What follows belongs to an exercise in optimizing a design on an open flow for small area, a short achievable clock period and few clock cycles per item; a production flow would make more cautious choices.
Where RTL was checked, it was by simulation tests only, not by an equivalence proof against the original.
Some runs may be left out. An edit can pass the tests and still lose a function that they never use.
For runs 1 to 8, 16 and 17, only the layout was checked, not whether the RTL still works.
With no activity given, the tool overestimates toggling in this design, so its power and IR-drop figures are unreliable.

**Run 1: IR drop map**

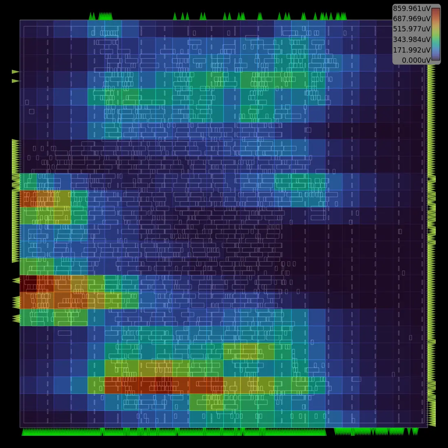
**Run 1: worst path highlighted**

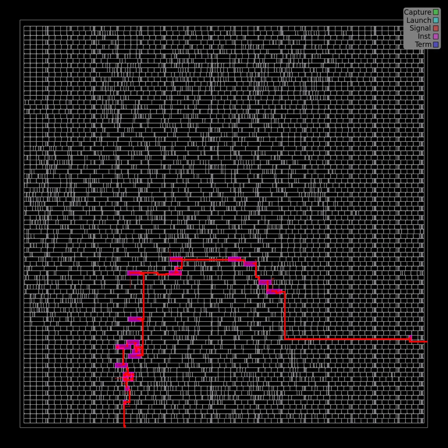
**Run 1: clock distribution**

Scale bar: 50 µm.
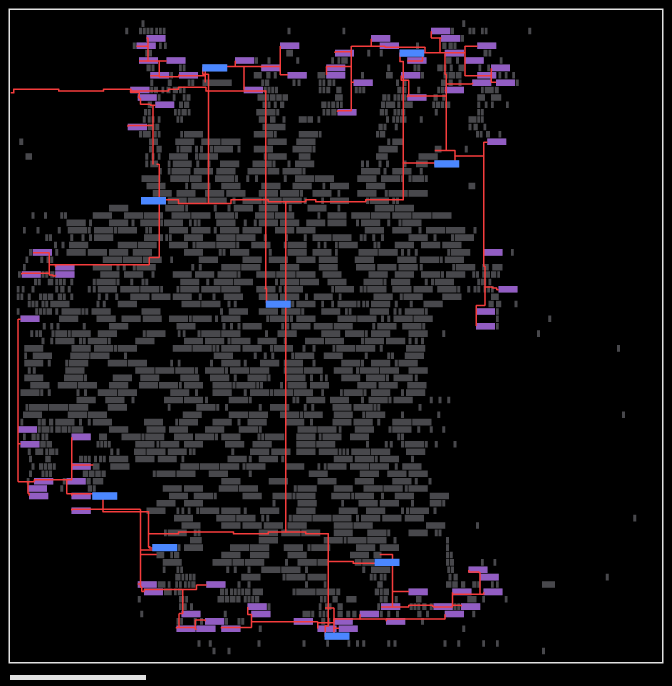
**Run 1: signal wires on met2**

Cells faint in the background.
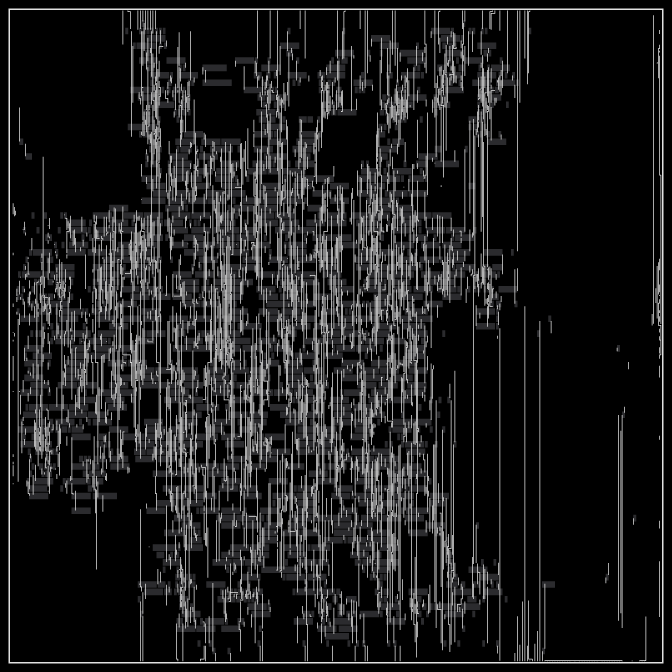
==> flow/design.v, too long to show whole: its modules and the start of the top module <==
// module ntt_top: 1816 lines
// module ntt_fa: 4 lines
// module ntt_ha: 4 lines
// module ntt_a21o_1: 3 lines
// module ntt_a221o_1: 3 lines
// module ntt_a22o_1: 3 lines
// module ntt_a31oi_1: 3 lines
// module ntt_a32o_1: 3 lines
// module ntt_a32oi_1: 3 lines
// module ntt_and2_1: 3 lines
// module ntt_and3_1: 3 lines
// module ntt_inv_1: 3 lines
// module ntt_nand2_1: 3 lines
// module ntt_nand2b_1: 3 lines
// module ntt_nand3_1: 3 lines
// module ntt_nand3b_1: 3 lines
// module ntt_nand4_1: 3 lines
// module ntt_nor2_1: 3 lines
// module ntt_o211a_1: 3 lines
// module ntt_o21a_1: 3 lines
// module ntt_o21ai_0: 3 lines
// module ntt_o221a_1: 3 lines
// module ntt_o22ai_1: 3 lines
// module ntt_or2_1: 3 lines
// module ntt_or3_1: 3 lines
// module ntt_xnor2_1: 3 lines
// module ntt_xor2_1: 3 lines
module ntt_top (
  input  wire        clk, rst, start,
  input  wire [15:0] din0, din1, din2, din3, din4, din5, din6, din7, din8, din9, din10, din11, din12, din13, din14, din15,
  output wire [15:0] dout0, dout1, dout2, dout3, dout4, dout5, dout6, dout7, dout8, dout9, dout10, dout11, dout12, dout13, dout14, dout15,
  output wire        done
);
  // ...
==> flow/flow/run.sh <==
#!/bin/bash
# The standard layout (standard.sh: the standard flow's synthesis and ORFS flow), with two
# placement options changed:
#  - port buffers are sky130_fd_sc_hd__buf_1 instead of the default pick;
#  - the constant-0 outputs share tie cells instead of one tie cell per port.
set -euo pipefail
bash standard.sh \
  "BUFFER_PORTS_ARGS=-buffer_cell sky130_fd_sc_hd__buf_1" \
  SKIP_REPAIR_TIE_FANOUT=1 \
  finish > standard_flow.log 2>&1
==> flow/standard.sh <==
#!/bin/bash
# synth_recipe.tcl (not shown) runs the flow's synth.tcl, then flattens the netlist and writes it again
# the make line also repeats each setting of config.mk as NAME=value (left out here)
make -C /OpenROAD-flow-scripts/flow DESIGN_CONFIG=/design/flow/config.mk WORK_HOME=/design/flow/orfs CLKGATE_MAP_FILE= SYNTH_SCRIPT=/design/flow/synth_recipe.tcl "${@:-finish}"
==> flow/config.mk <==
export PLATFORM = sky130hd
export DESIGN_NAME = ntt_top
export DESIGN_NICKNAME = ntt_top
export VERILOG_FILES = /design/flow/design.v
export SDC_FILE = /design/flow/constraint.sdc
export NUM_CORES = 8
export LEC_CHECK = 0
export CAP_MARGIN = 20
export CORE_MARGIN = 2
export CORE_UTILIZATION = 30
export SETUP_SLACK_MARGIN = 2.0
export SLEW_MARGIN = 20
export SYNTH_HIERARCHICAL = 1
export SYNTH_MINIMUM_KEEP_SIZE = 0
==> flow/constraint.sdc <==
create_clock -name core_clock -period 22.0 [get_ports {clk}]
set_input_delay 4.4000 -clock core_clock [delete_from_list [all_inputs] [get_ports {clk}]]
set_output_delay 4.4000 -clock core_clock [all_outputs]
set_load 0.01 [all_outputs]
==> summary.txt, run 1 <==
Post-synth top cells=fa_1 (528), inv_1 (362), buf_4 (176), nand2_1 (114), nor2_1 (83); comb_multi_in=892; CTS root buf=clkbuf_16; setup bufs post-CTS=0; CP max stage cell=fa_1; Reg2Reg Depth=2; Seq cells=80; clock sink count=80; max reg flops=80; Ys Warns=9; Crit Path Category=input port to primary output; largest family of logic cells by synthesized area=adder cells; Crit path top cell by count=fa_1; XOR/XNOR share of the synthesized area=0.2091%; Std-Cell Rows=86; CTS Buffer Depth=2; Post-Syn Nets=2313; sequential element share of the synthesized area=9.560%; clock-pin transition on the worst setup and hold timing paths=0.07 ns; port buffer count=163; status=timing/DRC/antenna clean; Max FO, Critical Path=4; post-synth top area share=63.10%; most frequent cell after synthesis=fa_1; Clock Skew=0 ns; Worst EP required=17.60 ns; final hold slack=0.4375 ns; critical path's largest stage delay=0.57 ns; hold_buf cts=0; clk tree area frac=1.755%; Period minus WS final=16.27 ns; vias in the first global route=11440; die height=240.3 µm; CTS Buf Count=9; Reg2Reg Setup Slack=21.27 ns; Die Wd=240.3 µm; GRT overflow=0; FILL cells=5663; final hold vios=0; min-delay worst type=register to register; largest net degree at the start of global routing=177; Avg WL per Cell=18.64 µm; Post-Syn Area=16750 µm²; NonClk Buf Share=3.668%; Slew @ Worst Pin=0.7474 ns; Yosys cell types=30; RSZ-0062 raised after global routing=false; stages on the worst setup path=28; synthesized flop and latch total=80; area occupied by registers=1602 µm²; crit-path leading delay family=adder cells; antenna-violating nets left=0; count of plain and timing-repair buffers=166; critical path buffer and inverter count=9; initial antenna violation count=29; Worst Setup Start Kind=input port; Resize count post-CTS=0; WL final=42370 µm; Ports=516; largest cells by area after synthesis=fa_1 (63%), dfxtp_1 (9.6%), inv_1 (8.1%), buf_4 (7.9%), nand2_1 (2.6%); gr usage total=15.91%; inverters=362; placed cell area=17000 µm²; CORE AREA=55200 µm²; initial core utilization=30.35%; clock buffers=9; Tap Count=748; Slew headroom=50.18%; Max-area cell class=multi-input gates; Synth Area in Adders=64.29%; layout cell share with drive strength beyond 1=1.451%; Hold Crit Depth=2; nets@finish=2314; top_reg_cell synth=dfxtp_1; n_diodes=9; Worst setup EP type=primary output; initial drt markers=407; CTS tree=done; Seq area share=9.242%; Final GP Congestion=0.9146; H-tree Lvls=3
Notes on 'IR drop map' above:

Notes on 'worst path highlighted' above:
non-filler instance count after layout: 2273
final core utilization: 31.39%
Fin Setup TNS: 0 ns
final worst slack: 5.729 ns

Notes on 'clock distribution' above:
clock wires -> red  # length 1740 µm
cells driving clock nets -> blue  # count 9
flip-flops -> purple  # count 80
routed clock nets = 10
flops lie = all over the die

Notes on 'signal wires on met2' above:
main direction = vertical
longest straight run = 131 µm

==> run 1: per-layer routing <==
layer,global-route usage (%),up-vias,share of wire [%]
li1,-,4220,-
met1,19.43,5122,40
met2,25.92,254,48
met3,6.854,78,9.9
met4,3.840,36,1.7
met5,0,-,0.52
==> run 1: worst min-delay path: stages, from the launching register on <==
cell and delay (ns):
dfxtp_1 0.31, nand2_1 0.04, nand2_1 0.06
==> run 1: cells in the final DEF (no fill, tap or decap), types with 9 or more instances in the layout <==
cell type / Yosys / layout
inv_1: 362 / 361
buf_1: 0 / 162
fa_1: 528 / 528
clkbuf_16: 0 / 9
diode_2: 0 / 9
nor2_1: 83 / 83
dfxtp_1: 80 / 80
nand2b_1: 9 / 9
a22o_1: 10 / 10
ha_1: 16 / 16
o21ai_1: 57 / 57
nand2_1: 114 / 114
and2_1: 9 / 9
a31oi_1: 13 / 13
==> run 1: cells by family (layout without fill, tap and decap cells) <==
logic type,count (synthesis),in the layout
compound gates,101,101
xor+xnor,4,4
fa+ha+maj,544,544
buf+inv,538,544
flops,80,80
other cells,1,10
simple gates,242,242
**Run 1: metal layers overlaid**

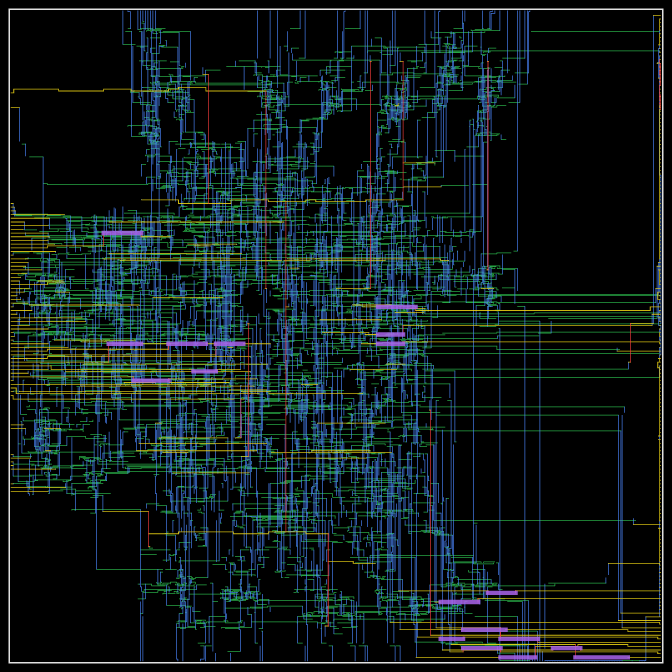

==> run 2: too many edits to list; what changed since run 1 <==
flow/design.v: 1897 -> 1520 lines; modules unchanged: 25
  ntt_top: edited, 1816 -> 1433 lines
  ntt_o21bai_1: new, 3 lines
  ntt_o311ai_0: new, 3 lines
  ntt_or2_0: new, 3 lines
  removed: ntt_a221o_1
==> module ntt_or2_0 as of run 2 <==
module ntt_or2_0 (input wire A, B, output wire X);
  assign X = (A) | (B);
endmodule
==> module ntt_o21bai_1 as of run 2 <==
module ntt_o21bai_1 (input wire A1, A2, B1_N, output wire Y);
  assign Y = (~A1&~A2) | (B1_N);
endmodule
==> module ntt_o311ai_0 as of run 2 <==
module ntt_o311ai_0 (input wire A1, A2, A3, B1, C1, output wire Y);
  assign Y = (~A1&~A2&~A3) | (~B1) | (~C1);
endmodule
--- a/flow/config.mk
+++ b/flow/config.mk
@@ -9,4 +9,5 @@
 export CORE_MARGIN = 2
 export CORE_UTILIZATION = 30
+export CTS_BUF_LIST = sky130_fd_sc_hd__clkbuf_8
 export SETUP_SLACK_MARGIN = 2.0
 export SLEW_MARGIN = 20
**Run 2: metal layers overlaid**

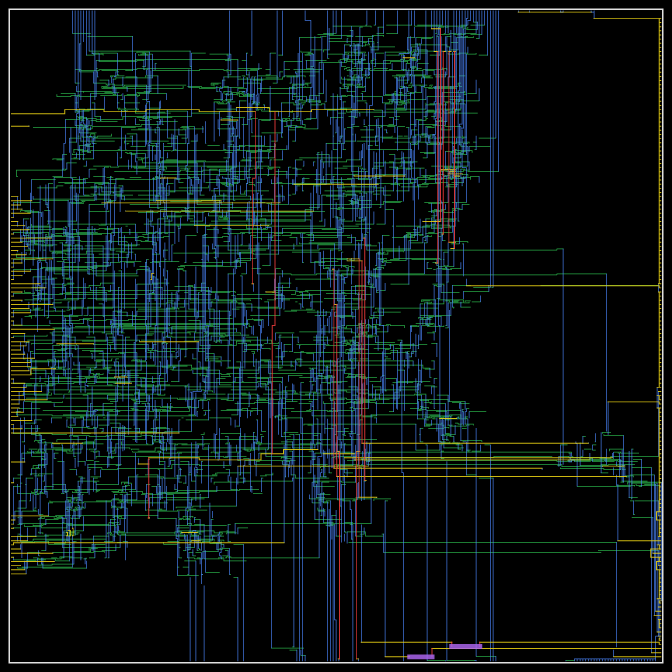
met5 -> purple  # wire length 16.6 µm
met4 -> red  # wire length 991 µm
met2 -> blue  # wire length 14900 µm
met1 -> green  # wire length 13100 µm
met3 -> yellow  # wire length 2130 µm

**Run 2: signal wires on met2**

Cells faint in the background.
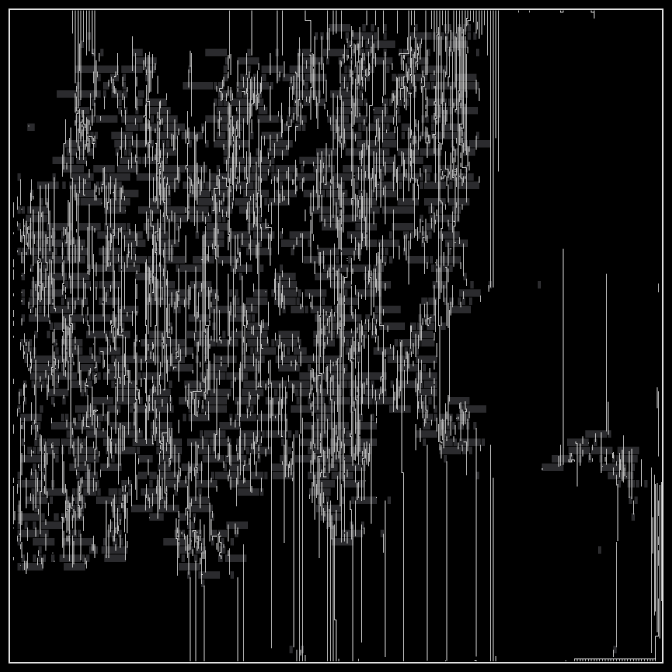
main direction = vertical
share of all routed wire = 48%
via count: 7916
WL final: 31160 µm
M2 GR Usage: 24.90%

==> summary.txt, run 2 <==
synthesized flop and latch total=80; non-filler instance count after layout=1879; Slew @ Worst Pin=1.039 ns; Fin Setup TNS=0 ns; final hold vios=0; nets@finish=1927; final worst slack=4.203 ns; CP max stage cell=fa_1; final core utilization=31.17%; Yosys cell types=31; crit-path leading delay family=adder cells; layout cell share with drive strength beyond 1=1.547%; Slew headroom=30.70%; critical path buffer and inverter count=5; placed cell area=13250 µm²; met1 usage=17.69%; Final GP Congestion=0.9136; metal2 WL=14900 µm; status=timing/DRC/antenna clean; CTS Buf Count=9; final hold slack=0.4506 ns; clock-pin transition on the worst setup and hold timing paths=0.10 ns; FILL cells=4542; Worst Setup Start Kind=input port; largest family of logic cells by synthesized area=adder cells; met3 GRT Util=3.984%; clock sink count=80; RSZ-0062 raised after global routing=false; Worst setup EP type=primary output; commonest non-fill, non-tap cell in the layout=fa_1; antenna-violating nets left=0; setup bufs post-CTS=0; min-delay worst type=register to register; Max FO, Critical Path=6; CORE AREA=43270 µm²; CTS Buffer Depth=2; Reg2Reg Setup Slack=21.26 ns; Crit path top cell by count=fa_1; initial core utilization=30.55%; Period minus WS final=17.80 ns; Resize count post-CTS=0; vias in the first global route=9063; gr usage total=14.58%; Std-Cell Rows=76; top_reg_cell synth=dfxtp_1
==> run 2: cell types whose count changed after synthesis, moves of 4 or more <==
cell      before  now
o22ai_1        2   16
ha_1          16   28
a32o_1         1   12
inv_1        362  338
nand2b_1       9    5
fa_1         528  352
or2_1          1    6
a31oi_1       13   18
nand2_1      114  107
and2_1         9    1
o21ai_1       57   33
nor2_1        83   58
or3_1          7    3
nand4_1        4   10
==> run 2: area by class of cell <==
type                       count  area share [%]
multi-input combinational    695           66.93
inverter                     338           9.409
sequential                    80           11.88
tap                          585           5.428
clock buffer                   9          0.9186
antenna                        1         0.01856
clock inverter                 7          0.7980
timing repair buffer         164           4.621
==> run 2: logic make-up (layout without fill, tap and decap cells) <==
group                      count (synthesis)  after routing
adders and majority gates                380            380
and+or+nand+nor                          204            204
AOI/OAI and AO/OA                        105            105
other                                      1              2
xor gates and xnor gates                   5              5
DFF                                       80             80
buffers and inverters                    514            518
## Run 3: what changed since run 2
--- a/flow/config.mk
+++ b/flow/config.mk
@@ -10,4 +10,5 @@
 export CORE_UTILIZATION = 30
 export CTS_BUF_LIST = sky130_fd_sc_hd__clkbuf_8
+export CTS_CLUSTER_SIZE = 40
 export SETUP_SLACK_MARGIN = 2.0
 export SLEW_MARGIN = 20
**Run 3: local utilization**

21 x 21 tiles, from black (low) to pale yellow (high), 0 to 100% covered.
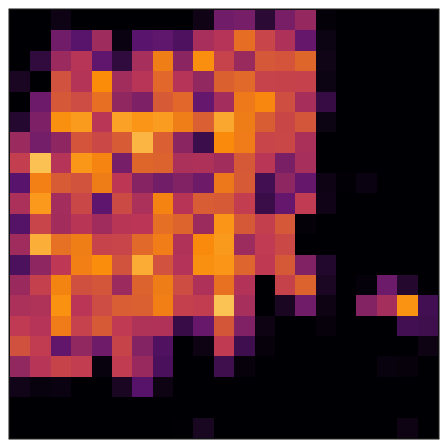
mean over tiles = 28%
nearly empty tiles = 39%
fullest tile = 87%
tiles over 75% full = 5.0%

==> summary.txt, run 3 <==
WL met3=2131 µm; H-tree Lvls=3; CTS Buffer Depth=2; port buffer count=163; initial drt markers=288; final hold slack=0.4506 ns; critical path's largest stage delay=0.50 ns; hold_buf cts=0; met3 GRT Util=3.984%; CP max stage cell=fa_1; met1 WL=13120 µm; mean post-synth cell area=10.25 µm²; critical path buffer and inverter count=5; most frequent cell after synthesis=fa_1; highest metal used=met5; Worst Setup Start Kind=input port; final hold vios=0; Ports=516; Post-Syn Nets=1928; initial core utilization=30.55%; setup bufs post-CTS=0; Fmax=0.05619 GHz; Ys Warns=9; Post-synth EDFFs=0; Crit Path Category=input port to primary output; max reg flops=80; Post-synth top cells=fa_1 (352), inv_1 (338), buf_4 (176), nand2_1 (107), dfxtp_1 (80); Avg WL per Cell=16.58 µm; layout cell share with drive strength beyond 1=1.547%; antenna-violating nets left=0; Reg2Reg Setup Slack=21.26 ns; Vias per Instance=4.213; most frequent cells in the layout=fa_1 (352), inv_1 (337), buf_1 (162); sequential element share of the synthesized area=12.12%; Crit path top cell by count=fa_1; commonest non-fill, non-tap cell in the layout=fa_1; nets@finish=1927; Clock Skew=0 ns; WL final=31160 µm; RSZ-0062 raised after global routing=false; M2 GR Usage=24.90%; Reg2Reg Depth=2; Resize count post-CTS=0; Hold Crit Depth=2; top_reg_cell synth=dfxtp_1; clock sink count=80; Clk Latency, worst-skew pair=0.39 ns; Yosys cell types=31; largest net degree at the start of global routing=177; Std-Cell Rows=76; Slew @ Worst Pin=1.039 ns; CTS tree=done; GRT overflow=0; synthesized flop and latch total=80; Slew headroom=30.70%; crit-path leading delay family=adder cells; placed cell area=13250 µm²; non-filler instance count after layout=1879; stages on the worst setup path=29; die height=213.9 µm; CTS root buf=clkbuf_8; Die Wd=213.9 µm; status=timing/DRC/antenna clean; met1 usage=17.69%; clock-pin transition on the worst setup and hold timing paths=0.10 ns; initial antenna violation count=3; CORE AREA=43270 µm²; min-delay worst type=register to register; Worst EP required=17.60 ns; Final GP Congestion=0.9136; largest cells by area after synthesis=fa_1 (53%), dfxtp_1 (12%), buf_4 (10%), inv_1 (9.6%), nand2_1 (3.0%); via count=7916; Worst setup EP type=primary output; Post-Syn Area=13220 µm²; FILL cells=4542
**Run 3: worst path highlighted**

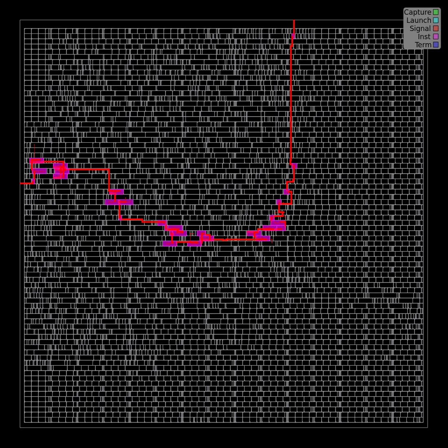
Period minus WS final: 17.80 ns
final worst slack: 4.203 ns
final core utilization: 31.17%

run 3: logic make-up after synthesis:
| group | synth area share (%) |
|---|---|
| AO/OA/AOI/OAI | 5.453 |
| adder cells (fa/ha/maj) | 55.97 |
| XOR/XNOR | 0.3313 |
| AND/OR/NAND/NOR | 6.504 |
| buffers and inverters | 19.60 |
| flip-flops | 12.12 |
| other | 0.02837 |
run 3: layout make-up:
class / instances / area [µm²] / area share (%)
antenna: 1 / 2.502 / 0.01856
sequential: 80 / 1602 / 11.88
clock inverter: 7 / 107.6 / 0.7980
timing repair buffer: 164 / 623.1 / 4.621
inverter: 338 / 1269 / 9.409
clock buffer: 9 / 123.9 / 0.9186
multi-input combinational: 695 / 9025 / 66.93
tap: 585 / 732.0 / 5.428
run 3: worst reg2reg max path, cell delays in order, from the launching register on:
cell and delay (ns):
dfxtp_1 0.32, inv_1 0.04, o22ai_1 0.27
**Run 3: IR drop map**

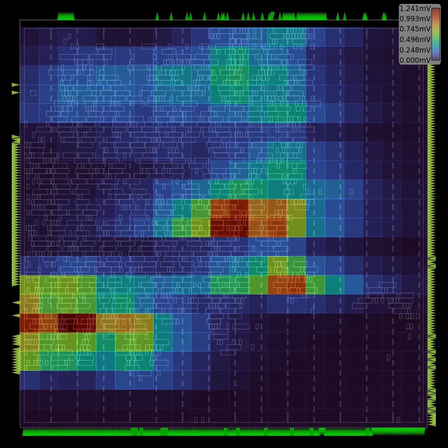

## Run 4: large edit since run 3, in outline
flow/design.v: 1520 -> 1519 lines; modules unchanged: 27
  ntt_top: edited, 1433 -> 1426 lines
  ntt_a222oi_1: new, 3 lines
  ntt_and4b_1: new, 3 lines
  ntt_o22a_1: new, 3 lines
  removed: ntt_o21bai_1
==> module ntt_and4b_1 as of run 4 <==
module ntt_and4b_1 (input wire A_N, B, C, D, output wire X);
  assign X = (~A_N&B&C&D);
endmodule
==> module ntt_a222oi_1 as of run 4 <==
module ntt_a222oi_1 (input wire A1, A2, B1, B2, C1, C2, output wire Y);
  assign Y = (~A1&~B1&~C1) | (~A1&~B1&~C2) | (~A1&~B2&~C1) | (~A2&~B1&~C1) | (~A1&~B2&~C2) | (~A2&~B1&~C2) | (~A2&~B2&~C1) | (~A2&~B2&~C2);
endmodule
==> module ntt_o22a_1 as of run 4 <==
module ntt_o22a_1 (input wire A1, A2, B1, B2, output wire X);
  assign X = (A1&B1) | (A2&B1) | (A1&B2) | (A2&B2);
endmodule
--- a/flow/config.mk
+++ b/flow/config.mk
@@ -10,5 +10,4 @@
 export CORE_UTILIZATION = 30
 export CTS_BUF_LIST = sky130_fd_sc_hd__clkbuf_8
-export CTS_CLUSTER_SIZE = 40
 export SETUP_SLACK_MARGIN = 2.0
 export SLEW_MARGIN = 20
**Run 4: IR drop map**

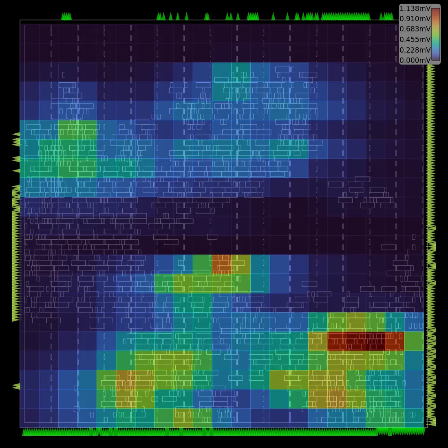

==> summary.txt, run 4 <==
status=timing/DRC/antenna clean; CTS tree=done; vias in the first global route=8752; Resize count post-CTS=0; Ys Warns=9; Yosys cell types=33; metal2 WL=15550 µm; clock sink count=80; clock-pin transition on the worst setup and hold timing paths=0.09 ns; Clk Latency, worst-skew pair=0.41 ns; CTS root buf=clkbuf_8; Final GP Congestion=0.8819; port buffer count=163; max reg flops=80; initial core utilization=30.29%; Hold Crit Depth=2; largest family of logic cells by synthesized area=adder cells; most frequent cell after synthesis=fa_1; layout cell share with drive strength beyond 1=1.681%; synthesized flop and latch total=80; DIE AREA=44980 µm²; hold_buf cts=0; placed cell area=13030 µm²; Std-Cell Rows=76; min-delay worst type=register to register; XOR/XNOR share of the synthesized area=0.3371%; Post-Syn Nets=1881; Synth Area in Simple Gates=6.877%; post-synth top area share=54.25%; Post-Syn Area=12990 µm²; Fmax=0.05510 GHz; Period minus WS final=18.15 ns; Reg2Reg Setup Slack=21.15 ns; Clock Skew=0 ns; non-filler instance count after layout=1834; highest metal used=met4; via count=7780; Worst EP required=17.60 ns; Worst EP arrival=13.75 ns; sequential element share of the synthesized area=12.33%; Slew headroom=49.80%; antenna-violating nets left=0; cell taking the most area after synthesis=fa_1; CTS Buffer Depth=2; Ports=516; Vias per Instance=4.242; final hold vios=0; Die Wd=212.1 µm; RSZ-0062 raised after global routing=false; Max FO, Critical Path=4; Crit Path Category=input port to primary output; Crit path top cell by count=fa_1; CP max stage cell=o311ai_1; Reg2Reg Depth=2; initial antenna violation count=0; WL met3=1955 µm; setup bufs post-CTS=0; compound-gate portion of the synthesized area=5.038%; Fin Setup TNS=0 ns; CTS Buf Count=9; n_diodes=0; CORE AREA=42890 µm²; met3 GRT Util=3.087%; final core utilization=30.91%; Worst Setup Start Kind=input port; met1 WL=14030 µm; met1 usage=20.02%; GRT overflow=0; initial drt markers=309; H-tree Lvls=3; Slew @ Worst Pin=0.7413 ns; Finish-stage setup viols=0; largest cells by area after synthesis=fa_1 (54%), dfxtp_1 (12%), buf_4 (10%), inv_1 (8.5%), nand2_1 (3.4%); top_reg_cell synth=dfxtp_1; most frequent cells in the layout=fa_1 (352), inv_1 (292), buf_1 (162); critical path's largest stage delay=0.63 ns; final worst slack=3.851 ns; commonest non-fill, non-tap cell in the layout=fa_1; multiplexer share of the synthesized area=0%; Synth Area in Adders=56.75%; nets@finish=1881; busiest grt layer=met2; Post-synth EDFFs=0; mean post-synth cell area=10.44 µm²; Worst setup EP type=primary output; Post-synth top cells=fa_1 (352), inv_1 (293), buf_4 (176), nand2_1 (116), dfxtp_1 (80); M2 GR Usage=25.61%; largest net degree at the start of global routing=177; global-route wire length before repair=49600 µm; die height=212.1 µm
**Run 4: metal layers overlaid**

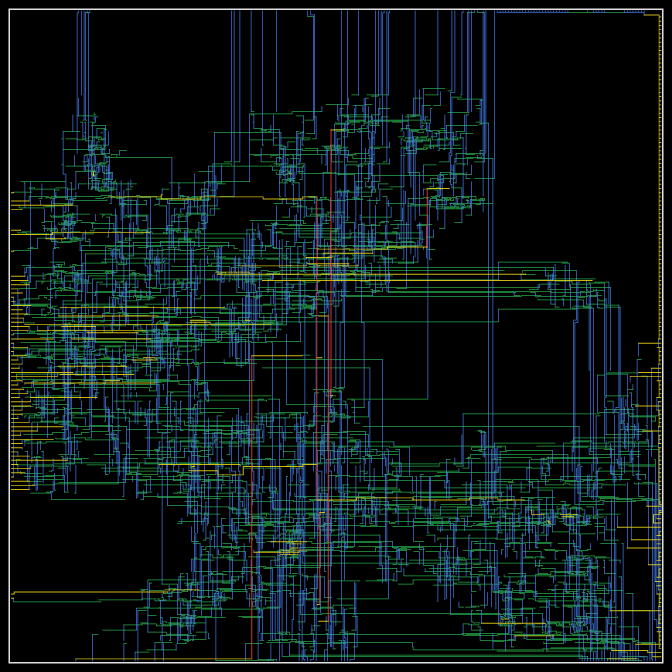
met2 -> blue  # wire length 15500 µm
met1 -> green  # wire length 14000 µm
met4 -> red  # wire length 432 µm
met3 -> yellow  # wire length 1960 µm
Avg WL per Cell: 17.43 µm
gr usage total: 15.14%
WL final: 31970 µm

==> run 4: changes by cell type in the layout (fill, tap and decap cells not counted), moves of 3 or more <==
cell | previous run | this run
nor2_1 | 58 | 55
o21bai_1 | 3 | 0
or2_1 | 6 | 3
o21ai_1 | 33 | 47
nand2b_1 | 5 | 8
nand2_1 | 107 | 116
o22ai_1 | 16 | 7
a32o_1 | 12 | 6
inv_1 | 337 | 292
and2_1 | 1 | 5
==> run 4: cell type report <==
type,instances,area (µm²)
repair buffers,165,630.6
multi-input cells,695,8967
well taps,585,732.0
fillers,4483,29630
clock buffers,9,123.9
inverters,293,1100
clock inverters,7,102.6
flip-flops and latches,80,1602
==> run 4: through the flow <==
step	hold slack [ns]
final	0.4466
after global routing	0.4797
after CTS	0.4511
after detailed placement	0.4299
after global placement	0.4260
after floorplan	0.4736
==> run 4: critical path: cells and delay by family <==
family,cells,cell delay [ns]
buffers and inverters,5,0.51
XOR/XNOR,1,0.25
AO/OA/AOI/OAI,4,1.10
AND/OR/NAND/NOR,2,0.24
adder cells (fa/ha/maj),19,7.24
**Run 4: signal wires on met2**

Cells faint in the background.
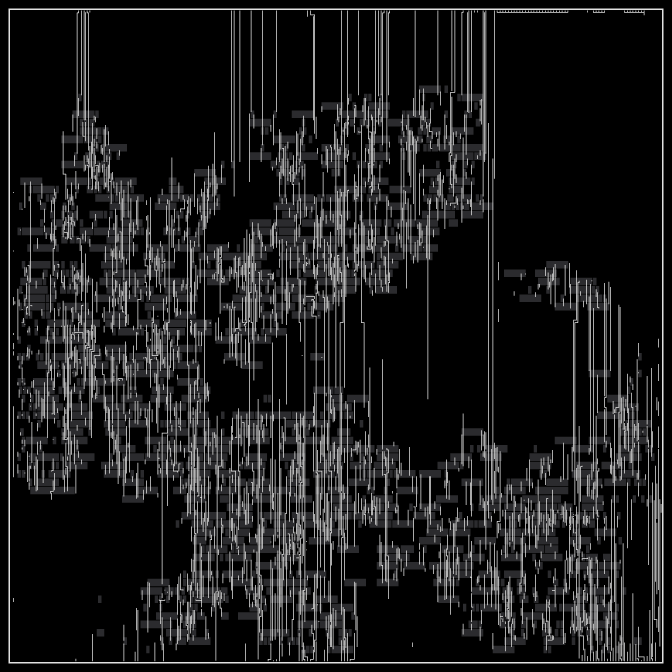

==> run 5: too many edits to list; what changed since run 4 <==
flow/design.v: 1519 -> 1489 lines; modules unchanged: 25
  ntt_top: edited, 1426 -> 1402 lines
  ntt_a221o_1: new, 3 lines
  ntt_a311oi_1: new, 3 lines
  ntt_and3b_1: new, 3 lines
  removed: ntt_a21o_1, ntt_a222oi_1, ntt_and3_1, ntt_and4b_1, ntt_xor2_1
==> module ntt_a221o_1 as of run 5 <==
module ntt_a221o_1 (input wire A1, A2, B1, B2, C1, output wire X);
  assign X = (B1&B2) | (A1&A2) | (C1);
endmodule
==> module ntt_a311oi_1 as of run 5 <==
module ntt_a311oi_1 (input wire A1, A2, A3, B1, C1, output wire Y);
  assign Y = (~A1&~B1&~C1) | (~A2&~B1&~C1) | (~A3&~B1&~C1);
endmodule
==> module ntt_and3b_1 as of run 5 <==
module ntt_and3b_1 (input wire A_N, B, C, output wire X);
  assign X = (~A_N&B&C);
endmodule
**Run 5: signal wires on met2**

Cells faint in the background.
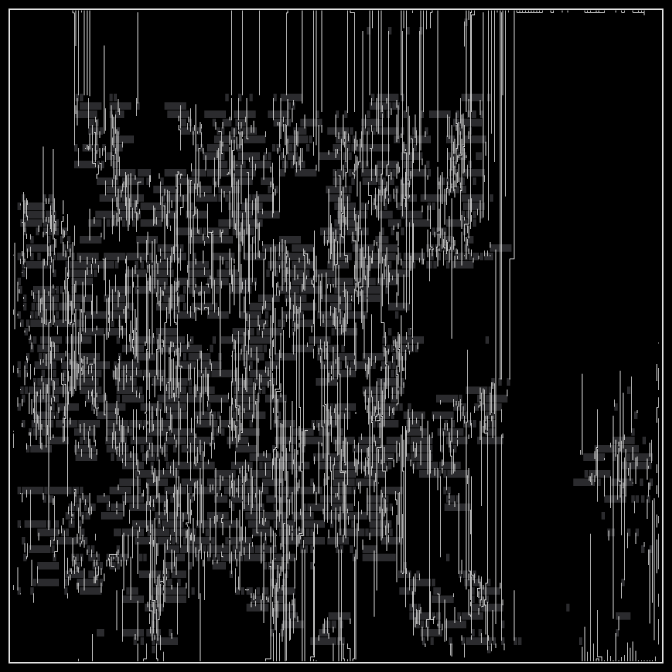
main direction = vertical
wire length on this layer = 15300 µm
longest straight run = 122 µm
nets with wire on the layer = 1510
M2 GR Usage: 25.89%
WL final: 31550 µm
via count: 7620

**Run 5: metal layers overlaid**

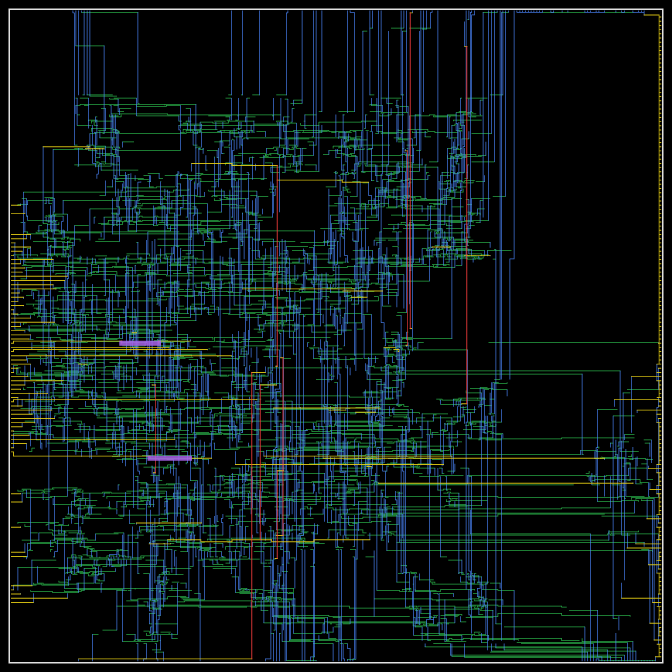
met2 -> blue  # wire length 15300 µm
met1 -> green  # wire length 13900 µm
met4 -> red  # wire length 608 µm
met5 -> purple  # wire length 24.8 µm
met3 -> yellow  # wire length 1800 µm
gr usage total: 15.28%
Avg WL per Cell: 17.22 µm

==> summary.txt, run 5 <==
Yosys cell types=31; CTS Buffer Depth=2; hold_buf cts=0; Worst EP required=17.60 ns; most frequent cell after synthesis=fa_1; CP max stage cell=fa_1; Worst Setup Start Kind=input port; Slew @ Worst Pin=0.7068 ns; WL met3=1801 µm; final hold vios=0; H-tree Lvls=3; Clock Skew=0 ns; sequential element share of the synthesized area=12.33%; Max FO, Critical Path=3; Ports=516; initial drt markers=351; non-filler instance count after layout=1832; most frequent cells in the layout=fa_1 (354), inv_1 (297), buf_1 (162); CTS tree=done; metal2 WL=15270 µm; clock-pin transition on the worst setup and hold timing paths=0.10 ns; nets@finish=1873; largest cells by area after synthesis=fa_1 (55%), dfxtp_1 (12%), buf_4 (10%), inv_1 (8.6%), nand2_1 (2.9%); Resize count post-CTS=0; initial antenna violation count=7; Fmax=0.05484 GHz; status=timing/DRC/antenna clean; Worst setup EP type=primary output; Die Wd=212.1 µm; final hold slack=0.4564 ns; highest metal used=met5; Reg2Reg Depth=2
[run 5: cell count changes after synthesis, moves of 5 or more]
cell | before | now
inv_1 | 293 | 298
o21ai_1 | 47 | 42
nand4_1 | 10 | 2
nor2_1 | 55 | 62
a32o_1 | 6 | 14
nand2_1 | 116 | 101
a31oi_1 | 17 | 10
[run 5: kinds of logic after synthesis]
kind of cell,Yosys count,share of synthesized area [%]
buffers and inverters,474,18.78
adder cells (fa/ha/maj),377,56.77
AND/OR/NAND/NOR,205,6.723
AO/OA/AOI/OAI,99,5.298
flip-flops,80,12.33
XOR/XNOR,1,0.06744
other,1,0.02887
[run 5: cell type report]
type | count | area (µm²)
inverters | 298 | 1119
flip-flops and latches | 80 | 1602
well taps | 585 | 732.0
diodes | 5 | 12.51
fillers | 4437 | 29630
multi-input cells | 683 | 8949
clock inverters | 7 | 86.33
repair buffers | 165 | 630.6
clock buffers | 9 | 123.9
[run 5: worst reg2reg max path, cell delays in order (launching register included)]
cell and delay, ns:
dfxtp_1 0.32, o22ai_1 0.07, a311oi_1 0.33
**Run 5: IR drop map**

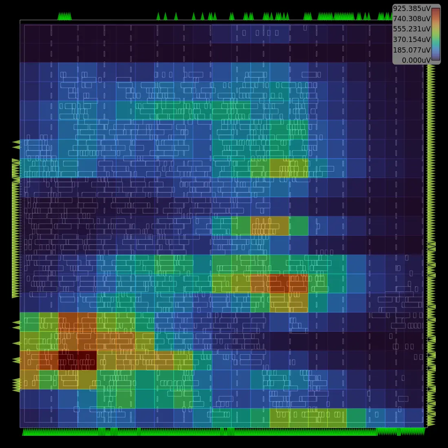

==> run 6: too many edits to list; what changed since run 5 <==
flow/design.v: 1489 -> 1560 lines; modules unchanged: 27
  ntt_top: edited, 1402 -> 1461 lines
  ntt_a211o_1: new, 3 lines
  ntt_a21o_1: new, 3 lines
  ntt_a31o_1: new, 3 lines
  ntt_o31a_1: new, 3 lines
  ntt_xor2_1: new, 3 lines
  removed: ntt_or2_1
==> module ntt_a21o_1 as of run 6 <==
module ntt_a21o_1 (input wire A1, A2, B1, output wire X);
  assign X = (A1&A2) | (B1);
endmodule
==> module ntt_a31o_1 as of run 6 <==
module ntt_a31o_1 (input wire A1, A2, A3, B1, output wire X);
  assign X = (A1&A2&A3) | (B1);
endmodule
==> module ntt_a211o_1 as of run 6 <==
module ntt_a211o_1 (input wire A1, A2, B1, C1, output wire X);
  assign X = (A1&A2) | (B1) | (C1);
endmodule
==> module ntt_o31a_1 as of run 6 <==
module ntt_o31a_1 (input wire A1, A2, A3, B1, output wire X);
  assign X = (A1&B1) | (A2&B1) | (A3&B1);
endmodule
==> module ntt_xor2_1 as of run 6 <==
module ntt_xor2_1 (input wire A, B, output wire X);
  assign X = (A&~B) | (~A&B);
endmodule
**Run 6: IR drop map**

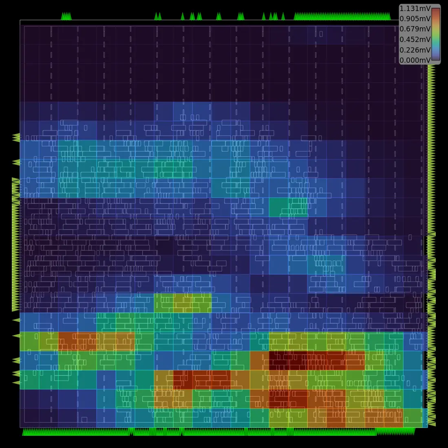

==> summary.txt, run 6 <==
placed cell area=13110 µm²; Synth Area in Simple Gates=7.096%; Yosys cell types=36; Tap Count=585; largest net degree at the start of global routing=177; nets@finish=1895; Post-synth top cells=fa_1 (352), inv_1 (295), buf_4 (176), nand2_1 (109), dfxtp_1 (80); Ports=516; post-synth top area share=53.94%; sequential element share of the synthesized area=12.26%; vias in the first global route=8787; Avg WL per Cell=16.97 µm; final core utilization=30.88%; Clk Latency, worst-skew pair=0.39 ns; antenna-violating nets left=0; port buffer count=163; Fmax=0.05663 GHz; Reg2Reg Setup Slack=21.10 ns; max reg flops=80; Worst EP arrival=13.26 ns; Die Wd=212.7 µm; inverters=295; H-tree Lvls=3; hold_buf cts=0; status=timing/DRC/antenna clean; Slew @ Worst Pin=0.5466 ns; Ys Warns=9; via count=7929; Fin Setup TNS=0 ns; Std-Cell Rows=76; area occupied by registers=1602 µm²; gr usage total=14.87%; final hold vios=0; mean post-synth cell area=10.35 µm²; Period minus WS final=17.66 ns; Worst EP required=17.60 ns; final hold slack=0.4477 ns; compound-gate portion of the synthesized area=5.650%; Seq area share=12.04%; DIE AREA=45230 µm²; largest cells by area after synthesis=fa_1 (54%), dfxtp_1 (12%), buf_4 (10%), inv_1 (8.5%), nand2_1 (3.1%); clock buffers=10; comb_multi_in=711; clk tree area frac=1.411%; n_diodes=3; largest family of logic cells by synthesized area=adder cells; min-delay worst type=register to register; Vias per Instance=4.274; clock-pin transition on the worst setup and hold timing paths=0.09 ns; CTS root buf=clkbuf_8
**Run 6: local utilization**

21 x 21 tiles, from black (low) to pale yellow (high), 0 to 100% covered.
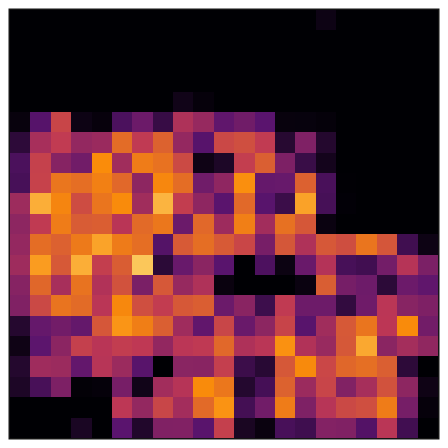
nearly empty tiles = 35%
fullest tile = 88%
mean over tiles = 28%
emptiest ninth of the die = top right
densest ninth of the die = left middle
tiles over 75% full = 2.9%
initial core utilization: 30.33%
CORE AREA: 43080 µm²

==> run 6: changes by cell type in the layout (fill, tap and decap cells not counted), moves of 4 or more <==
cell      change
a22o_1        -4
a32o_1       -10
nand2_1       +8
nand2b_1      +4
nand3_1      +10
nand4_1       +4
nor2_1        -4
o21ai_1      +17
or2_1         -6
==> run 6: critical path, stage by stage <==
cell and delay [ns]:
buf_1 0.12, fa_1 0.44, fa_1 0.40, fa_1 0.40
fa_1 0.39, fa_1 0.56, fa_1 0.44, ha_1 0.22
fa_1 0.41, fa_1 0.42, fa_1 0.52, fa_1 0.41
fa_1 0.48, fa_1 0.40, fa_1 0.40, fa_1 0.57
fa_1 0.43, ha_1 0.20, fa_1 0.50, nor2_1 0.25
inv_1 0.07, o21ai_1 0.18, a21o_1 0.16, o21ai_1 0.06
nor2_1 0.16, buf_1 0.23
==> run 6: metal layers <==
metal	track usage, %	share of wire (%)
met5	0	0.076
met4	2.749	0.95
met3	3.309	5.9
met2	23.98	46
met1	20.74	47
**Run 6: metal layers overlaid**

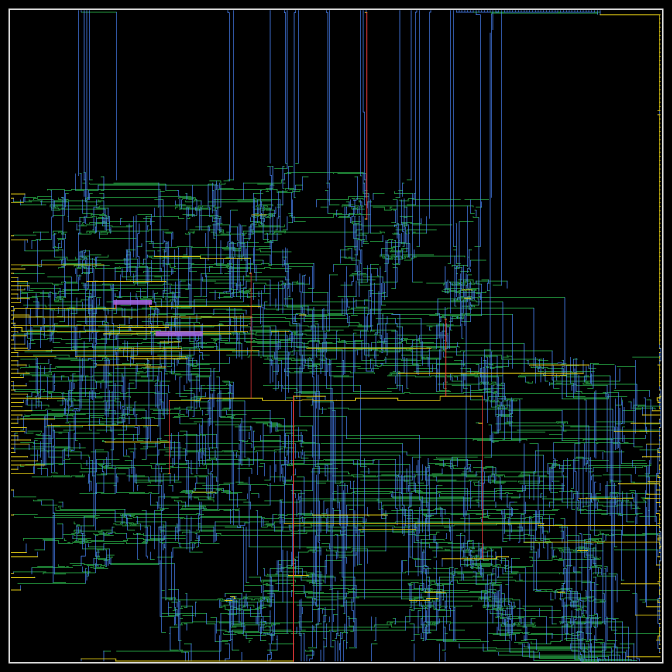

## Run 7: large edit since run 6, in outline
flow/design.v: 1560 -> 1541 lines; modules unchanged: 27
  ntt_top: edited, 1461 -> 1448 lines
  ntt_a41o_1: new, 3 lines
  ntt_or2_1: new, 3 lines
  ntt_or4_1: new, 3 lines
  removed: ntt_a211o_1, ntt_a311oi_1, ntt_a31o_1, ntt_and3b_1, ntt_o31a_1
==> module ntt_or4_1 as of run 7 <==
module ntt_or4_1 (input wire A, B, C, D, output wire X);
  assign X = (A) | (B) | (C) | (D);
endmodule
==> module ntt_or2_1 as of run 7 <==
module ntt_or2_1 (input wire A, B, output wire X);
  assign X = (A) | (B);
endmodule
==> module ntt_a41o_1 as of run 7 <==
module ntt_a41o_1 (input wire A1, A2, A3, A4, B1, output wire X);
  assign X = (A1&A2&A3&A4) | (B1);
endmodule
**Run 7: metal layers overlaid**

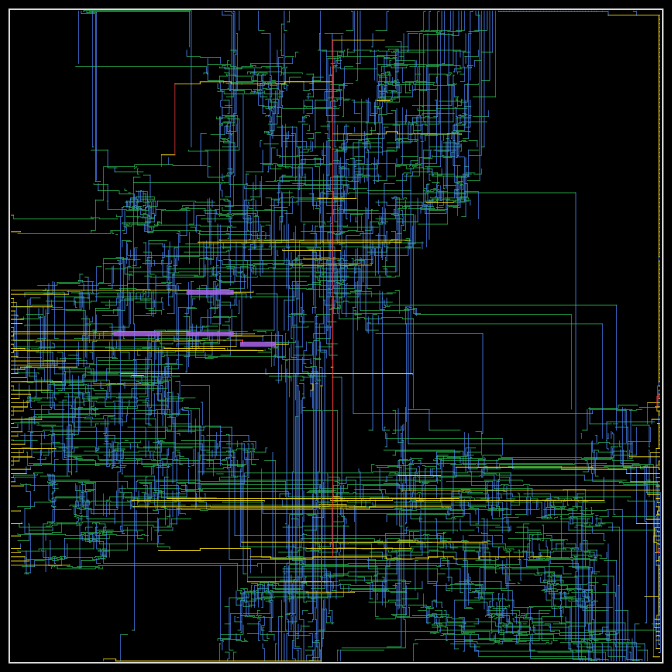
met2 -> blue  # wire length 15000 µm
met5 -> purple  # wire length 51.5 µm
met4 -> red  # wire length 292 µm
met3 -> yellow  # wire length 2370 µm
met1 -> green  # wire length 14100 µm
via count: 7865
WL final: 31890 µm

==> summary.txt, run 7 <==
Yosys cell types=33; top_reg_cell synth=dfxtp_1; commonest non-fill, non-tap cell in the layout=fa_1; Worst setup EP type=primary output; Post-Syn Area=13080 µm²; Slew @ Worst Pin=0.9863 ns; met1 usage=19.95%; placed cell area=13120 µm²; Reg2Reg Setup Slack=21.26 ns; Final GP Congestion=0.9364; initial drt markers=353; Clock Skew=0 ns; antenna-violating nets left=0; vias in the first global route=8826; hold_buf cts=0; final hold vios=0; busiest grt layer=met2; Ports=516; port buffer count=163; post-synth top area share=54.48%; CORE AREA=43080 µm²; Std-Cell Rows=76; Fin Setup TNS=0 ns; Worst EP required=17.60 ns; status=timing/DRC/antenna clean; RSZ-0062 raised after global routing=false; Fmax=0.05636 GHz; WL met3=2367 µm; non-filler instance count after layout=1851; initial core utilization=30.37%; GRT overflow=0; M2 GR Usage=24.81%; largest cells by area after synthesis=fa_1 (54%), dfxtp_1 (12%), buf_4 (10%), inv_1 (8.7%), nand2_1 (3.1%); nets@finish=1893; Avg WL per Cell=17.23 µm; Vias per Instance=4.249; final core utilization=30.94%; Finish-stage setup viols=0; max reg flops=80; critical path's largest stage delay=0.46 ns; cell taking the most area after synthesis=fa_1; met1 WL=14140 µm; final hold slack=0.4463 ns; synthesized flop and latch total=80; die height=212.8 µm; Hold Crit Depth=2; gr usage total=15.25%; clock sink count=80; most frequent cell after synthesis=fa_1; Max FO, Critical Path=3; Slew headroom=33.84%; metal2 WL=15040 µm; met3 GRT Util=4.810%; final worst slack=4.256 ns; sequential element share of the synthesized area=12.24%; initial antenna violation count=7; Post-synth top cells=fa_1 (356), inv_1 (302), buf_4 (176), nand2_1 (108), dfxtp_1 (80); Period minus WS final=17.74 ns; Post-synth EDFFs=0; min-delay worst type=register to register; Crit path top cell by count=fa_1; Worst Setup Start Kind=input port; Crit Path Category=input port to primary output; CP max stage cell=fa_1; Clk Latency, worst-skew pair=0.44 ns; Die Wd=212.8 µm; largest net degree at the start of global routing=177; Ys Warns=9; setup bufs post-CTS=0; H-tree Lvls=3; clock-pin transition on the worst setup and hold timing paths=0.08 ns; highest metal used=met5; Post-Syn Nets=1893; CTS root buf=clkbuf_8; mean post-synth cell area=10.40 µm²; CTS tree=done; global-route wire length before repair=50090 µm
**Run 7: IR drop map**

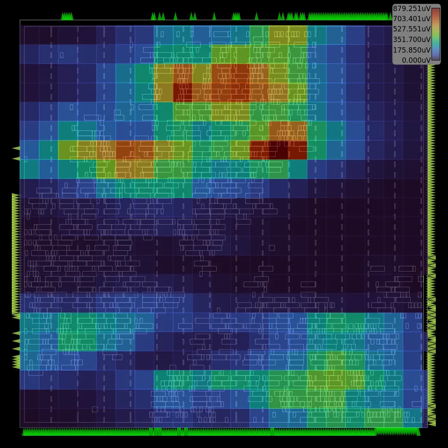

-- run 7: cell type report --
class | instances | area (µm²)
diodes | 3 | 7.507
clock buffers | 9 | 123.9
clock inverters | 7 | 72.57
fillers | 4433 | 29750
inverters | 302 | 1134
multi-input cells | 700 | 9026
flip-flops and latches | 80 | 1602
well taps | 585 | 732.0
repair buffers | 165 | 630.6
-- run 7: cell families after synthesis --
kind of cell | Yosys count | synth area share [%]
buffers and inverters | 478 | 18.76
XOR/XNOR | 4 | 0.2678
flip-flops | 80 | 12.24
adder cells (fa/ha/maj) | 376 | 56.39
other | 1 | 0.02866
AO/OA/AOI/OAI | 102 | 5.146
AND/OR/NAND/NOR | 217 | 7.163
-- run 7: critical path: cells and delay by family --
family,cells,cell delay [ns]
buf+inv,7,0.72
simple gates,3,0.39
xor+xnor,1,0.22
fa+ha+maj,20,6.88
compound gates,3,0.74
**Run 7: worst path highlighted**

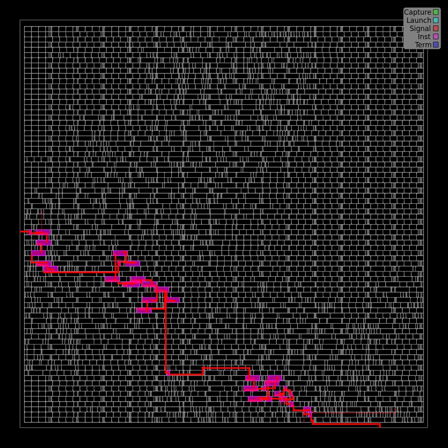

--- run 8: outline of the changes from run 7 ---
flow/design.v: 1541 -> 1515 lines; modules unchanged: 25
  ntt_top: edited, 1448 -> 1425 lines
  ntt_a222oi_1: new, 3 lines
  ntt_and2_0: new, 3 lines
  ntt_and3_1: new, 3 lines
  ntt_and4b_1: new, 3 lines
  removed: ntt_a221o_1, ntt_a41o_1, ntt_nand3b_1, ntt_or4_1, ntt_xnor2_1
==> module ntt_a222oi_1 as of run 8 <==
module ntt_a222oi_1 (input wire A1, A2, B1, B2, C1, C2, output wire Y);
  assign Y = (~A1&~B1&~C1) | (~A1&~B1&~C2) | (~A1&~B2&~C1) | (~A2&~B1&~C1) | (~A1&~B2&~C2) | (~A2&~B1&~C2) | (~A2&~B2&~C1) | (~A2&~B2&~C2);
endmodule
==> module ntt_and4b_1 as of run 8 <==
module ntt_and4b_1 (input wire A_N, B, C, D, output wire X);
  assign X = (~A_N&B&C&D);
endmodule
==> module ntt_and3_1 as of run 8 <==
module ntt_and3_1 (input wire A, B, C, output wire X);
  assign X = (A&B&C);
endmodule
==> module ntt_and2_0 as of run 8 <==
module ntt_and2_0 (input wire A, B, output wire X);
  assign X = (A&B);
endmodule
**Run 8: worst path highlighted**

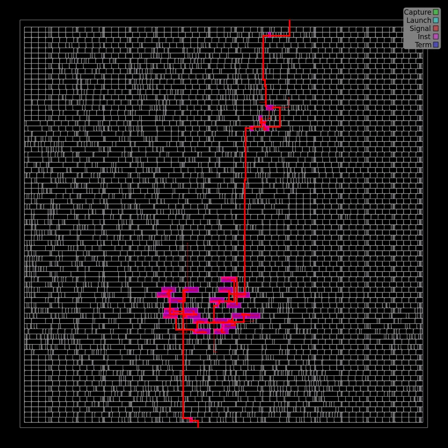
final worst slack: 4.383 ns
final core utilization: 31.04%

**Run 8: IR drop map**

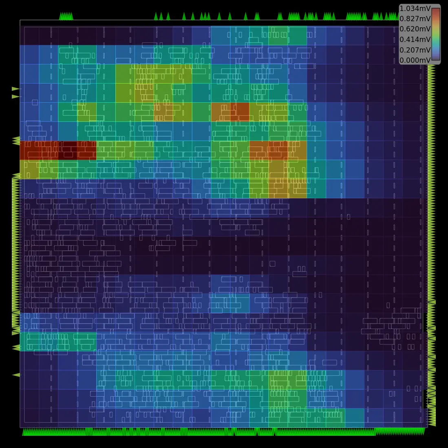

==> summary.txt, run 8 <==
port buffer count=163; area occupied by registers=1602 µm²; crit-path leading delay family=adder cells; CP max stage cell=a222oi_1; clock buffers=9; FILL cells=4480; Post-Syn Nets=1892; die height=213.1 µm; Resize count post-CTS=0; Avg WL per Cell=17.41 µm; multi-input combinational area share=67.88%; Seq area share=11.98%; hold_buf cts=0; Hold Crit Depth=2; final hold slack=0.4489 ns; sequential element share of the synthesized area=12.21%; clock sink count=80; H-tree Lvls=3; critical path's largest stage delay=0.56 ns; initial drt markers=335; most frequent cells in the layout=fa_1 (356), inv_1 (298), buf_1 (162); Fin Setup TNS=0 ns; CORE AREA=43080 µm²; Post-synth EDFFs=0; via count=7792; CTS Buffer Depth=2; nets@finish=1892; top_reg_cell synth=dfxtp_1; Tap Count=585; largest cells by area after synthesis=fa_1 (54%), dfxtp_1 (12%), buf_4 (10%), inv_1 (8.6%), ha_1 (2.7%); critical path buffer and inverter count=6; Final GP Congestion=0.9021; Max FO, Critical Path=5; Die Wd=213.1 µm; Reg2Reg Setup Slack=21.10 ns; CTS Buf Count=9; Place WS=4.329 ns; layout cell share with drive strength beyond 1=1.675%; Seq cells=80; stages on the worst setup path=31; cell taking the most area after synthesis=fa_1; Worst EP required=17.60 ns; most frequent cell after synthesis=fa_1; Multi-input gate area=9076 µm²; RSZ-0062 raised after global routing=false; max reg flops=80; n_diodes=2; Finish-stage setup viols=0; commonest non-fill, non-tap cell in the layout=fa_1; Vias per Instance=4.232; clock-pin transition on the worst setup and hold timing paths=0.10 ns; DIE AREA=45430 µm²; Slew @ Worst Pin=0.6216 ns; Clock Skew=0 ns; global-route wire length before repair=50000 µm; count of plain and timing-repair buffers=165; Reg2Reg Depth=2; setup bufs post-CTS=0; mean post-synth cell area=10.51 µm²; Period minus WS final=17.62 ns; Max-area cell class=multi-input gates; clk tree area frac=1.525%; initial core utilization=30.46%; Ports=516; CTS tree=done; antenna-violating nets left=0; Post-synth top cells=fa_1 (356), inv_1 (299), buf_4 (176), nand2_1 (93), dfxtp_1 (80); min-delay worst type=register to register; gr usage total=15.24%; WL final=32050 µm; Yosys cell types=31; Worst EP arrival=13.22 ns; Worst Setup Start Kind=input port; vias in the first global route=8749; comb_multi_in=694; Std-Cell Rows=76; CTS root buf=clkbuf_8; Slew headroom=58.56%; final hold vios=0; Crit path top cell by count=fa_1; synthesized flop and latch total=80; status=timing/DRC/antenna clean; largest net degree at the start of global routing=177; Fmax=0.05676 GHz; inverters=299; Ys Warns=9; Crit Path Category=input port to primary output
==> run 8: cell count changes in the layout (fill, tap and decap cells not counted), moves of 5 or more <==
cell     delta
ha_1        +8
a22o_1      +5
nand4_1     -6
nand2_1    -15
==> run 8: per-layer routing <==
metal  vias to the layer above  track usage, %  part of all wire (%)
li1                       3540               -                     -
met1                      4050           20.10                    45
met2                       179           25.45                    48
met3                        19           3.501                   6.2
met4                         4           3.616                   1.2
met5                         -               0                 0.087
==> run 8: logic make-up after synthesis <==
logic type                 share of synthesized area, %
AOI/OAI and AO/OA                                 5.435
xor gates and xnor gates                         0.1335
adders and majority gates                         56.98
buffers and inverters                             18.62
DFF                                               12.21
other                                           0.02858
and+or+nand+nor                                   6.589
==> run 8: per-stage QoR <==
step | cell area, µm² | cells
after global placement | 13160 | 1823
after detailed placement | 13160 | 1823
after global routing | 13370 | 1839
after floorplan | 13120 | 1249
after CTS | 13370 | 1839
final | 13370 | 1841
**Run 8: clock distribution**

Scale bar: 50 µm.
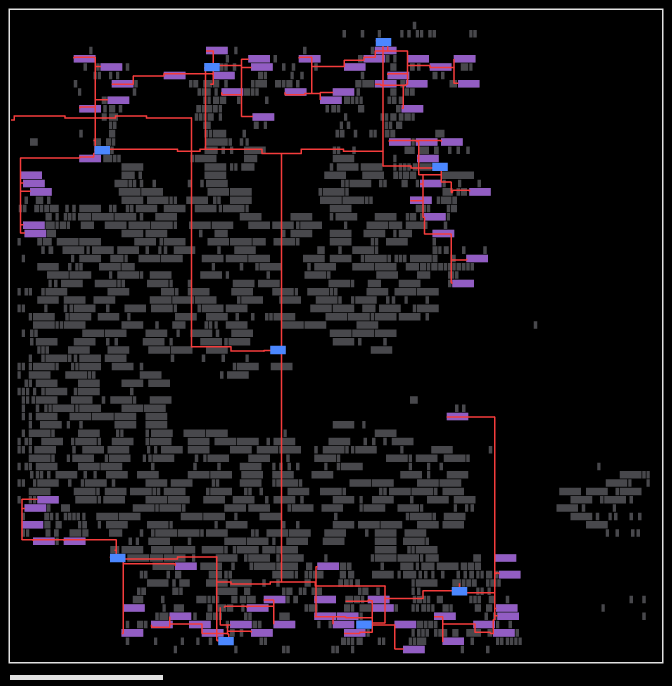

--- run 9: outline of the changes from run 8 ---
flow/design.v: 1515 -> 1143 lines; modules unchanged: 2
  ntt_top: edited, 1425 -> 1134 lines
  removed: ntt_a21o_1, ntt_a222oi_1, ntt_a22o_1, ntt_a31oi_1, ntt_a32o_1, ntt_a32oi_1, ntt_and2_0, ntt_and2_1, ntt_and3_1, ntt_and4b_1, ntt_inv_1, ntt_nand2_1, ntt_nand2b_1, ntt_nand3_1, ntt_nand4_1, ntt_nor2_1, ntt_o211a_1, ntt_o21a_1, ntt_o21ai_0, ntt_o221a_1, ntt_o22a_1, ntt_o22ai_1, ntt_o311ai_0, ntt_or2_0, ntt_or2_1, ntt_or3_1, ntt_xor2_1
--- a/flow/config.mk
+++ b/flow/config.mk
@@ -9,5 +9,4 @@
 export CORE_MARGIN = 2
 export CORE_UTILIZATION = 30
-export CTS_BUF_LIST = sky130_fd_sc_hd__clkbuf_8
 export SETUP_SLACK_MARGIN = 2.0
 export SLEW_MARGIN = 20
**Run 9: clock distribution**

Scale bar: 50 µm.
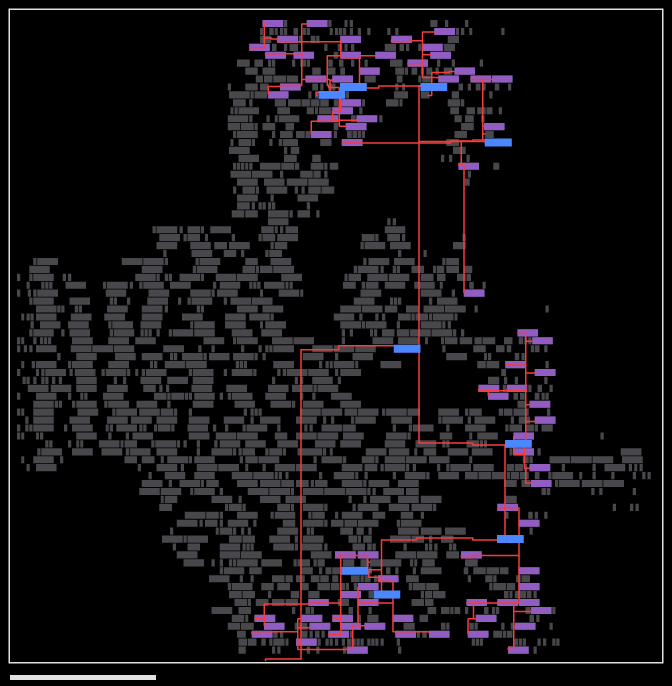
flip-flops -> purple  # count 80
cells driving clock nets -> blue  # count 9
clock wires -> red  # length 1350 µm
routed clock nets = 10

==> summary.txt, run 9 <==
Post-synth EDFFs=0; Place WS=2.946 ns; placed cell area=14470 µm²; critical path buffer and inverter count=10; CP max stage cell=fa_1; final instance area=14770 µm²; Crit path top cell by count=fa_1; Clock Skew=0 ns; Reg2Reg Depth=1; critical path's largest stage delay=0.48 ns; most frequent cells in the layout=inv_1 (378), fa_1 (340), buf_1 (162); post-synth top area share=47.05%; Std-Cell Rows=80; H-tree Lvls=3; stages on the worst setup path=41; CTS Buffer Depth=2; Yosys cell types=31; CTS tree=done; FILL cells=4948; Max FO, Critical Path=3; CTS Buf Count=9; Resize count post-CTS=0; Finish-stage setup viols=0; Multi-input gate area=10050 µm²; mean post-synth cell area=10.69 µm²; status=timing/DRC/antenna clean; Slew @ Worst Pin=0.9418 ns; initial core utilization=30.36%; Worst EP required=17.60 ns; Vias per Instance=4.176; CTS root buf=clkbuf_16; Hold Crit Depth=2; gr usage total=13.24%; Post-synth top cells=inv_1 (378), fa_1 (340), buf_4 (176), ha_1 (141), dfxtp_1 (80); final core utilization=31.01%; Crit Path Category=input port to primary output; final worst slack=3.007 ns; die height=223.6 µm
Testbench counts for the RTL of run 9, summed over its fixed seeds: cycles 2,400, items 2,400.
**Run 9: metal layers overlaid**

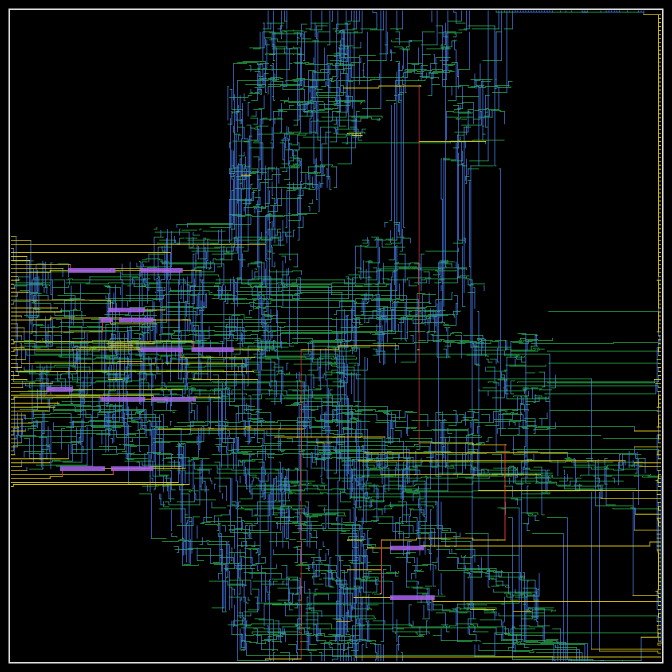
met2 -> blue  # wire length 14800 µm
met1 -> green  # wire length 14100 µm
met5 -> purple  # wire length 163 µm
met4 -> red  # wire length 303 µm
met3 -> yellow  # wire length 2660 µm

-- run 9: changes by cell type in the layout (fill, tap and decap cells not counted), sizes merged, moves of 9 or more --
cell    previous run  this run
nand4b             0         9
a31oi             19         1
xor2               2        19
xnor2              0        28
nand3b             0         9
ha                28       141
nor2              59        44
o21ai             45         6
fa               356       340
a21oi              0        44
mux2               0        19
inv              301       379
nand2             93        10
-- run 9: area by class of cell --
class	instances	share of cell area [%]
Multi-Input combinational cell	703	68.06
Sequential cell	80	10.84
Inverter	378	9.604
Tap cell	615	5.209
Timing Repair Buffer	164	4.218
Clock buffer	11	1.575
Clock inverter	4	0.3727
Antenna cell	7	0.1186
-- run 9: per-layer routing --
layer  part of all wire [%]  track usage [%]
met1                     44            16.92
met2                     46            21.95
met3                    8.3            4.132
met4                   0.94            3.054
met5                   0.51                0
-- run 9: cells by family after synthesis --
group | after synthesis | share of synthesized area (%)
AOI/OAI and AO/OA | 62 | 2.275
xor gates and xnor gates | 47 | 2.846
adders and majority gates | 481 | 59.25
buffers and inverters | 570 | 19.43
DFF | 80 | 11.07
muxes | 19 | 1.479
other | 1 | 0.02592
and+or+nand+nor | 93 | 3.633
**Run 9: IR drop map**

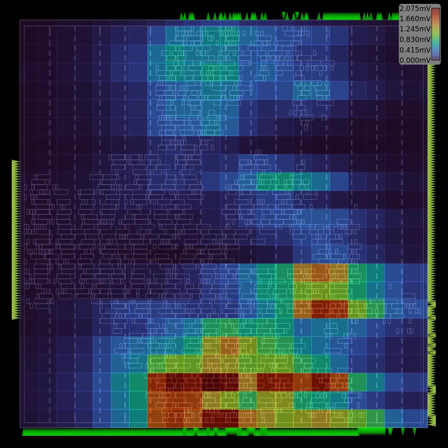

==> run 10: too many edits to list; what changed since run 9 <==
flow/design.v: 1143 -> 1637 lines; modules unchanged: 2
  ntt_top: edited, 1134 -> 1547 lines
  ntt_a211o_1: new, 3 lines
  ntt_a21o_1: new, 3 lines
  ntt_a221o_1: new, 3 lines
  ntt_a22o_1: new, 3 lines
  ntt_a311oi_1: new, 3 lines
  ntt_a31oi_1: new, 3 lines
  ntt_a32o_1: new, 3 lines
  ntt_a32oi_1: new, 3 lines
  ntt_and2_1: new, 3 lines
  ntt_inv_1: new, 3 lines
  ntt_nand2_1: new, 3 lines
  ntt_nand2b_1: new, 3 lines
  ntt_nand3_1: new, 3 lines
  ntt_nand3b_1: new, 3 lines
  ntt_nand4_1: new, 3 lines
  ntt_nor2_1: new, 3 lines
  ntt_o211a_1: new, 3 lines
  ntt_o21a_1: new, 3 lines
  ntt_o21ai_0: new, 3 lines
  ntt_o221a_1: new, 3 lines
  ntt_o22a_1: new, 3 lines
  ntt_o22ai_1: new, 3 lines
  ntt_o311ai_0: new, 3 lines
  ntt_o32a_1: new, 3 lines
  ntt_or3_1: new, 3 lines
  ntt_xnor2_1: new, 3 lines
  ntt_xor2_1: new, 3 lines
==> module ntt_o21ai_0 as of run 10 <==
module ntt_o21ai_0 (input wire A1, A2, B1, output wire Y);
  assign Y = (~A1&~A2) | (~B1);
endmodule
==> module ntt_o22a_1 as of run 10 <==
module ntt_o22a_1 (input wire A1, A2, B1, B2, output wire X);
  assign X = (A1&B1) | (A2&B1) | (A1&B2) | (A2&B2);
endmodule
==> module ntt_a31oi_1 as of run 10 <==
module ntt_a31oi_1 (input wire A1, A2, A3, B1, output wire Y);
  assign Y = (~A1&~B1) | (~A2&~B1) | (~A3&~B1);
endmodule
==> module ntt_a211o_1 as of run 10 <==
module ntt_a211o_1 (input wire A1, A2, B1, C1, output wire X);
  assign X = (A1&A2) | (B1) | (C1);
endmodule
==> module ntt_o311ai_0 as of run 10 <==
module ntt_o311ai_0 (input wire A1, A2, A3, B1, C1, output wire Y);
  assign Y = (~A1&~A2&~A3) | (~B1) | (~C1);
endmodule
==> module ntt_xor2_1 as of run 10 <==
module ntt_xor2_1 (input wire A, B, output wire X);
  assign X = (A&~B) | (~A&B);
endmodule
==> module ntt_and2_1 as of run 10 <==
module ntt_and2_1 (input wire A, B, output wire X);
  assign X = (A&B);
endmodule
==> module ntt_inv_1 as of run 10 <==
module ntt_inv_1 (input wire A, output wire Y);
  assign Y = (~A);
endmodule
==> module ntt_a32oi_1 as of run 10 <==
module ntt_a32oi_1 (input wire A1, A2, A3, B1, B2, output wire Y);
  assign Y = (~A1&~B1) | (~A1&~B2) | (~A2&~B1) | (~A3&~B1) | (~A2&~B2) | (~A3&~B2);
endmodule
==> module ntt_nand3b_1 as of run 10 <==
module ntt_nand3b_1 (input wire A_N, B, C, output wire Y);
  assign Y = (A_N) | (~B) | (~C);
endmodule
==> module ntt_a22o_1 as of run 10 <==
module ntt_a22o_1 (input wire A1, A2, B1, B2, output wire X);
  assign X = (B1&B2) | (A1&A2);
endmodule
==> module ntt_a311oi_1 as of run 10 <==
module ntt_a311oi_1 (input wire A1, A2, A3, B1, C1, output wire Y);
  assign Y = (~A1&~B1&~C1) | (~A2&~B1&~C1) | (~A3&~B1&~C1);
endmodule
==> module ntt_nand4_1 as of run 10 <==
module ntt_nand4_1 (input wire A, B, C, D, output wire Y);
  assign Y = (~A) | (~B) | (~C) | (~D);
endmodule
==> module ntt_a32o_1 as of run 10 <==
module ntt_a32o_1 (input wire A1, A2, A3, B1, B2, output wire X);
  assign X = (A1&A2&A3) | (B1&B2);
endmodule
==> module ntt_nand3_1 as of run 10 <==
module ntt_nand3_1 (input wire A, B, C, output wire Y);
  assign Y = (~A) | (~B) | (~C);
endmodule
==> module ntt_xnor2_1 as of run 10 <==
module ntt_xnor2_1 (input wire A, B, output wire Y);
  assign Y = (~A&~B) | (A&B);
endmodule
==> module ntt_or3_1 as of run 10 <==
module ntt_or3_1 (input wire A, B, C, output wire X);
  assign X = (A) | (B) | (C);
endmodule
==> module ntt_o32a_1 as of run 10 <==
module ntt_o32a_1 (input wire A1, A2, A3, B1, B2, output wire X);
  assign X = (A1&B1) | (A1&B2) | (A2&B1) | (A3&B1) | (A2&B2) | (A3&B2);
endmodule
==> module ntt_nor2_1 as of run 10 <==
module ntt_nor2_1 (input wire A, B, output wire Y);
  assign Y = (~A&~B);
endmodule
==> module ntt_o221a_1 as of run 10 <==
module ntt_o221a_1 (input wire A1, A2, B1, B2, C1, output wire X);
  assign X = (A1&B1&C1) | (A2&B1&C1) | (A1&B2&C1) | (A2&B2&C1);
endmodule
==> module ntt_nand2b_1 as of run 10 <==
module ntt_nand2b_1 (input wire A_N, B, output wire Y);
  assign Y = (A_N) | (~B);
endmodule
==> module ntt_o21a_1 as of run 10 <==
module ntt_o21a_1 (input wire A1, A2, B1, output wire X);
  assign X = (A1&B1) | (A2&B1);
endmodule
==> module ntt_o22ai_1 as of run 10 <==
module ntt_o22ai_1 (input wire A1, A2, B1, B2, output wire Y);
  assign Y = (~B1&~B2) | (~A1&~A2);
endmodule
==> module ntt_nand2_1 as of run 10 <==
module ntt_nand2_1 (input wire A, B, output wire Y);
  assign Y = (~A) | (~B);
endmodule
==> module ntt_o211a_1 as of run 10 <==
module ntt_o211a_1 (input wire A1, A2, B1, C1, output wire X);
  assign X = (A1&B1&C1) | (A2&B1&C1);
endmodule
==> module ntt_a21o_1 as of run 10 <==
module ntt_a21o_1 (input wire A1, A2, B1, output wire X);
  assign X = (A1&A2) | (B1);
endmodule
==> module ntt_a221o_1 as of run 10 <==
module ntt_a221o_1 (input wire A1, A2, B1, B2, C1, output wire X);
  assign X = (B1&B2) | (A1&A2) | (C1);
endmodule
--- a/flow/config.mk
+++ b/flow/config.mk
@@ -9,4 +9,5 @@
 export CORE_MARGIN = 2
 export CORE_UTILIZATION = 30
+export CTS_BUF_LIST = sky130_fd_sc_hd__clkbuf_8
 export SETUP_SLACK_MARGIN = 2.0
 export SLEW_MARGIN = 20
**Run 10: IR drop map**

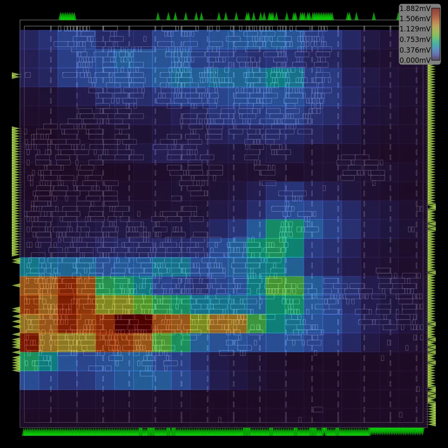

==> summary.txt, run 10 <==
Crit path top cell by count=fa_1; final hold slack=0.4440 ns; highest metal used=met5; min-delay worst type=register to register; stages on the worst setup path=36; GRT overflow=0; final hold vios=0; Slew headroom=58.28%; antenna-violating nets left=0; synthesized flop and latch total=80; Post-synth EDFFs=0; post-synth top area share=50.77%; Worst EP required=17.60 ns; Fmax=0.05368 GHz; largest net degree at the start of global routing=177; Clk Latency, worst-skew pair=0.39 ns; final worst slack=3.370 ns; mean post-synth cell area=9.952 µm²; Crit Path Category=input port to primary output; vias in the first global route=9147; Std-Cell Rows=77; global-route wire length before repair=50560 µm; largest cells by area after synthesis=fa_1 (51%), dfxtp_1 (12%), inv_1 (10%), buf_4 (9.9%), ha_1 (4.9%); most frequent cells in the layout=inv_1 (358), fa_1 (340), buf_1 (162); max reg flops=80; final instance area=13650 µm²; Worst setup EP type=primary output; port buffer count=163; Fin Setup TNS=0 ns; busiest grt layer=met2; status=timing/DRC/antenna clean; Place WS=3.372 ns; Vias per Instance=4.140; initial core utilization=30.38%; Max FO, Critical Path=4; final core utilization=30.93%; Die Wd=215.4 µm; Worst Setup Start Kind=input port; cell taking the most area after synthesis=fa_1; nets@finish=1998; met3 GRT Util=2.791%; Period minus WS final=18.63 ns
Testbench counts for the RTL of run 10, summed over its fixed seeds: cycles 2,400, items 2,400.
**Run 10: local utilization**

22 x 22 tiles, from black (low) to pale yellow (high), 0 to 100% covered.
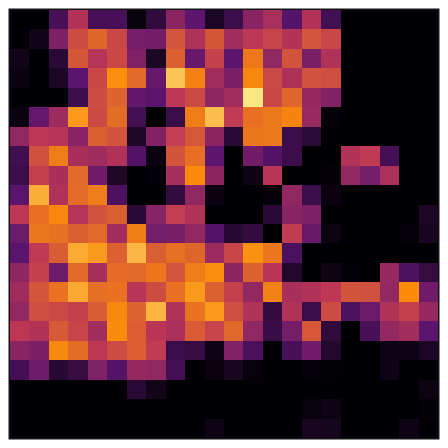
tiles over 75% full = 3.5%
fullest tile = 95%
mean over tiles = 28%
nearly empty tiles = 34%

-- run 10: cell types whose count changed after synthesis, moves of 9 or more --
cell / previous run / this run
a21oi_1: 43 / 0
a31oi_1: 1 / 10
ha_1: 141 / 52
inv_1: 378 / 358
mux2_1: 18 / 0
nand2_1: 10 / 117
nand2b_1: 0 / 11
nand4b_1: 9 / 0
nor2_1: 44 / 76
o21ai_1: 6 / 51
xnor2_1: 28 / 4
xor2_1: 19 / 2
-- run 10: final cells by class --
| type | count | area, µm² |
|---|---|---|
| clock inverters | 7 | 61.31 |
| repair buffers | 165 | 630.6 |
| inverters | 358 | 1344 |
| clock buffers | 9 | 123.9 |
| fillers | 4650 | 30480 |
| flip-flops and latches | 80 | 1602 |
| multi-input cells | 733 | 9139 |
| well taps | 592 | 740.7 |
| diodes | 3 | 7.507 |
-- run 10: cells by family after synthesis --
logic type / count (synthesis) / share of synthesized area [%]
buf+inv: 534 / 19.88
fa+ha+maj: 392 / 55.63
simple gates: 233 / 7.243
compound gates: 101 / 4.881
flops: 80 / 11.95
xor+xnor: 6 / 0.3920
other cells: 1 / 0.02797
**Run 10: worst path highlighted**

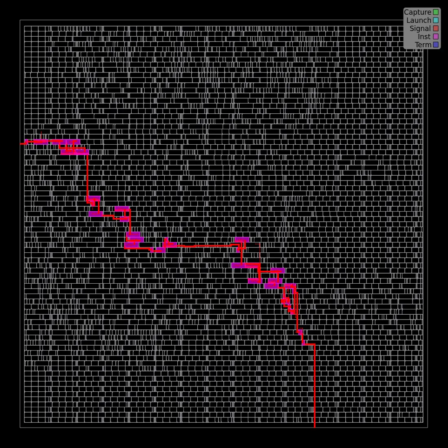

## Run 11: what changed since run 10
--- a/flow/config.mk
+++ b/flow/config.mk
@@ -9,5 +9,4 @@
 export CORE_MARGIN = 2
 export CORE_UTILIZATION = 30
-export CTS_BUF_LIST = sky130_fd_sc_hd__clkbuf_8
 export SETUP_SLACK_MARGIN = 2.0
 export SLEW_MARGIN = 20
**Run 11: worst path highlighted**

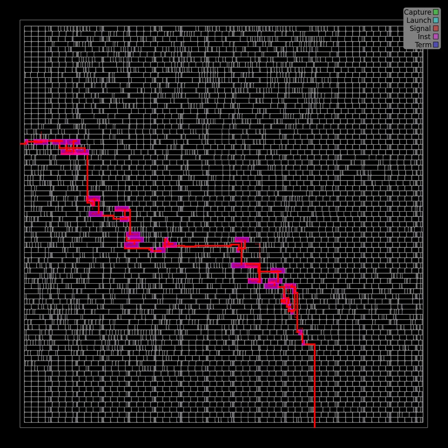
final worst slack: 3.375 ns
Period minus WS final: 18.62 ns

==> summary.txt, run 11 <==
Vias per Instance=4.146; cell taking the most area after synthesis=fa_1; critical path's largest stage delay=0.48 ns; Place WS=3.372 ns; final hold vios=0; stages on the worst setup path=36; met1 usage=18.44%; synthesized flop and latch total=80; mean post-synth cell area=9.952 µm²; vias in the first global route=9157; H-tree Lvls=3; layout cell share with drive strength beyond 1=1.479%; CTS tree=done; CORE AREA=44120 µm²; critical path buffer and inverter count=7; met3 GRT Util=2.833%; min-delay worst type=register to register; Final GP Congestion=0.8397; met1 WL=13600 µm; WL met3=1849 µm; max reg flops=80; busiest grt layer=met2; FILL cells=4636; Multi-input gate area=9139 µm²; Crit Path Category=input port to primary output; via count=8072; largest net degree at the start of global routing=177; Max FO, Critical Path=4; commonest non-fill, non-tap cell in the layout=inv_1; sequential element share of the synthesized area=11.95%; DIE AREA=46390 µm²; status=timing/DRC/antenna clean; metal2 WL=15280 µm; Worst EP required=17.60 ns; Ys Warns=9; Slew @ Worst Pin=0.6281 ns; multiplexer share of the synthesized area=0%; Post-synth top cells=inv_1 (358), fa_1 (340), buf_4 (176), nand2_1 (117), dfxtp_1 (80); compound-gate portion of the synthesized area=4.881%; port buffer count=163; Fmax=0.05369 GHz; Finish-stage setup viols=0; post-synth top area share=50.77%; Fin Setup TNS=0 ns; Post-Syn Nets=1998; area occupied by registers=1602 µm²; Die Wd=215.4 µm; setup bufs post-CTS=0; hold_buf cts=0; Yosys cell types=33; Hold Crit Depth=2
**Run 11: IR drop map**

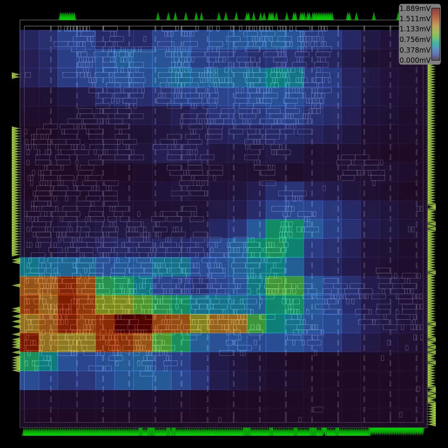

[run 11: cell counts after synthesis]
Identical to the previous run, type by type.
[run 11: through the flow]
stage / std cells / instance area, µm² / hold slack (ns)
floorplan: 1347 / 13410 / 0.4736
global placement: 1928 / 13460 / 0.4233
detailed placement: 1928 / 13460 / 0.4268
CTS: 1944 / 13740 / 0.4416
global route: 1944 / 13740 / 0.4593
finish: 1947 / 13750 / 0.4385
[run 11: kinds of logic (layout without fill, tap and decap cells)]
logic type / after synthesis / in the layout
AND/OR/NAND/NOR: 233 / 233
adder cells (fa/ha/maj): 392 / 392
XOR/XNOR: 6 / 6
flip-flops: 80 / 80
buffers and inverters: 534 / 539
other: 1 / 4
AO/OA/AOI/OAI: 101 / 101
[run 11: layout make-up]
class	count	area share, %
antenna	3	0.05460
clock buffer	9	1.638
clock inverter	7	0.4459
inverter	358	9.773
multi-input combinational	733	66.47
sequential	80	11.65
tap	592	5.387
timing repair buffer	165	4.586
**Run 11: local utilization**

22 x 22 tiles, from black (low) to pale yellow (high), 0 to 100% covered.
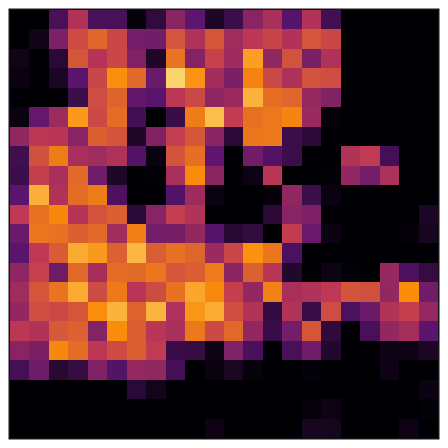

==> run 12: too many edits to list; what changed since run 11 <==
flow/design.v: 1637 -> 1602 lines; modules unchanged: 27
  ntt_top: edited, 1547 -> 1512 lines
  ntt_and3_1: new, 3 lines
  ntt_mux2i_1: new, 3 lines
  removed: ntt_a211o_1, ntt_o311ai_0
==> module ntt_and3_1 as of run 12 <==
module ntt_and3_1 (input wire A, B, C, output wire X);
  assign X = (A&B&C);
endmodule
==> module ntt_mux2i_1 as of run 12 <==
module ntt_mux2i_1 (input wire A0, A1, S, output wire Y);
  assign Y = (~A0&~S) | (~A1&S);
endmodule
**Run 12: local utilization**

21 x 21 tiles, from black (low) to pale yellow (high), 0 to 100% covered.
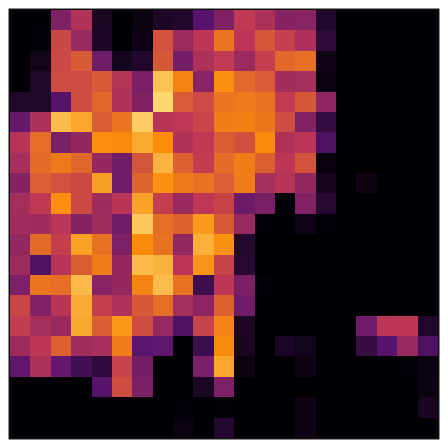
mean over tiles = 28%
tiles over 75% full = 6.3%
emptiest ninth of the die = right middle
fullest tile = 91%
nearly empty tiles = 39%
initial core utilization: 30.18%
CORE AREA: 43930 µm²
final core utilization: 31.08%

==> summary.txt, run 12 <==
status=timing/DRC/antenna clean; NonClk Buf Share=4.655%; initial antenna violation count=5; sequential element share of the synthesized area=12.08%; non-filler instance count after layout=1923; Crit Path Category=input port to primary output; Hold Crit Depth=2; CTS Buf Count=9; placed cell area=13320 µm²; CTS Buffer Depth=2; Worst EP required=17.60 ns; Seq area share=11.73%; count of plain and timing-repair buffers=166; commonest non-fill, non-tap cell in the layout=fa_1; Slew headroom=64.22%; Fmax=0.05576 GHz; Crit path top cell by count=fa_1; final instance area=13650 µm²; multi-input combinational area share=66.17%; comb_multi_in=721; WL final=31370 µm; final worst slack=4.064 ns; die height=214.2 µm; Finish-stage setup viols=0; Seq cells=80; most frequent cells in the layout=fa_1 (352), inv_1 (346), buf_1 (162); inverters=347; Fin Setup TNS=0 ns; Yosys cell types=33; Avg WL per Cell=16.31 µm; synthesized flop and latch total=80; final hold vios=0; nets@finish=1964; Worst setup EP type=primary output; Slew @ Worst Pin=0.5367 ns; CTS root buf=clkbuf_16; H-tree Lvls=3; clk tree area frac=2.465%; Ports=516; Post-synth EDFFs=0; Max-area cell class=multi-input gates; most frequent cell after synthesis=fa_1; Max FO, Critical Path=3; Worst EP arrival=13.54 ns; Reg2Reg Depth=2; Post-Syn Area=13260 µm²; Tap Count=592; gr usage total=14.64%; clock-pin transition on the worst setup and hold timing paths=0.07 ns; Period minus WS final=17.94 ns; final hold slack=0.4387 ns; Ys Warns=9; top_reg_cell synth=dfxtp_1; Place WS=4.043 ns; max reg flops=80; Post-Syn Nets=1963; largest cells by area after synthesis=fa_1 (53%), dfxtp_1 (12%), buf_4 (10%), inv_1 (9.8%), nand2_1 (3.3%); port buffer count=163; Std-Cell Rows=77
Testbench counts for the RTL of run 12, summed over its fixed seeds: cycles 2,400, items 2,400.
**Run 12: clock distribution**

Scale bar: 50 µm.
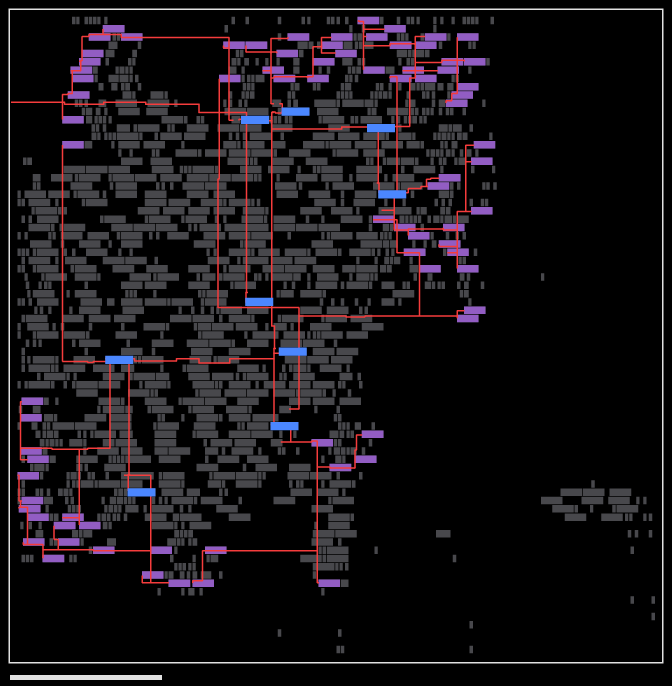
flip-flops -> purple  # count 80
cells driving clock nets -> blue  # count 9
clock wires -> red  # length 1670 µm
flops lie = all over the die
routed clock nets = 10
Clk Latency, worst-skew pair: 0.35 ns
Clock Skew: 0 ns

## run 12: worst max-delay path: cells and delay by family
kind                     cells  cell delay [ns]
adder cells (fa/ha/maj)     19             7.33
buffers and inverters        9             0.91
AND/OR/NAND/NOR              6             0.81
AO/OA/AOI/OAI                1             0.09
## run 12: per-layer routing
| metal | up-vias | global-route usage (%) | wire length (µm) |
|---|---|---|---|
| li1 | 3667 | - | - |
| met1 | 4012 | 17.72 | 12950 |
| met2 | 179 | 26.05 | 15590 |
| met3 | 33 | 3.149 | 1950 |
| met4 | 8 | 4.444 | 831 |
| met5 | - | 0 | 49 |
## run 12: cell families after synthesis
group                    share of synthesized area [%]
AO/OA/AOI/OAI                                    4.331
XOR/XNOR                                        0.3303
adder cells (fa/ha/maj)                          55.78
buffers and inverters                            19.79
flip-flops                                       12.08
multiplexers                                   0.07549
other                                          0.02828
AND/OR/NAND/NOR                                  7.586
**Run 12: worst path highlighted**

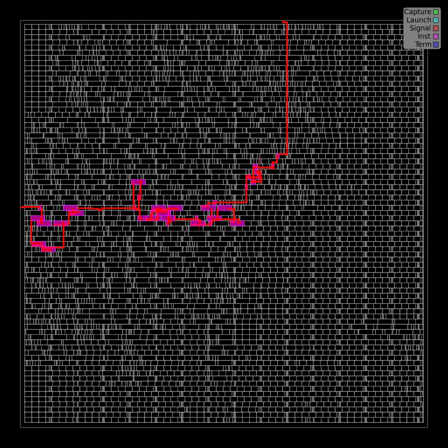

## Run 13: what changed since run 12
--- a/flow/config.mk
+++ b/flow/config.mk
@@ -9,4 +9,6 @@
 export CORE_MARGIN = 2
 export CORE_UTILIZATION = 30
+export CTS_BUF_LIST = sky130_fd_sc_hd__clkbuf_8
+export PLACE_DENSITY = 0.8
 export SETUP_SLACK_MARGIN = 2.0
 export SLEW_MARGIN = 20
**Run 13: worst path highlighted**

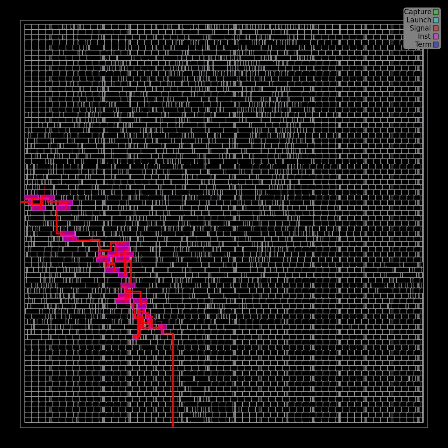
non-filler instance count after layout: 1925
final core utilization: 30.85%
Period minus WS final: 18.03 ns

==> summary.txt, run 13 <==
status=timing/DRC/antenna clean; Final GP Congestion=0.8831; sequential element share of the synthesized area=12.08%; initial core utilization=30.18%; largest cells by area after synthesis=fa_1 (53%), dfxtp_1 (12%), buf_4 (10%), inv_1 (9.8%), nand2_1 (3.3%); synthesized flop and latch total=80; Reg2Reg Setup Slack=21.19 ns; vias in the first global route=9357; Crit path top cell by count=fa_1; Clock Skew=0 ns; Finish-stage setup viols=0; stages on the worst setup path=39; largest family of logic cells by synthesized area=adder cells; initial drt markers=323; Reg2Reg Depth=2; global-route wire length before repair=52010 µm; most frequent cells in the layout=fa_1 (352), inv_1 (346), buf_1 (162); compound-gate portion of the synthesized area=4.331%; Crit Path Category=input port to primary output; WL final=32270 µm; Slew headroom=58.87%; largest net degree at the start of global routing=177; Worst EP required=17.60 ns; initial antenna violation count=7; Vias per Instance=4.196; crit-path leading delay family=adder cells; critical path's largest stage delay=0.52 ns; CTS Buffer Depth=2; Yosys cell types=33; CP max stage cell=fa_1; top_reg_cell synth=dfxtp_1; setup bufs post-CTS=0; hold_buf cts=0; Worst Setup Start Kind=input port; Synth Area in Adders=55.78%; CTS root buf=clkbuf_8; critical path buffer and inverter count=10; min-delay worst type=register to register; mean post-synth cell area=10.02 µm²; clock-pin transition on the worst setup and hold timing paths=0.09 ns; layout cell share with drive strength beyond 1=1.505%; Hold Crit Depth=2; final hold slack=0.4454 ns; commonest non-fill, non-tap cell in the layout=fa_1; Clk Latency, worst-skew pair=0.38 ns; Die Wd=214.2 µm; metal2 WL=16450 µm; CTS tree=done; Ys Warns=9; antenna-violating nets left=0; Std-Cell Rows=77; die height=214.2 µm; Max FO, Critical Path=3; Post-synth EDFFs=0
**Run 13: local utilization**

21 x 21 tiles, from black (low) to pale yellow (high), 0 to 100% covered.
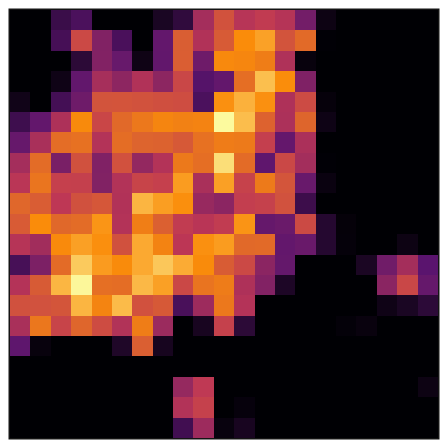
tiles over 75% full = 7.3%
nearly empty tiles = 44%
emptiest ninth of the die = bottom right
mean over tiles = 28%

==> run 13: stage by stage <==
| step | setup WS [ns] | utilization [%] | area, µm² | cells |
|---|---|---|---|---|
| global placement | 4.175 | 30.29 | 13310 | 1905 |
| global route | 3.389 | 30.83 | 13540 | 1922 |
| CTS | 3.913 | 30.82 | 13540 | 1921 |
| detailed placement | 3.936 | 30.29 | 13310 | 1905 |
| floorplan | 4.839 | - | 13260 | 1324 |
| finish | 3.972 | 30.85 | 13550 | 1925 |
==> run 13: routing by layer <==
| layer | global-route usage [%] | vias to the layer above |
|---|---|---|
| li1 | - | 3669 |
| met1 | 18.02 | 4162 |
| met2 | 26.99 | 205 |
| met3 | 2.823 | 36 |
| met4 | 4.352 | 6 |
| met5 | 0 | - |
==> run 13: final cells by class <==
type,instances,area (µm²)
Timing Repair Buffer,165,628.1
Fill cell,4602,30380
Antenna cell,4,10.01
Tap cell,592,740.7
Clock inverter,7,110.1
Inverter,347,1303
Clock buffer,9,123.9
Sequential cell,80,1602
Multi-Input combinational cell,721,9035
**Run 13: metal layers overlaid**

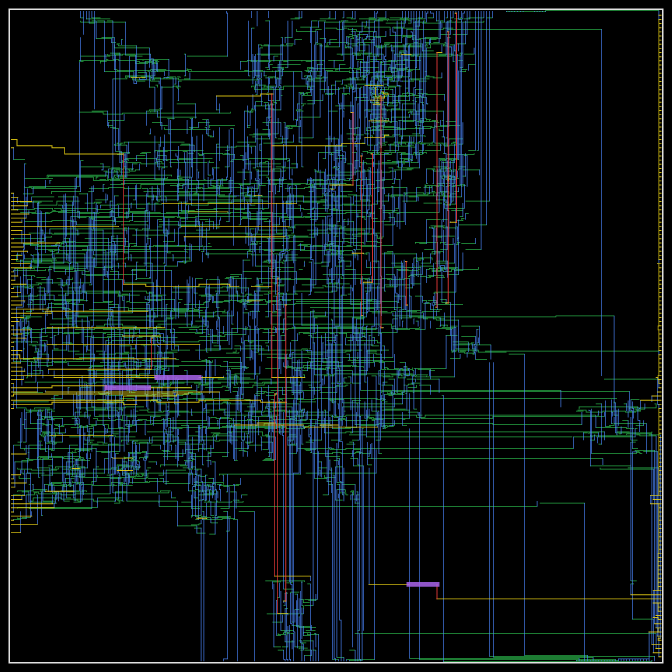

## Run 14: what changed since run 13
--- a/flow/config.mk
+++ b/flow/config.mk
@@ -8,5 +8,5 @@
 export CAP_MARGIN = 20
 export CORE_MARGIN = 2
-export CORE_UTILIZATION = 30
+export CORE_UTILIZATION = 50
 export CTS_BUF_LIST = sky130_fd_sc_hd__clkbuf_8
 export PLACE_DENSITY = 0.8
**Run 14: metal layers overlaid**

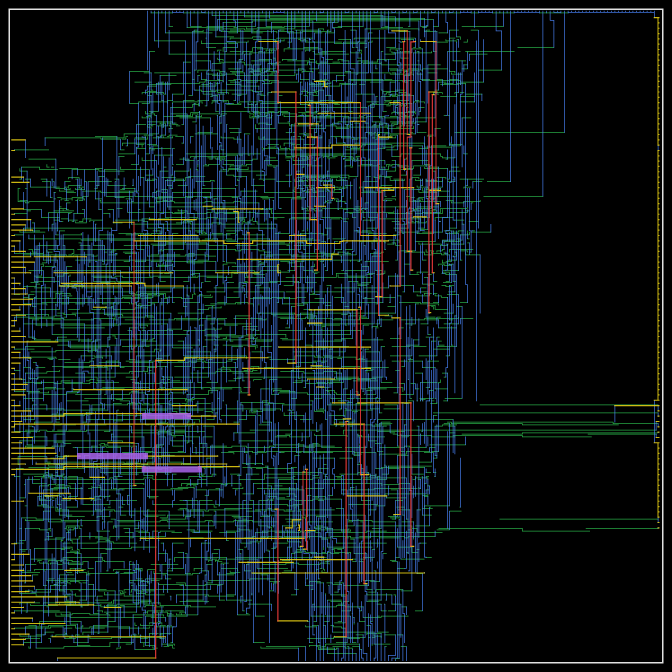
met3 -> yellow  # wire length 1520 µm
met4 -> red  # wire length 1100 µm
met1 -> green  # wire length 11300 µm
met2 -> blue  # wire length 14900 µm
met5 -> purple  # wire length 41.4 µm
via count: 8269
WL final: 28860 µm
gr usage total: 21.98%
Avg WL per Cell: 17.33 µm

==> summary.txt, run 14 <==
status=timing/DRC/antenna clean; most frequent cell after synthesis=fa_1; die height=166.9 µm; Yosys cell types=33; busiest grt layer=met2; FILL cells=2242; met3 GRT Util=4.016%; clock sink count=80; hold_buf cts=0; Ys Warns=9; critical path's largest stage delay=0.51 ns; initial drt markers=379; GRT overflow=0; CTS Buffer Depth=2; commonest non-fill, non-tap cell in the layout=fa_1; Post-synth top cells=fa_1 (352), inv_1 (347), buf_4 (176), nand2_1 (118), nor2_1 (92); cell taking the most area after synthesis=fa_1; Reg2Reg Setup Slack=21.20 ns; largest family of logic cells by synthesized area=adder cells; Async S/R FF share, synth=0%; Slew headroom=56.29%; largest cells by area after synthesis=fa_1 (53%), dfxtp_1 (12%), buf_4 (10%), inv_1 (9.8%), nand2_1 (3.3%); XOR/XNOR share of the synthesized area=0.3303%; Worst EP required=17.60 ns; Fmax=0.05543 GHz; Ports=516; top_reg_cell synth=dfxtp_1; Resize count post-CTS=0; port buffer count=163; Synth Area in Adders=55.78%; Slew @ Worst Pin=0.6556 ns; Final GP Congestion=0.9074; Hold Crit Depth=2; final hold slack=0.4459 ns; antenna-violating nets left=0; Worst Setup Start Kind=input port; crit-path leading delay family=adder cells; multiplexer share of the synthesized area=0.07549%; global-route wire length before repair=47200 µm; CTS root buf=clkbuf_8; Clk Latency, worst-skew pair=0.39 ns; max reg flops=80; final hold vios=0; CORE AREA=26060 µm²; nets@finish=1963; initial antenna violation count=4; RSZ-0062 raised after global routing=false; Clock Skew=0 ns; Worst EP arrival=13.64 ns; CP max stage cell=fa_1; H-tree Lvls=3; vias in the first global route=9549; Die Wd=166.9 µm; post-synth top area share=53.14%; Vias per Instance=4.966; mean post-synth cell area=10.02 µm²; Post-Syn Nets=1963; Post-Syn Area=13260 µm²; setup bufs post-CTS=0; M2 GR Usage=39.18%; Fin Setup TNS=0 ns; Worst setup EP type=primary output; area occupied by registers=1602 µm²; stages on the worst setup path=39; Finish-stage setup viols=0; Post-synth EDFFs=0; Crit path top cell by count=fa_1; critical path buffer and inverter count=10; Period minus WS final=18.04 ns; sequential element share of the synthesized area=12.08%; synthesized flop and latch total=80; layout cell share with drive strength beyond 1=1.505%; compound-gate portion of the synthesized area=4.331%; Multi-input gate area=9035 µm²; min-delay worst type=register to register; Synth Area in Simple Gates=7.586%; Reg2Reg Depth=2; CTS tree=done; clock-pin transition on the worst setup and hold timing paths=0.09 ns; met1 usage=26.39%; DIE AREA=27840 µm²; initial core utilization=50.89%; largest net degree at the start of global routing=177
**Run 14: IR drop map**

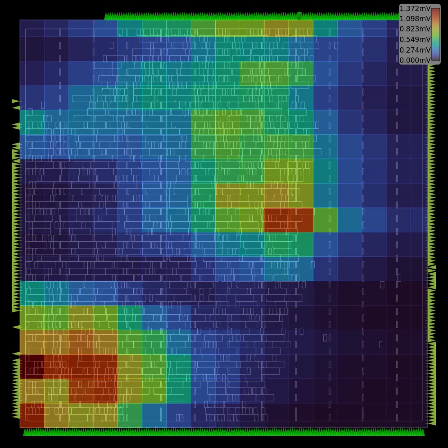

## run 14: through the flow
stage	cells	util, %	worst slack [ns]	cell area, µm²
global route	1664	50.74	3.468	13220
detailed placement	1648	49.83	3.996	12990
floorplan	1324	-	4.839	13260
finish	1665	50.75	3.960	13220
global placement	1648	49.83	4.132	12990
CTS	1664	50.74	3.973	13220
## run 14: metal layers
layer / routed length [µm] / share of wire [%] / up-vias
met1: 11280 / 39 / 4270
met4: 1097 / 3.8 / 6
met3: 1518 / 5.3 / 66
met5: 41 / 0.14 / -
li1: - / - / 3662
met2: 14920 / 52 / 265
## run 14: final cells by class
type                    instances  share of cell area, %
well taps                     335                  3.170
diodes                          1                0.01892
clock inverters                 6                 0.7380
inverters                     347                  9.850
multi-input cells             721                  68.32
flip-flops and latches         80                  12.11
clock buffers                  10                  1.041
repair buffers                165                  4.750
**Run 14: signal wires on met2**

Cells faint in the background.
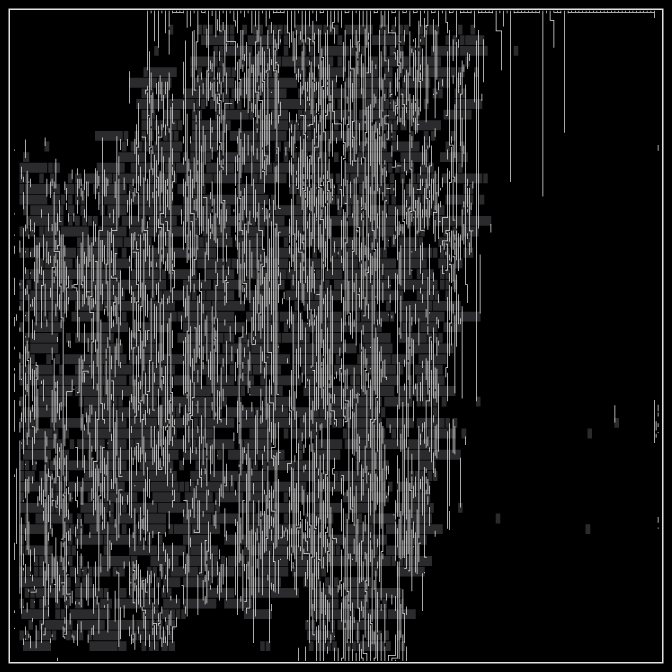

## Run 15: what changed since run 14
--- a/flow/config.mk
+++ b/flow/config.mk
@@ -8,7 +8,6 @@
 export CAP_MARGIN = 20
 export CORE_MARGIN = 2
-export CORE_UTILIZATION = 50
+export CORE_UTILIZATION = 30
 export CTS_BUF_LIST = sky130_fd_sc_hd__clkbuf_8
-export PLACE_DENSITY = 0.8
 export SETUP_SLACK_MARGIN = 2.0
 export SLEW_MARGIN = 20
**Run 15: signal wires on met2**

Cells faint in the background.
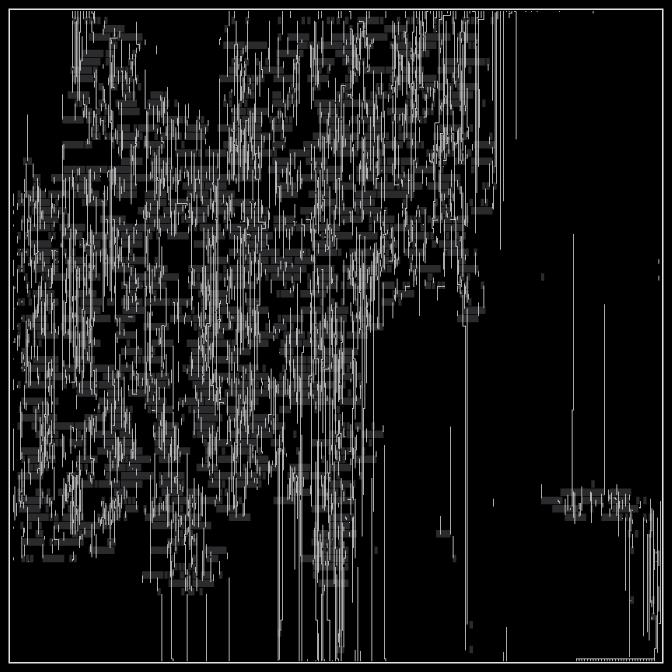
longest straight run = 107 µm
nets with wire on the layer = 1565
share of all routed wire = 49%
main direction = vertical

**Run 15: metal layers overlaid**

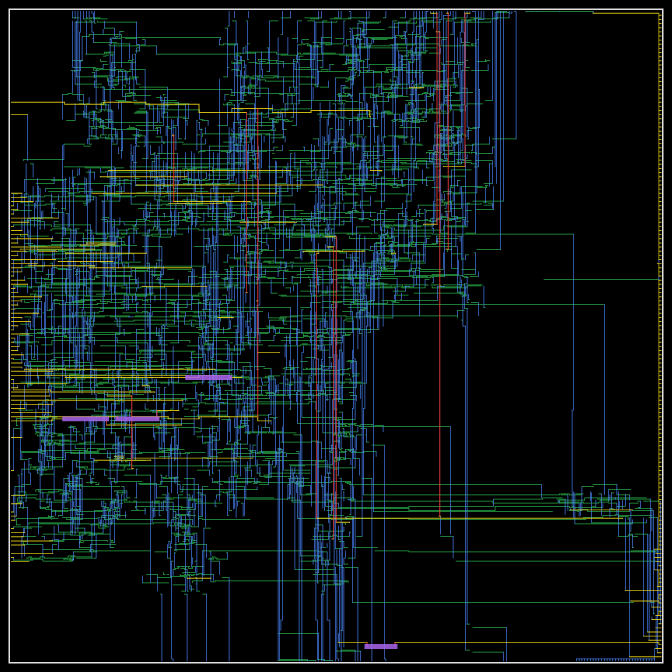
met5 -> purple  # wire length 49.7 µm
met2 -> blue  # wire length 15500 µm
met3 -> yellow  # wire length 2080 µm
met4 -> red  # wire length 848 µm
met1 -> green  # wire length 12800 µm

==> summary.txt, run 15 <==
final hold vios=0; critical path's largest stage delay=0.50 ns; sequential element share of the synthesized area=12.08%; Async S/R FF share, synth=0%; DIE AREA=45900 µm²; Worst EP required=17.60 ns; commonest non-fill, non-tap cell in the layout=fa_1; Std-Cell Rows=77; via count=7902; initial core utilization=30.18%; Worst setup EP type=primary output; Period minus WS final=17.93 ns; status=timing/DRC/antenna clean; GRT overflow=0; most frequent cell after synthesis=fa_1; Die Wd=214.2 µm; CTS Buf Count=9; Clk Latency, worst-skew pair=0.37 ns; Vias per Instance=4.109; cell taking the most area after synthesis=fa_1; min-delay worst type=register to register; Worst Setup Start Kind=input port; Hold Crit Depth=2; Finish-stage setup viols=0; nets@finish=1964; antenna-violating nets left=0; final worst slack=4.074 ns; CP max stage cell=fa_1; Place WS=4.043 ns; vias in the first global route=9168; Post-Syn Area=13260 µm²; most frequent cells in the layout=fa_1 (352), inv_1 (346), buf_1 (162); maxcap violations=0; Slew @ Worst Pin=0.5312 ns; Post-synth EDFFs=0; synthesized flop and latch total=80; Final GP Congestion=0.8647; final instance area=13550 µm²; placed insts=1906; RSZ-0062 raised after global routing=false; max reg flops=80; Clock Skew=0 ns; H-tree Lvls=3; die height=214.2 µm; largest net degree at the start of global routing=177; CTS tree=done; hold_buf cts=0; Crit Path Category=input port to primary output; initial drt markers=357; mean post-synth cell area=10.02 µm²; Worst EP arrival=13.53 ns; setup bufs post-CTS=0; WL final=31280 µm; placed cell area=13320 µm²; CORE AREA=43930 µm²; top_reg_cell synth=dfxtp_1; post-synth top area share=53.14%; drt pass-1 iters=4; final core utilization=30.85%; Slew headroom=64.59%; global-route wire length before repair=50790 µm; Post-Syn Nets=1963; Reg2Reg Setup Slack=21.21 ns; gr usage total=14.61%; Avg WL per Cell=16.27 µm; Crit path top cell by count=fa_1; Ys Warns=9; non-filler instance count after layout=1923; port buffer count=163; Fin Setup TNS=0 ns; Post-synth top cells=fa_1 (352), inv_1 (347), buf_4 (176), nand2_1 (118), nor2_1 (92); initial antenna violation count=5; Resize count post-CTS=0; CTS Buffer Depth=2; Yosys cell types=33; Final Slew Violations=0; Area Overhead vs Synth=2.208%; final hold slack=0.4440 ns; Max FO, Critical Path=3; clock sink count=80; Reg2Reg Depth=2; Fmax=0.05579 GHz; clock-pin transition on the worst setup and hold timing paths=0.09 ns; layout cell share with drive strength beyond 1=1.654%; Ports=516; largest cells by area after synthesis=fa_1 (53%), dfxtp_1 (12%), buf_4 (10%), inv_1 (9.8%), nand2_1 (3.3%); CTS root buf=clkbuf_8
run 15: cell counts after synthesis:
No cell type changed its count.
run 15: area by class of cell:
| type | instances | area (µm²) |
|---|---|---|
| diodes | 1 | 2.502 |
| flip-flops and latches | 80 | 1602 |
| repair buffers | 166 | 635.6 |
| clock inverters | 7 | 111.4 |
| well taps | 592 | 740.7 |
| fillers | 4610 | 30380 |
| multi-input cells | 721 | 9035 |
| clock buffers | 9 | 123.9 |
| inverters | 347 | 1303 |
run 15: cells by family (layout without fill, tap and decap cells):
kind of cell,count (synthesis),count (layout),share of synthesized area [%]
compound gates,88,88,4.331
xor+xnor,5,5,0.3303
fa+ha+maj,380,380,55.78
buf+inv,523,529,19.79
flops,80,80,12.08
mux,1,1,0.07549
other cells,1,2,0.02828
simple gates,246,246,7.586
run 15: worst max-delay path, delay by kind of cell:
family / cells / cell delay (ns)
fa+ha+maj: 20 / 7.35
buf+inv: 10 / 0.82
compound gates: 4 / 0.40
simple gates: 5 / 0.53
run 15: routing by layer:
metal	wire (µm)	global-route usage [%]	vias to the layer above
met5	49	0	-
met2	15480	25.89	187
met1	12830	17.73	4008
met4	847	4.329	8
met3	2078	3.291	33
li1	-	-	3666
**Run 15: clock distribution**

Scale bar: 50 µm.
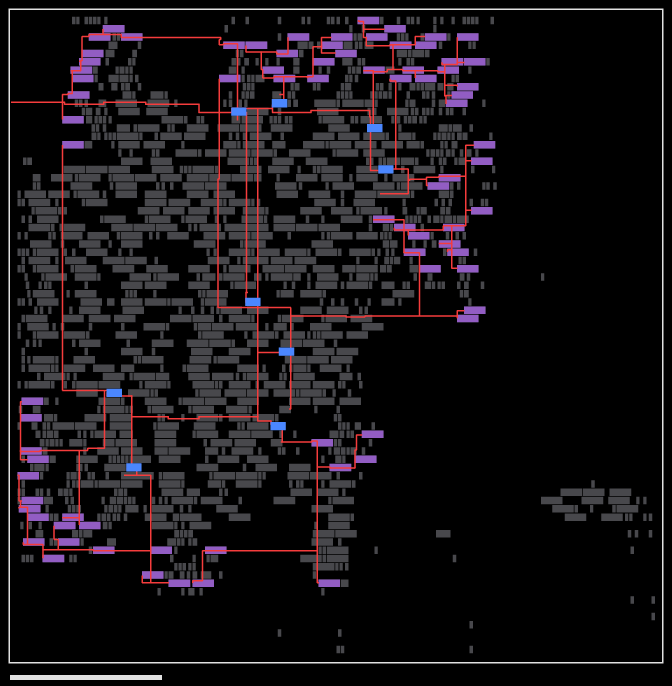

==> run 16: too many edits to list; what changed since run 15 <==
flow/design.v: 1602 -> 1560 lines; modules unchanged: 27
  ntt_top: edited, 1512 -> 1458 lines
  ntt_and2_0: new, 3 lines
  ntt_o21bai_1: new, 3 lines
  ntt_o311ai_0: new, 3 lines
  ntt_or2_0: new, 3 lines
  ntt_or2_1: new, 3 lines
  ntt_or4_1: new, 3 lines
  removed: ntt_mux2i_1, ntt_o32a_1
==> module ntt_or4_1 as of run 16 <==
module ntt_or4_1 (input wire A, B, C, D, output wire X);
  assign X = (A) | (B) | (C) | (D);
endmodule
==> module ntt_o21bai_1 as of run 16 <==
module ntt_o21bai_1 (input wire A1, A2, B1_N, output wire Y);
  assign Y = (~A1&~A2) | (B1_N);
endmodule
==> module ntt_or2_1 as of run 16 <==
module ntt_or2_1 (input wire A, B, output wire X);
  assign X = (A) | (B);
endmodule
==> module ntt_or2_0 as of run 16 <==
module ntt_or2_0 (input wire A, B, output wire X);
  assign X = (A) | (B);
endmodule
==> module ntt_o311ai_0 as of run 16 <==
module ntt_o311ai_0 (input wire A1, A2, A3, B1, C1, output wire Y);
  assign Y = (~A1&~A2&~A3) | (~B1) | (~C1);
endmodule
==> module ntt_and2_0 as of run 16 <==
module ntt_and2_0 (input wire A, B, output wire X);
  assign X = (A&B);
endmodule
**Run 16: clock distribution**

Scale bar: 50 µm.
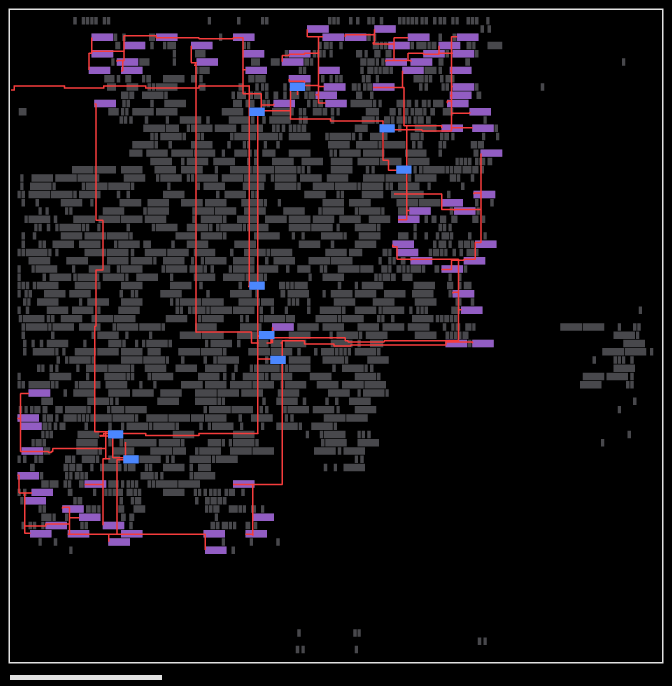
flip-flops -> purple  # count 80
clock wires -> red  # length 1640 µm
cells driving clock nets -> blue  # count 9
flops lie = all over the die

==> summary.txt, run 16 <==
status=timing/DRC/antenna clean; met3 GRT Util=2.922%; met1 usage=17.54%; Fin Setup TNS=0 ns; highest metal used=met5; critical path's largest stage delay=0.56 ns; inverters=342; NonClk Buf Share=4.652%; antenna-violating nets left=0; mean post-synth cell area=10.21 µm²; Clk Latency, worst-skew pair=0.38 ns; global-route wire length before repair=49800 µm; busiest grt layer=met2; Fmax=0.05522 GHz; Worst EP arrival=13.71 ns; CTS tree=done; M2 GR Usage=25.47%; Vias per Instance=4.208; synthesized flop and latch total=80; Ys Warns=9; final hold vios=0; WL met3=1829 µm; DIE AREA=45940 µm²; die height=214.3 µm; RSZ-0062 raised after global routing=false; Resize count post-CTS=0; top_reg_cell synth=dfxtp_1; clock sink count=80; Seq area share=11.81%; initial core utilization=30.21%; met1 WL=12960 µm; FILL cells=4638; nets@finish=1939; cell taking the most area after synthesis=fa_1; Reg2Reg Depth=2; clk tree area frac=1.726%; Crit Path Category=input port to primary output; initial drt markers=407; H-tree Lvls=3; Yosys cell types=35; WL final=31130 µm; gr usage total=14.27%; comb_multi_in=702; most frequent cell after synthesis=fa_1; Final GP Congestion=0.8949; sequential element share of the synthesized area=12.07%; initial antenna violation count=2; CTS root buf=clkbuf_8; CTS Buf Count=9; critical path buffer and inverter count=9; Slew headroom=47.45%; drt pass-1 iters=5; commonest non-fill, non-tap cell in the layout=fa_1; CTS Buffer Depth=2; Worst EP required=17.60 ns; Post-synth top cells=fa_1 (352), inv_1 (342), buf_4 (176), nand2_1 (100), dfxtp_1 (80); via count=7983; CORE AREA=43930 µm²; hold_buf cts=0; vias in the first global route=9123; Finish-stage setup viols=0; Worst Setup Start Kind=input port; stages on the worst setup path=33; most frequent cells in the layout=fa_1 (352), inv_1 (342), buf_1 (162); Hold Crit Depth=2; Die Wd=214.3 µm; layout cell share with drive strength beyond 1=1.533%; Async S/R FF share, synth=0%; Reg2Reg Setup Slack=21.14 ns; clock buffers=9; Post-synth EDFFs=0; Crit path top cell by count=fa_1; Seq cells=80; area occupied by registers=1602 µm²; max reg flops=80; largest cells by area after synthesis=fa_1 (53%), dfxtp_1 (12%), buf_4 (10%), inv_1 (9.7%), nand2_1 (2.8%); multi-input combinational area share=66.87%; Slew @ Worst Pin=0.7883 ns; Avg WL per Cell=16.41 µm; post-synth top area share=53.10%; Post-Syn Nets=1939; n_diodes=0; Max FO, Critical Path=3
**Run 16: worst path highlighted**

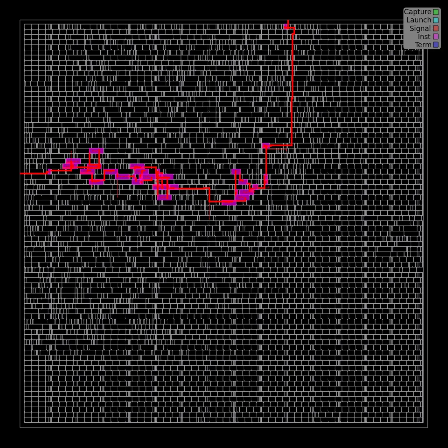
non-filler instance count after layout: 1897
final core utilization: 30.86%
Period minus WS final: 18.11 ns
final worst slack: 3.890 ns

## run 16: cell types whose count changed in the layout (fill, tap and decap cells not counted), sizes merged, moves of 4 or more
cell / previous run / this run
a31oi: 11 / 16
a32o: 3 / 12
inv: 350 / 346
nand2: 118 / 100
nand4: 2 / 7
nor2: 92 / 65
or2: 0 / 5
## run 16: logic make-up after synthesis
kind of cell / after synthesis / share of synthesized area, %
buffers and inverters: 518 / 19.63
adder cells (fa/ha/maj): 380 / 55.74
AND/OR/NAND/NOR: 210 / 6.694
AO/OA/AOI/OAI: 106 / 5.515
flip-flops: 80 / 12.07
XOR/XNOR: 5 / 0.3300
other: 1 / 0.02826
## run 16: per-stage QoR
step	hold slack, ns	setup slack (ns)	instance area, µm²	instances
floorplan	0.4736	4.733	13270	1300
detailed placement	0.4315	3.919	13320	1881
CTS	0.4524	3.930	13560	1897
global placement	0.4265	4.069	13320	1881
finish	0.4463	3.890	13560	1897
global route	0.4748	3.536	13560	1897
**Run 16: signal wires on met2**

Cells faint in the background.
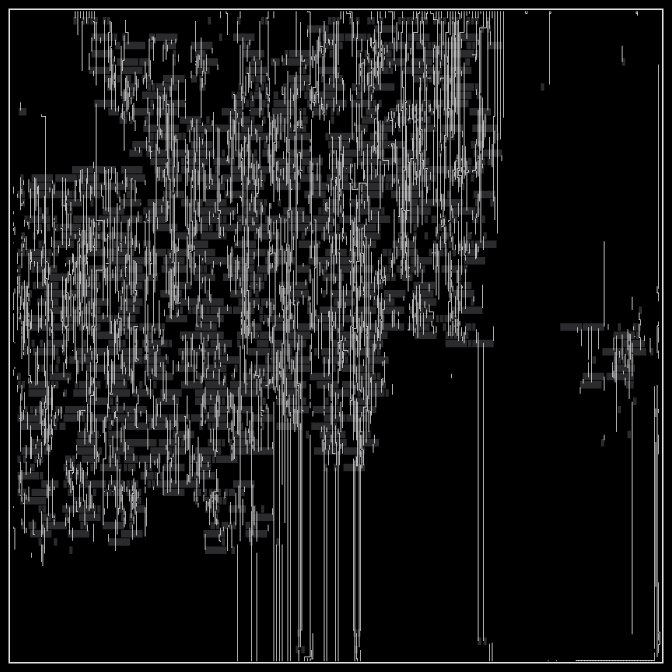

## Run 17: what changed since run 16
--- a/flow/config.mk
+++ b/flow/config.mk
@@ -10,5 +10,5 @@
 export CORE_UTILIZATION = 30
 export CTS_BUF_LIST = sky130_fd_sc_hd__clkbuf_8
-export SETUP_SLACK_MARGIN = 2.0
+export SETUP_SLACK_MARGIN = 5.0
 export SLEW_MARGIN = 20
 export SYNTH_HIERARCHICAL = 1
**Run 17: signal wires on met2**

Cells faint in the background.
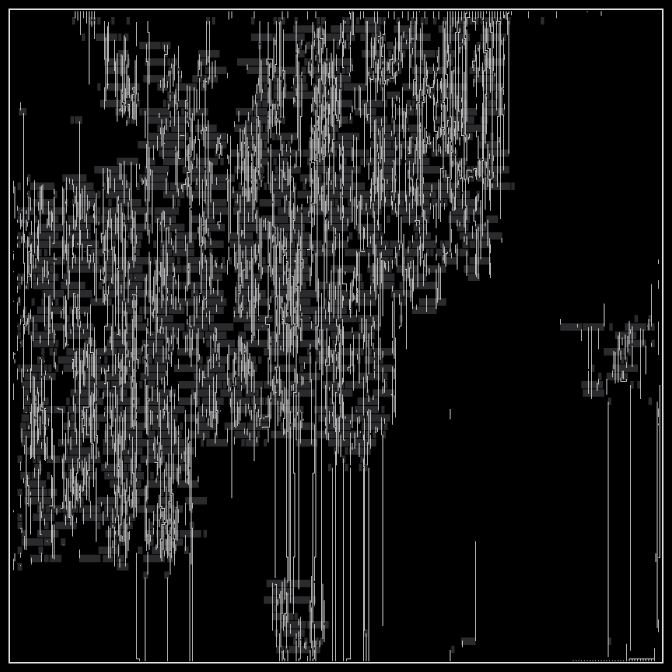
share of all routed wire = 51%
wire length on this layer = 16400 µm
M2 GR Usage: 26.03%
via count: 8257
WL final: 32230 µm

==> summary.txt, run 17 <==
Final Slew Violations=0; non-filler instance count after layout=1947; gr usage total=14.51%; Ports=516; clock-pin transition on the worst setup and hold timing paths=0.09 ns; Fin Setup TNS=0 ns; mean post-synth cell area=10.21 µm²; Ys Warns=9; critical path buffer and inverter count=12; Place WS=4.278 ns; vias in the first global route=9402; H-tree Lvls=3; final worst slack=4.767 ns; largest net degree at the start of global routing=177; max reg flops=80; Reg2Reg Depth=2; Worst EP arrival=12.83 ns; stages on the worst setup path=36; layout cell share with drive strength beyond 1=27.23%; Async S/R FF share, synth=0%; Max FO, Critical Path=3; Slew @ Worst Pin=0.7240 ns; CTS tree=done; Slew headroom=51.73%; DIE AREA=45940 µm²; Remaining DRCs=0; post-synth top area share=53.10%; RSZ-0062 raised after global routing=true; CP max stage cell=fa_1; min-delay worst type=register to register; largest cells by area after synthesis=fa_1 (53%), dfxtp_1 (12%), buf_4 (10%), inv_1 (9.7%), nand2_1 (2.8%); Crit Path Category=input port to primary output; most frequent cell after synthesis=fa_1; Die Wd=214.3 µm; FILL cells=4463; Clk Latency, worst-skew pair=0.39 ns; top_reg_cell synth=dfxtp_1; Std-Cell Rows=77; final hold slack=0.4461 ns; Vias per Instance=4.241; Fmax=0.05803 GHz; Final GP Congestion=0.8996; Worst setup EP type=primary output; critical path's largest stage delay=0.54 ns; Crit path top cell by count=fa_2; crit-path leading delay family=adder cells; Worst Setup Start Kind=input port; drt pass-1 iters=4; Avg WL per Cell=16.56 µm; final worst path period share=78.33%; CTS Buffer Depth=2; sequential element share of the synthesized area=12.07%; most frequent cells in the layout=inv_1 (307), fa_1 (222), fa_2 (130); port buffer count=163; CORE AREA=43930 µm²; clock sink count=80; antenna-violating nets left=0; HPWL Detailed=28140 µm; initial core utilization=30.21%; Clock Skew=0 ns; Post-synth EDFFs=0; status=timing/DRC/antenna clean; initial antenna violation count=3; Period minus WS final=17.23 ns; final instance area=14850 µm²; n_diodes=0; Worst EP required=17.60 ns; Post-synth top cells=fa_1 (352), inv_1 (342), buf_4 (176), nand2_1 (100), dfxtp_1 (80); global-route wire length before repair=51070 µm; synthesized flop and latch total=80; Area Overhead vs Synth=11.90%; Reg2Reg Setup Slack=21.08 ns; CTS root buf=clkbuf_8; Post-Syn Area=13270 µm²; final hold vios=0; final core utilization=33.80%; initial drt markers=408; Mapped Cells=1300; GRT overflow=0; commonest non-fill, non-tap cell in the layout=inv_1; Hold Crit Depth=2; Yosys cell types=35; placed cell area=13350 µm²; CTS Buf Count=9; nets@finish=1989; Post-Syn Nets=1939; maxcap violations=0; die height=214.3 µm; placed insts=1881; cell taking the most area after synthesis=fa_1; Finish-stage setup viols=0
**Run 17: IR drop map**

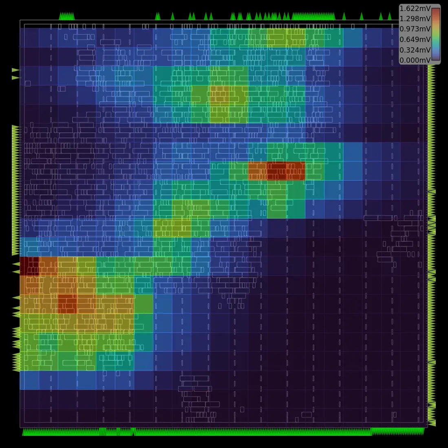

==> run 17: cell counts after synthesis <==
No cell type changed its count.
==> run 17: repair_timing <==
item                                    CTS  global route
hold buffers                              0             0
endpoints found under the setup margin   51            65
setup buffers                            36            14
pin swaps                                60            62
resized for setup                       187           154
==> run 17: logic make-up (layout without fill, tap and decap cells) <==
logic type	after synthesis	count (layout)	synth area share (%)
adder cells (fa/ha/maj)	380	380	55.74
XOR/XNOR	5	5	0.3300
flip-flops	80	80	12.07
other	1	1	0.02826
buffers and inverters	518	573	19.63
AO/OA/AOI/OAI	106	106	5.515
AND/OR/NAND/NOR	210	210	6.694
==> run 17: routing by layer <==
metal | part of all wire, % | global-route usage (%) | up-vias
met2 | 51 | 26.03 | 180
met4 | 1.7 | 3.588 | 6
li1 | - | - | 3752
met5 | 0.099 | 0 | -
met1 | 42 | 18.28 | 4289
met3 | 5.1 | 2.241 | 30
==> run 17: final cells by class <==
cell class	count	area (µm²)	share of cell area, %
clock inverters	7	83.83	0.5645
clock buffers	9	123.9	0.8341
repair buffers	215	1135	7.642
well taps	592	740.7	4.988
multi-input cells	702	9877	66.51
flip-flops and latches	80	1602	10.78
inverters	342	1289	8.678

## what the ideal ports hide
The results above use ideal ports. As a check the final layouts listed here were re-extracted and re-timed, cells and wires unchanged.
Step 1 sets driving cells, clkbuf_16 on the clock port and buf_2 on the other inputs (assumed; they add their load-dependent delay and slew).
Step 2 adds t to the input delays and takes it off the output delays; t is the mean of the earliest and latest rising clock arrival at the registers after step 1. Input paths then give back, and output paths get back, about the clock's delay inside the block.
a / b / c = ideal ports / drivers / drivers and shift; a / b = the first two.
| run | t, ns | setup WS [ns] | hold slack, ns | worst data-port slew with drivers (ns) | cell pins on the clock port's net |
|---|---|---|---|---|---|
| run 1 | 0.438 | 5.729 / 5.702 / 5.702 | 0.438 / 0.438 / 0.438 | 0.17 | 1 |
| run 2 | 0.430 | 4.203 / 4.181 / 4.181 | 0.451 / 0.451 / 0.451 | 0.10 | 1 |
| run 3 | 0.430 | 4.203 / 4.181 / 4.181 | 0.451 / 0.451 / 0.451 | 0.10 | 1 |
| run 4 | 0.459 | 3.851 / 3.795 / 3.795 | 0.447 / 0.447 / 0.447 | 0.08 | 1 |
| run 5 | 0.425 | 3.764 / 3.740 / 3.740 | 0.456 / 0.456 / 0.456 | 0.10 | 1 |
| run 6 | 0.442 | 4.342 / 4.319 / 4.319 | 0.448 / 0.448 / 0.448 | 0.10 | 1 |
| run 7 | 0.469 | 4.256 / 4.234 / 4.234 | 0.446 / 0.446 / 0.446 | 0.10 | 1 |
| run 8 | 0.474 | 4.383 / 4.361 / 4.361 | 0.449 / 0.449 / 0.449 | 0.16 | 1 |
| run 9 | 0.402 | 3.007 / 2.983 / 2.983 | 0.448 / 0.448 / 0.448 | 0.13 | 1 |
| run 10 | 0.429 | 3.370 / 3.350 / 3.350 | 0.444 / 0.444 / 0.444 | 0.10 | 1 |
| run 11 | 0.399 | 3.375 / 3.355 / 3.355 | 0.438 / 0.438 / 0.438 | 0.10 | 1 |
| run 12 | 0.404 | 4.064 / 4.041 / 4.041 | 0.439 / 0.439 / 0.439 | 0.09 | 1 |
| run 13 | 0.427 | 3.972 / 3.951 / 3.951 | 0.445 / 0.445 / 0.445 | 0.09 | 1 |
| run 14 | 0.430 | 3.960 / 3.939 / 3.939 | 0.446 / 0.446 / 0.446 | 0.09 | 1 |
| run 15 | 0.431 | 4.074 / 4.052 / 4.052 | 0.444 / 0.444 / 0.444 | 0.09 | 1 |
| run 16 | 0.430 | 3.890 / 3.861 / 3.861 | 0.446 / 0.446 / 0.446 | 0.08 | 1 |
| run 17 | 0.438 | 4.767 / 4.743 / 4.743 | 0.446 / 0.446 / 0.446 | 0.10 | 1 |
After both steps every run listed still meets setup and hold. For run 4, which loses most, drivers alone change the setup slack by -0.056 ns; drivers and shift together by -0.056 ns.
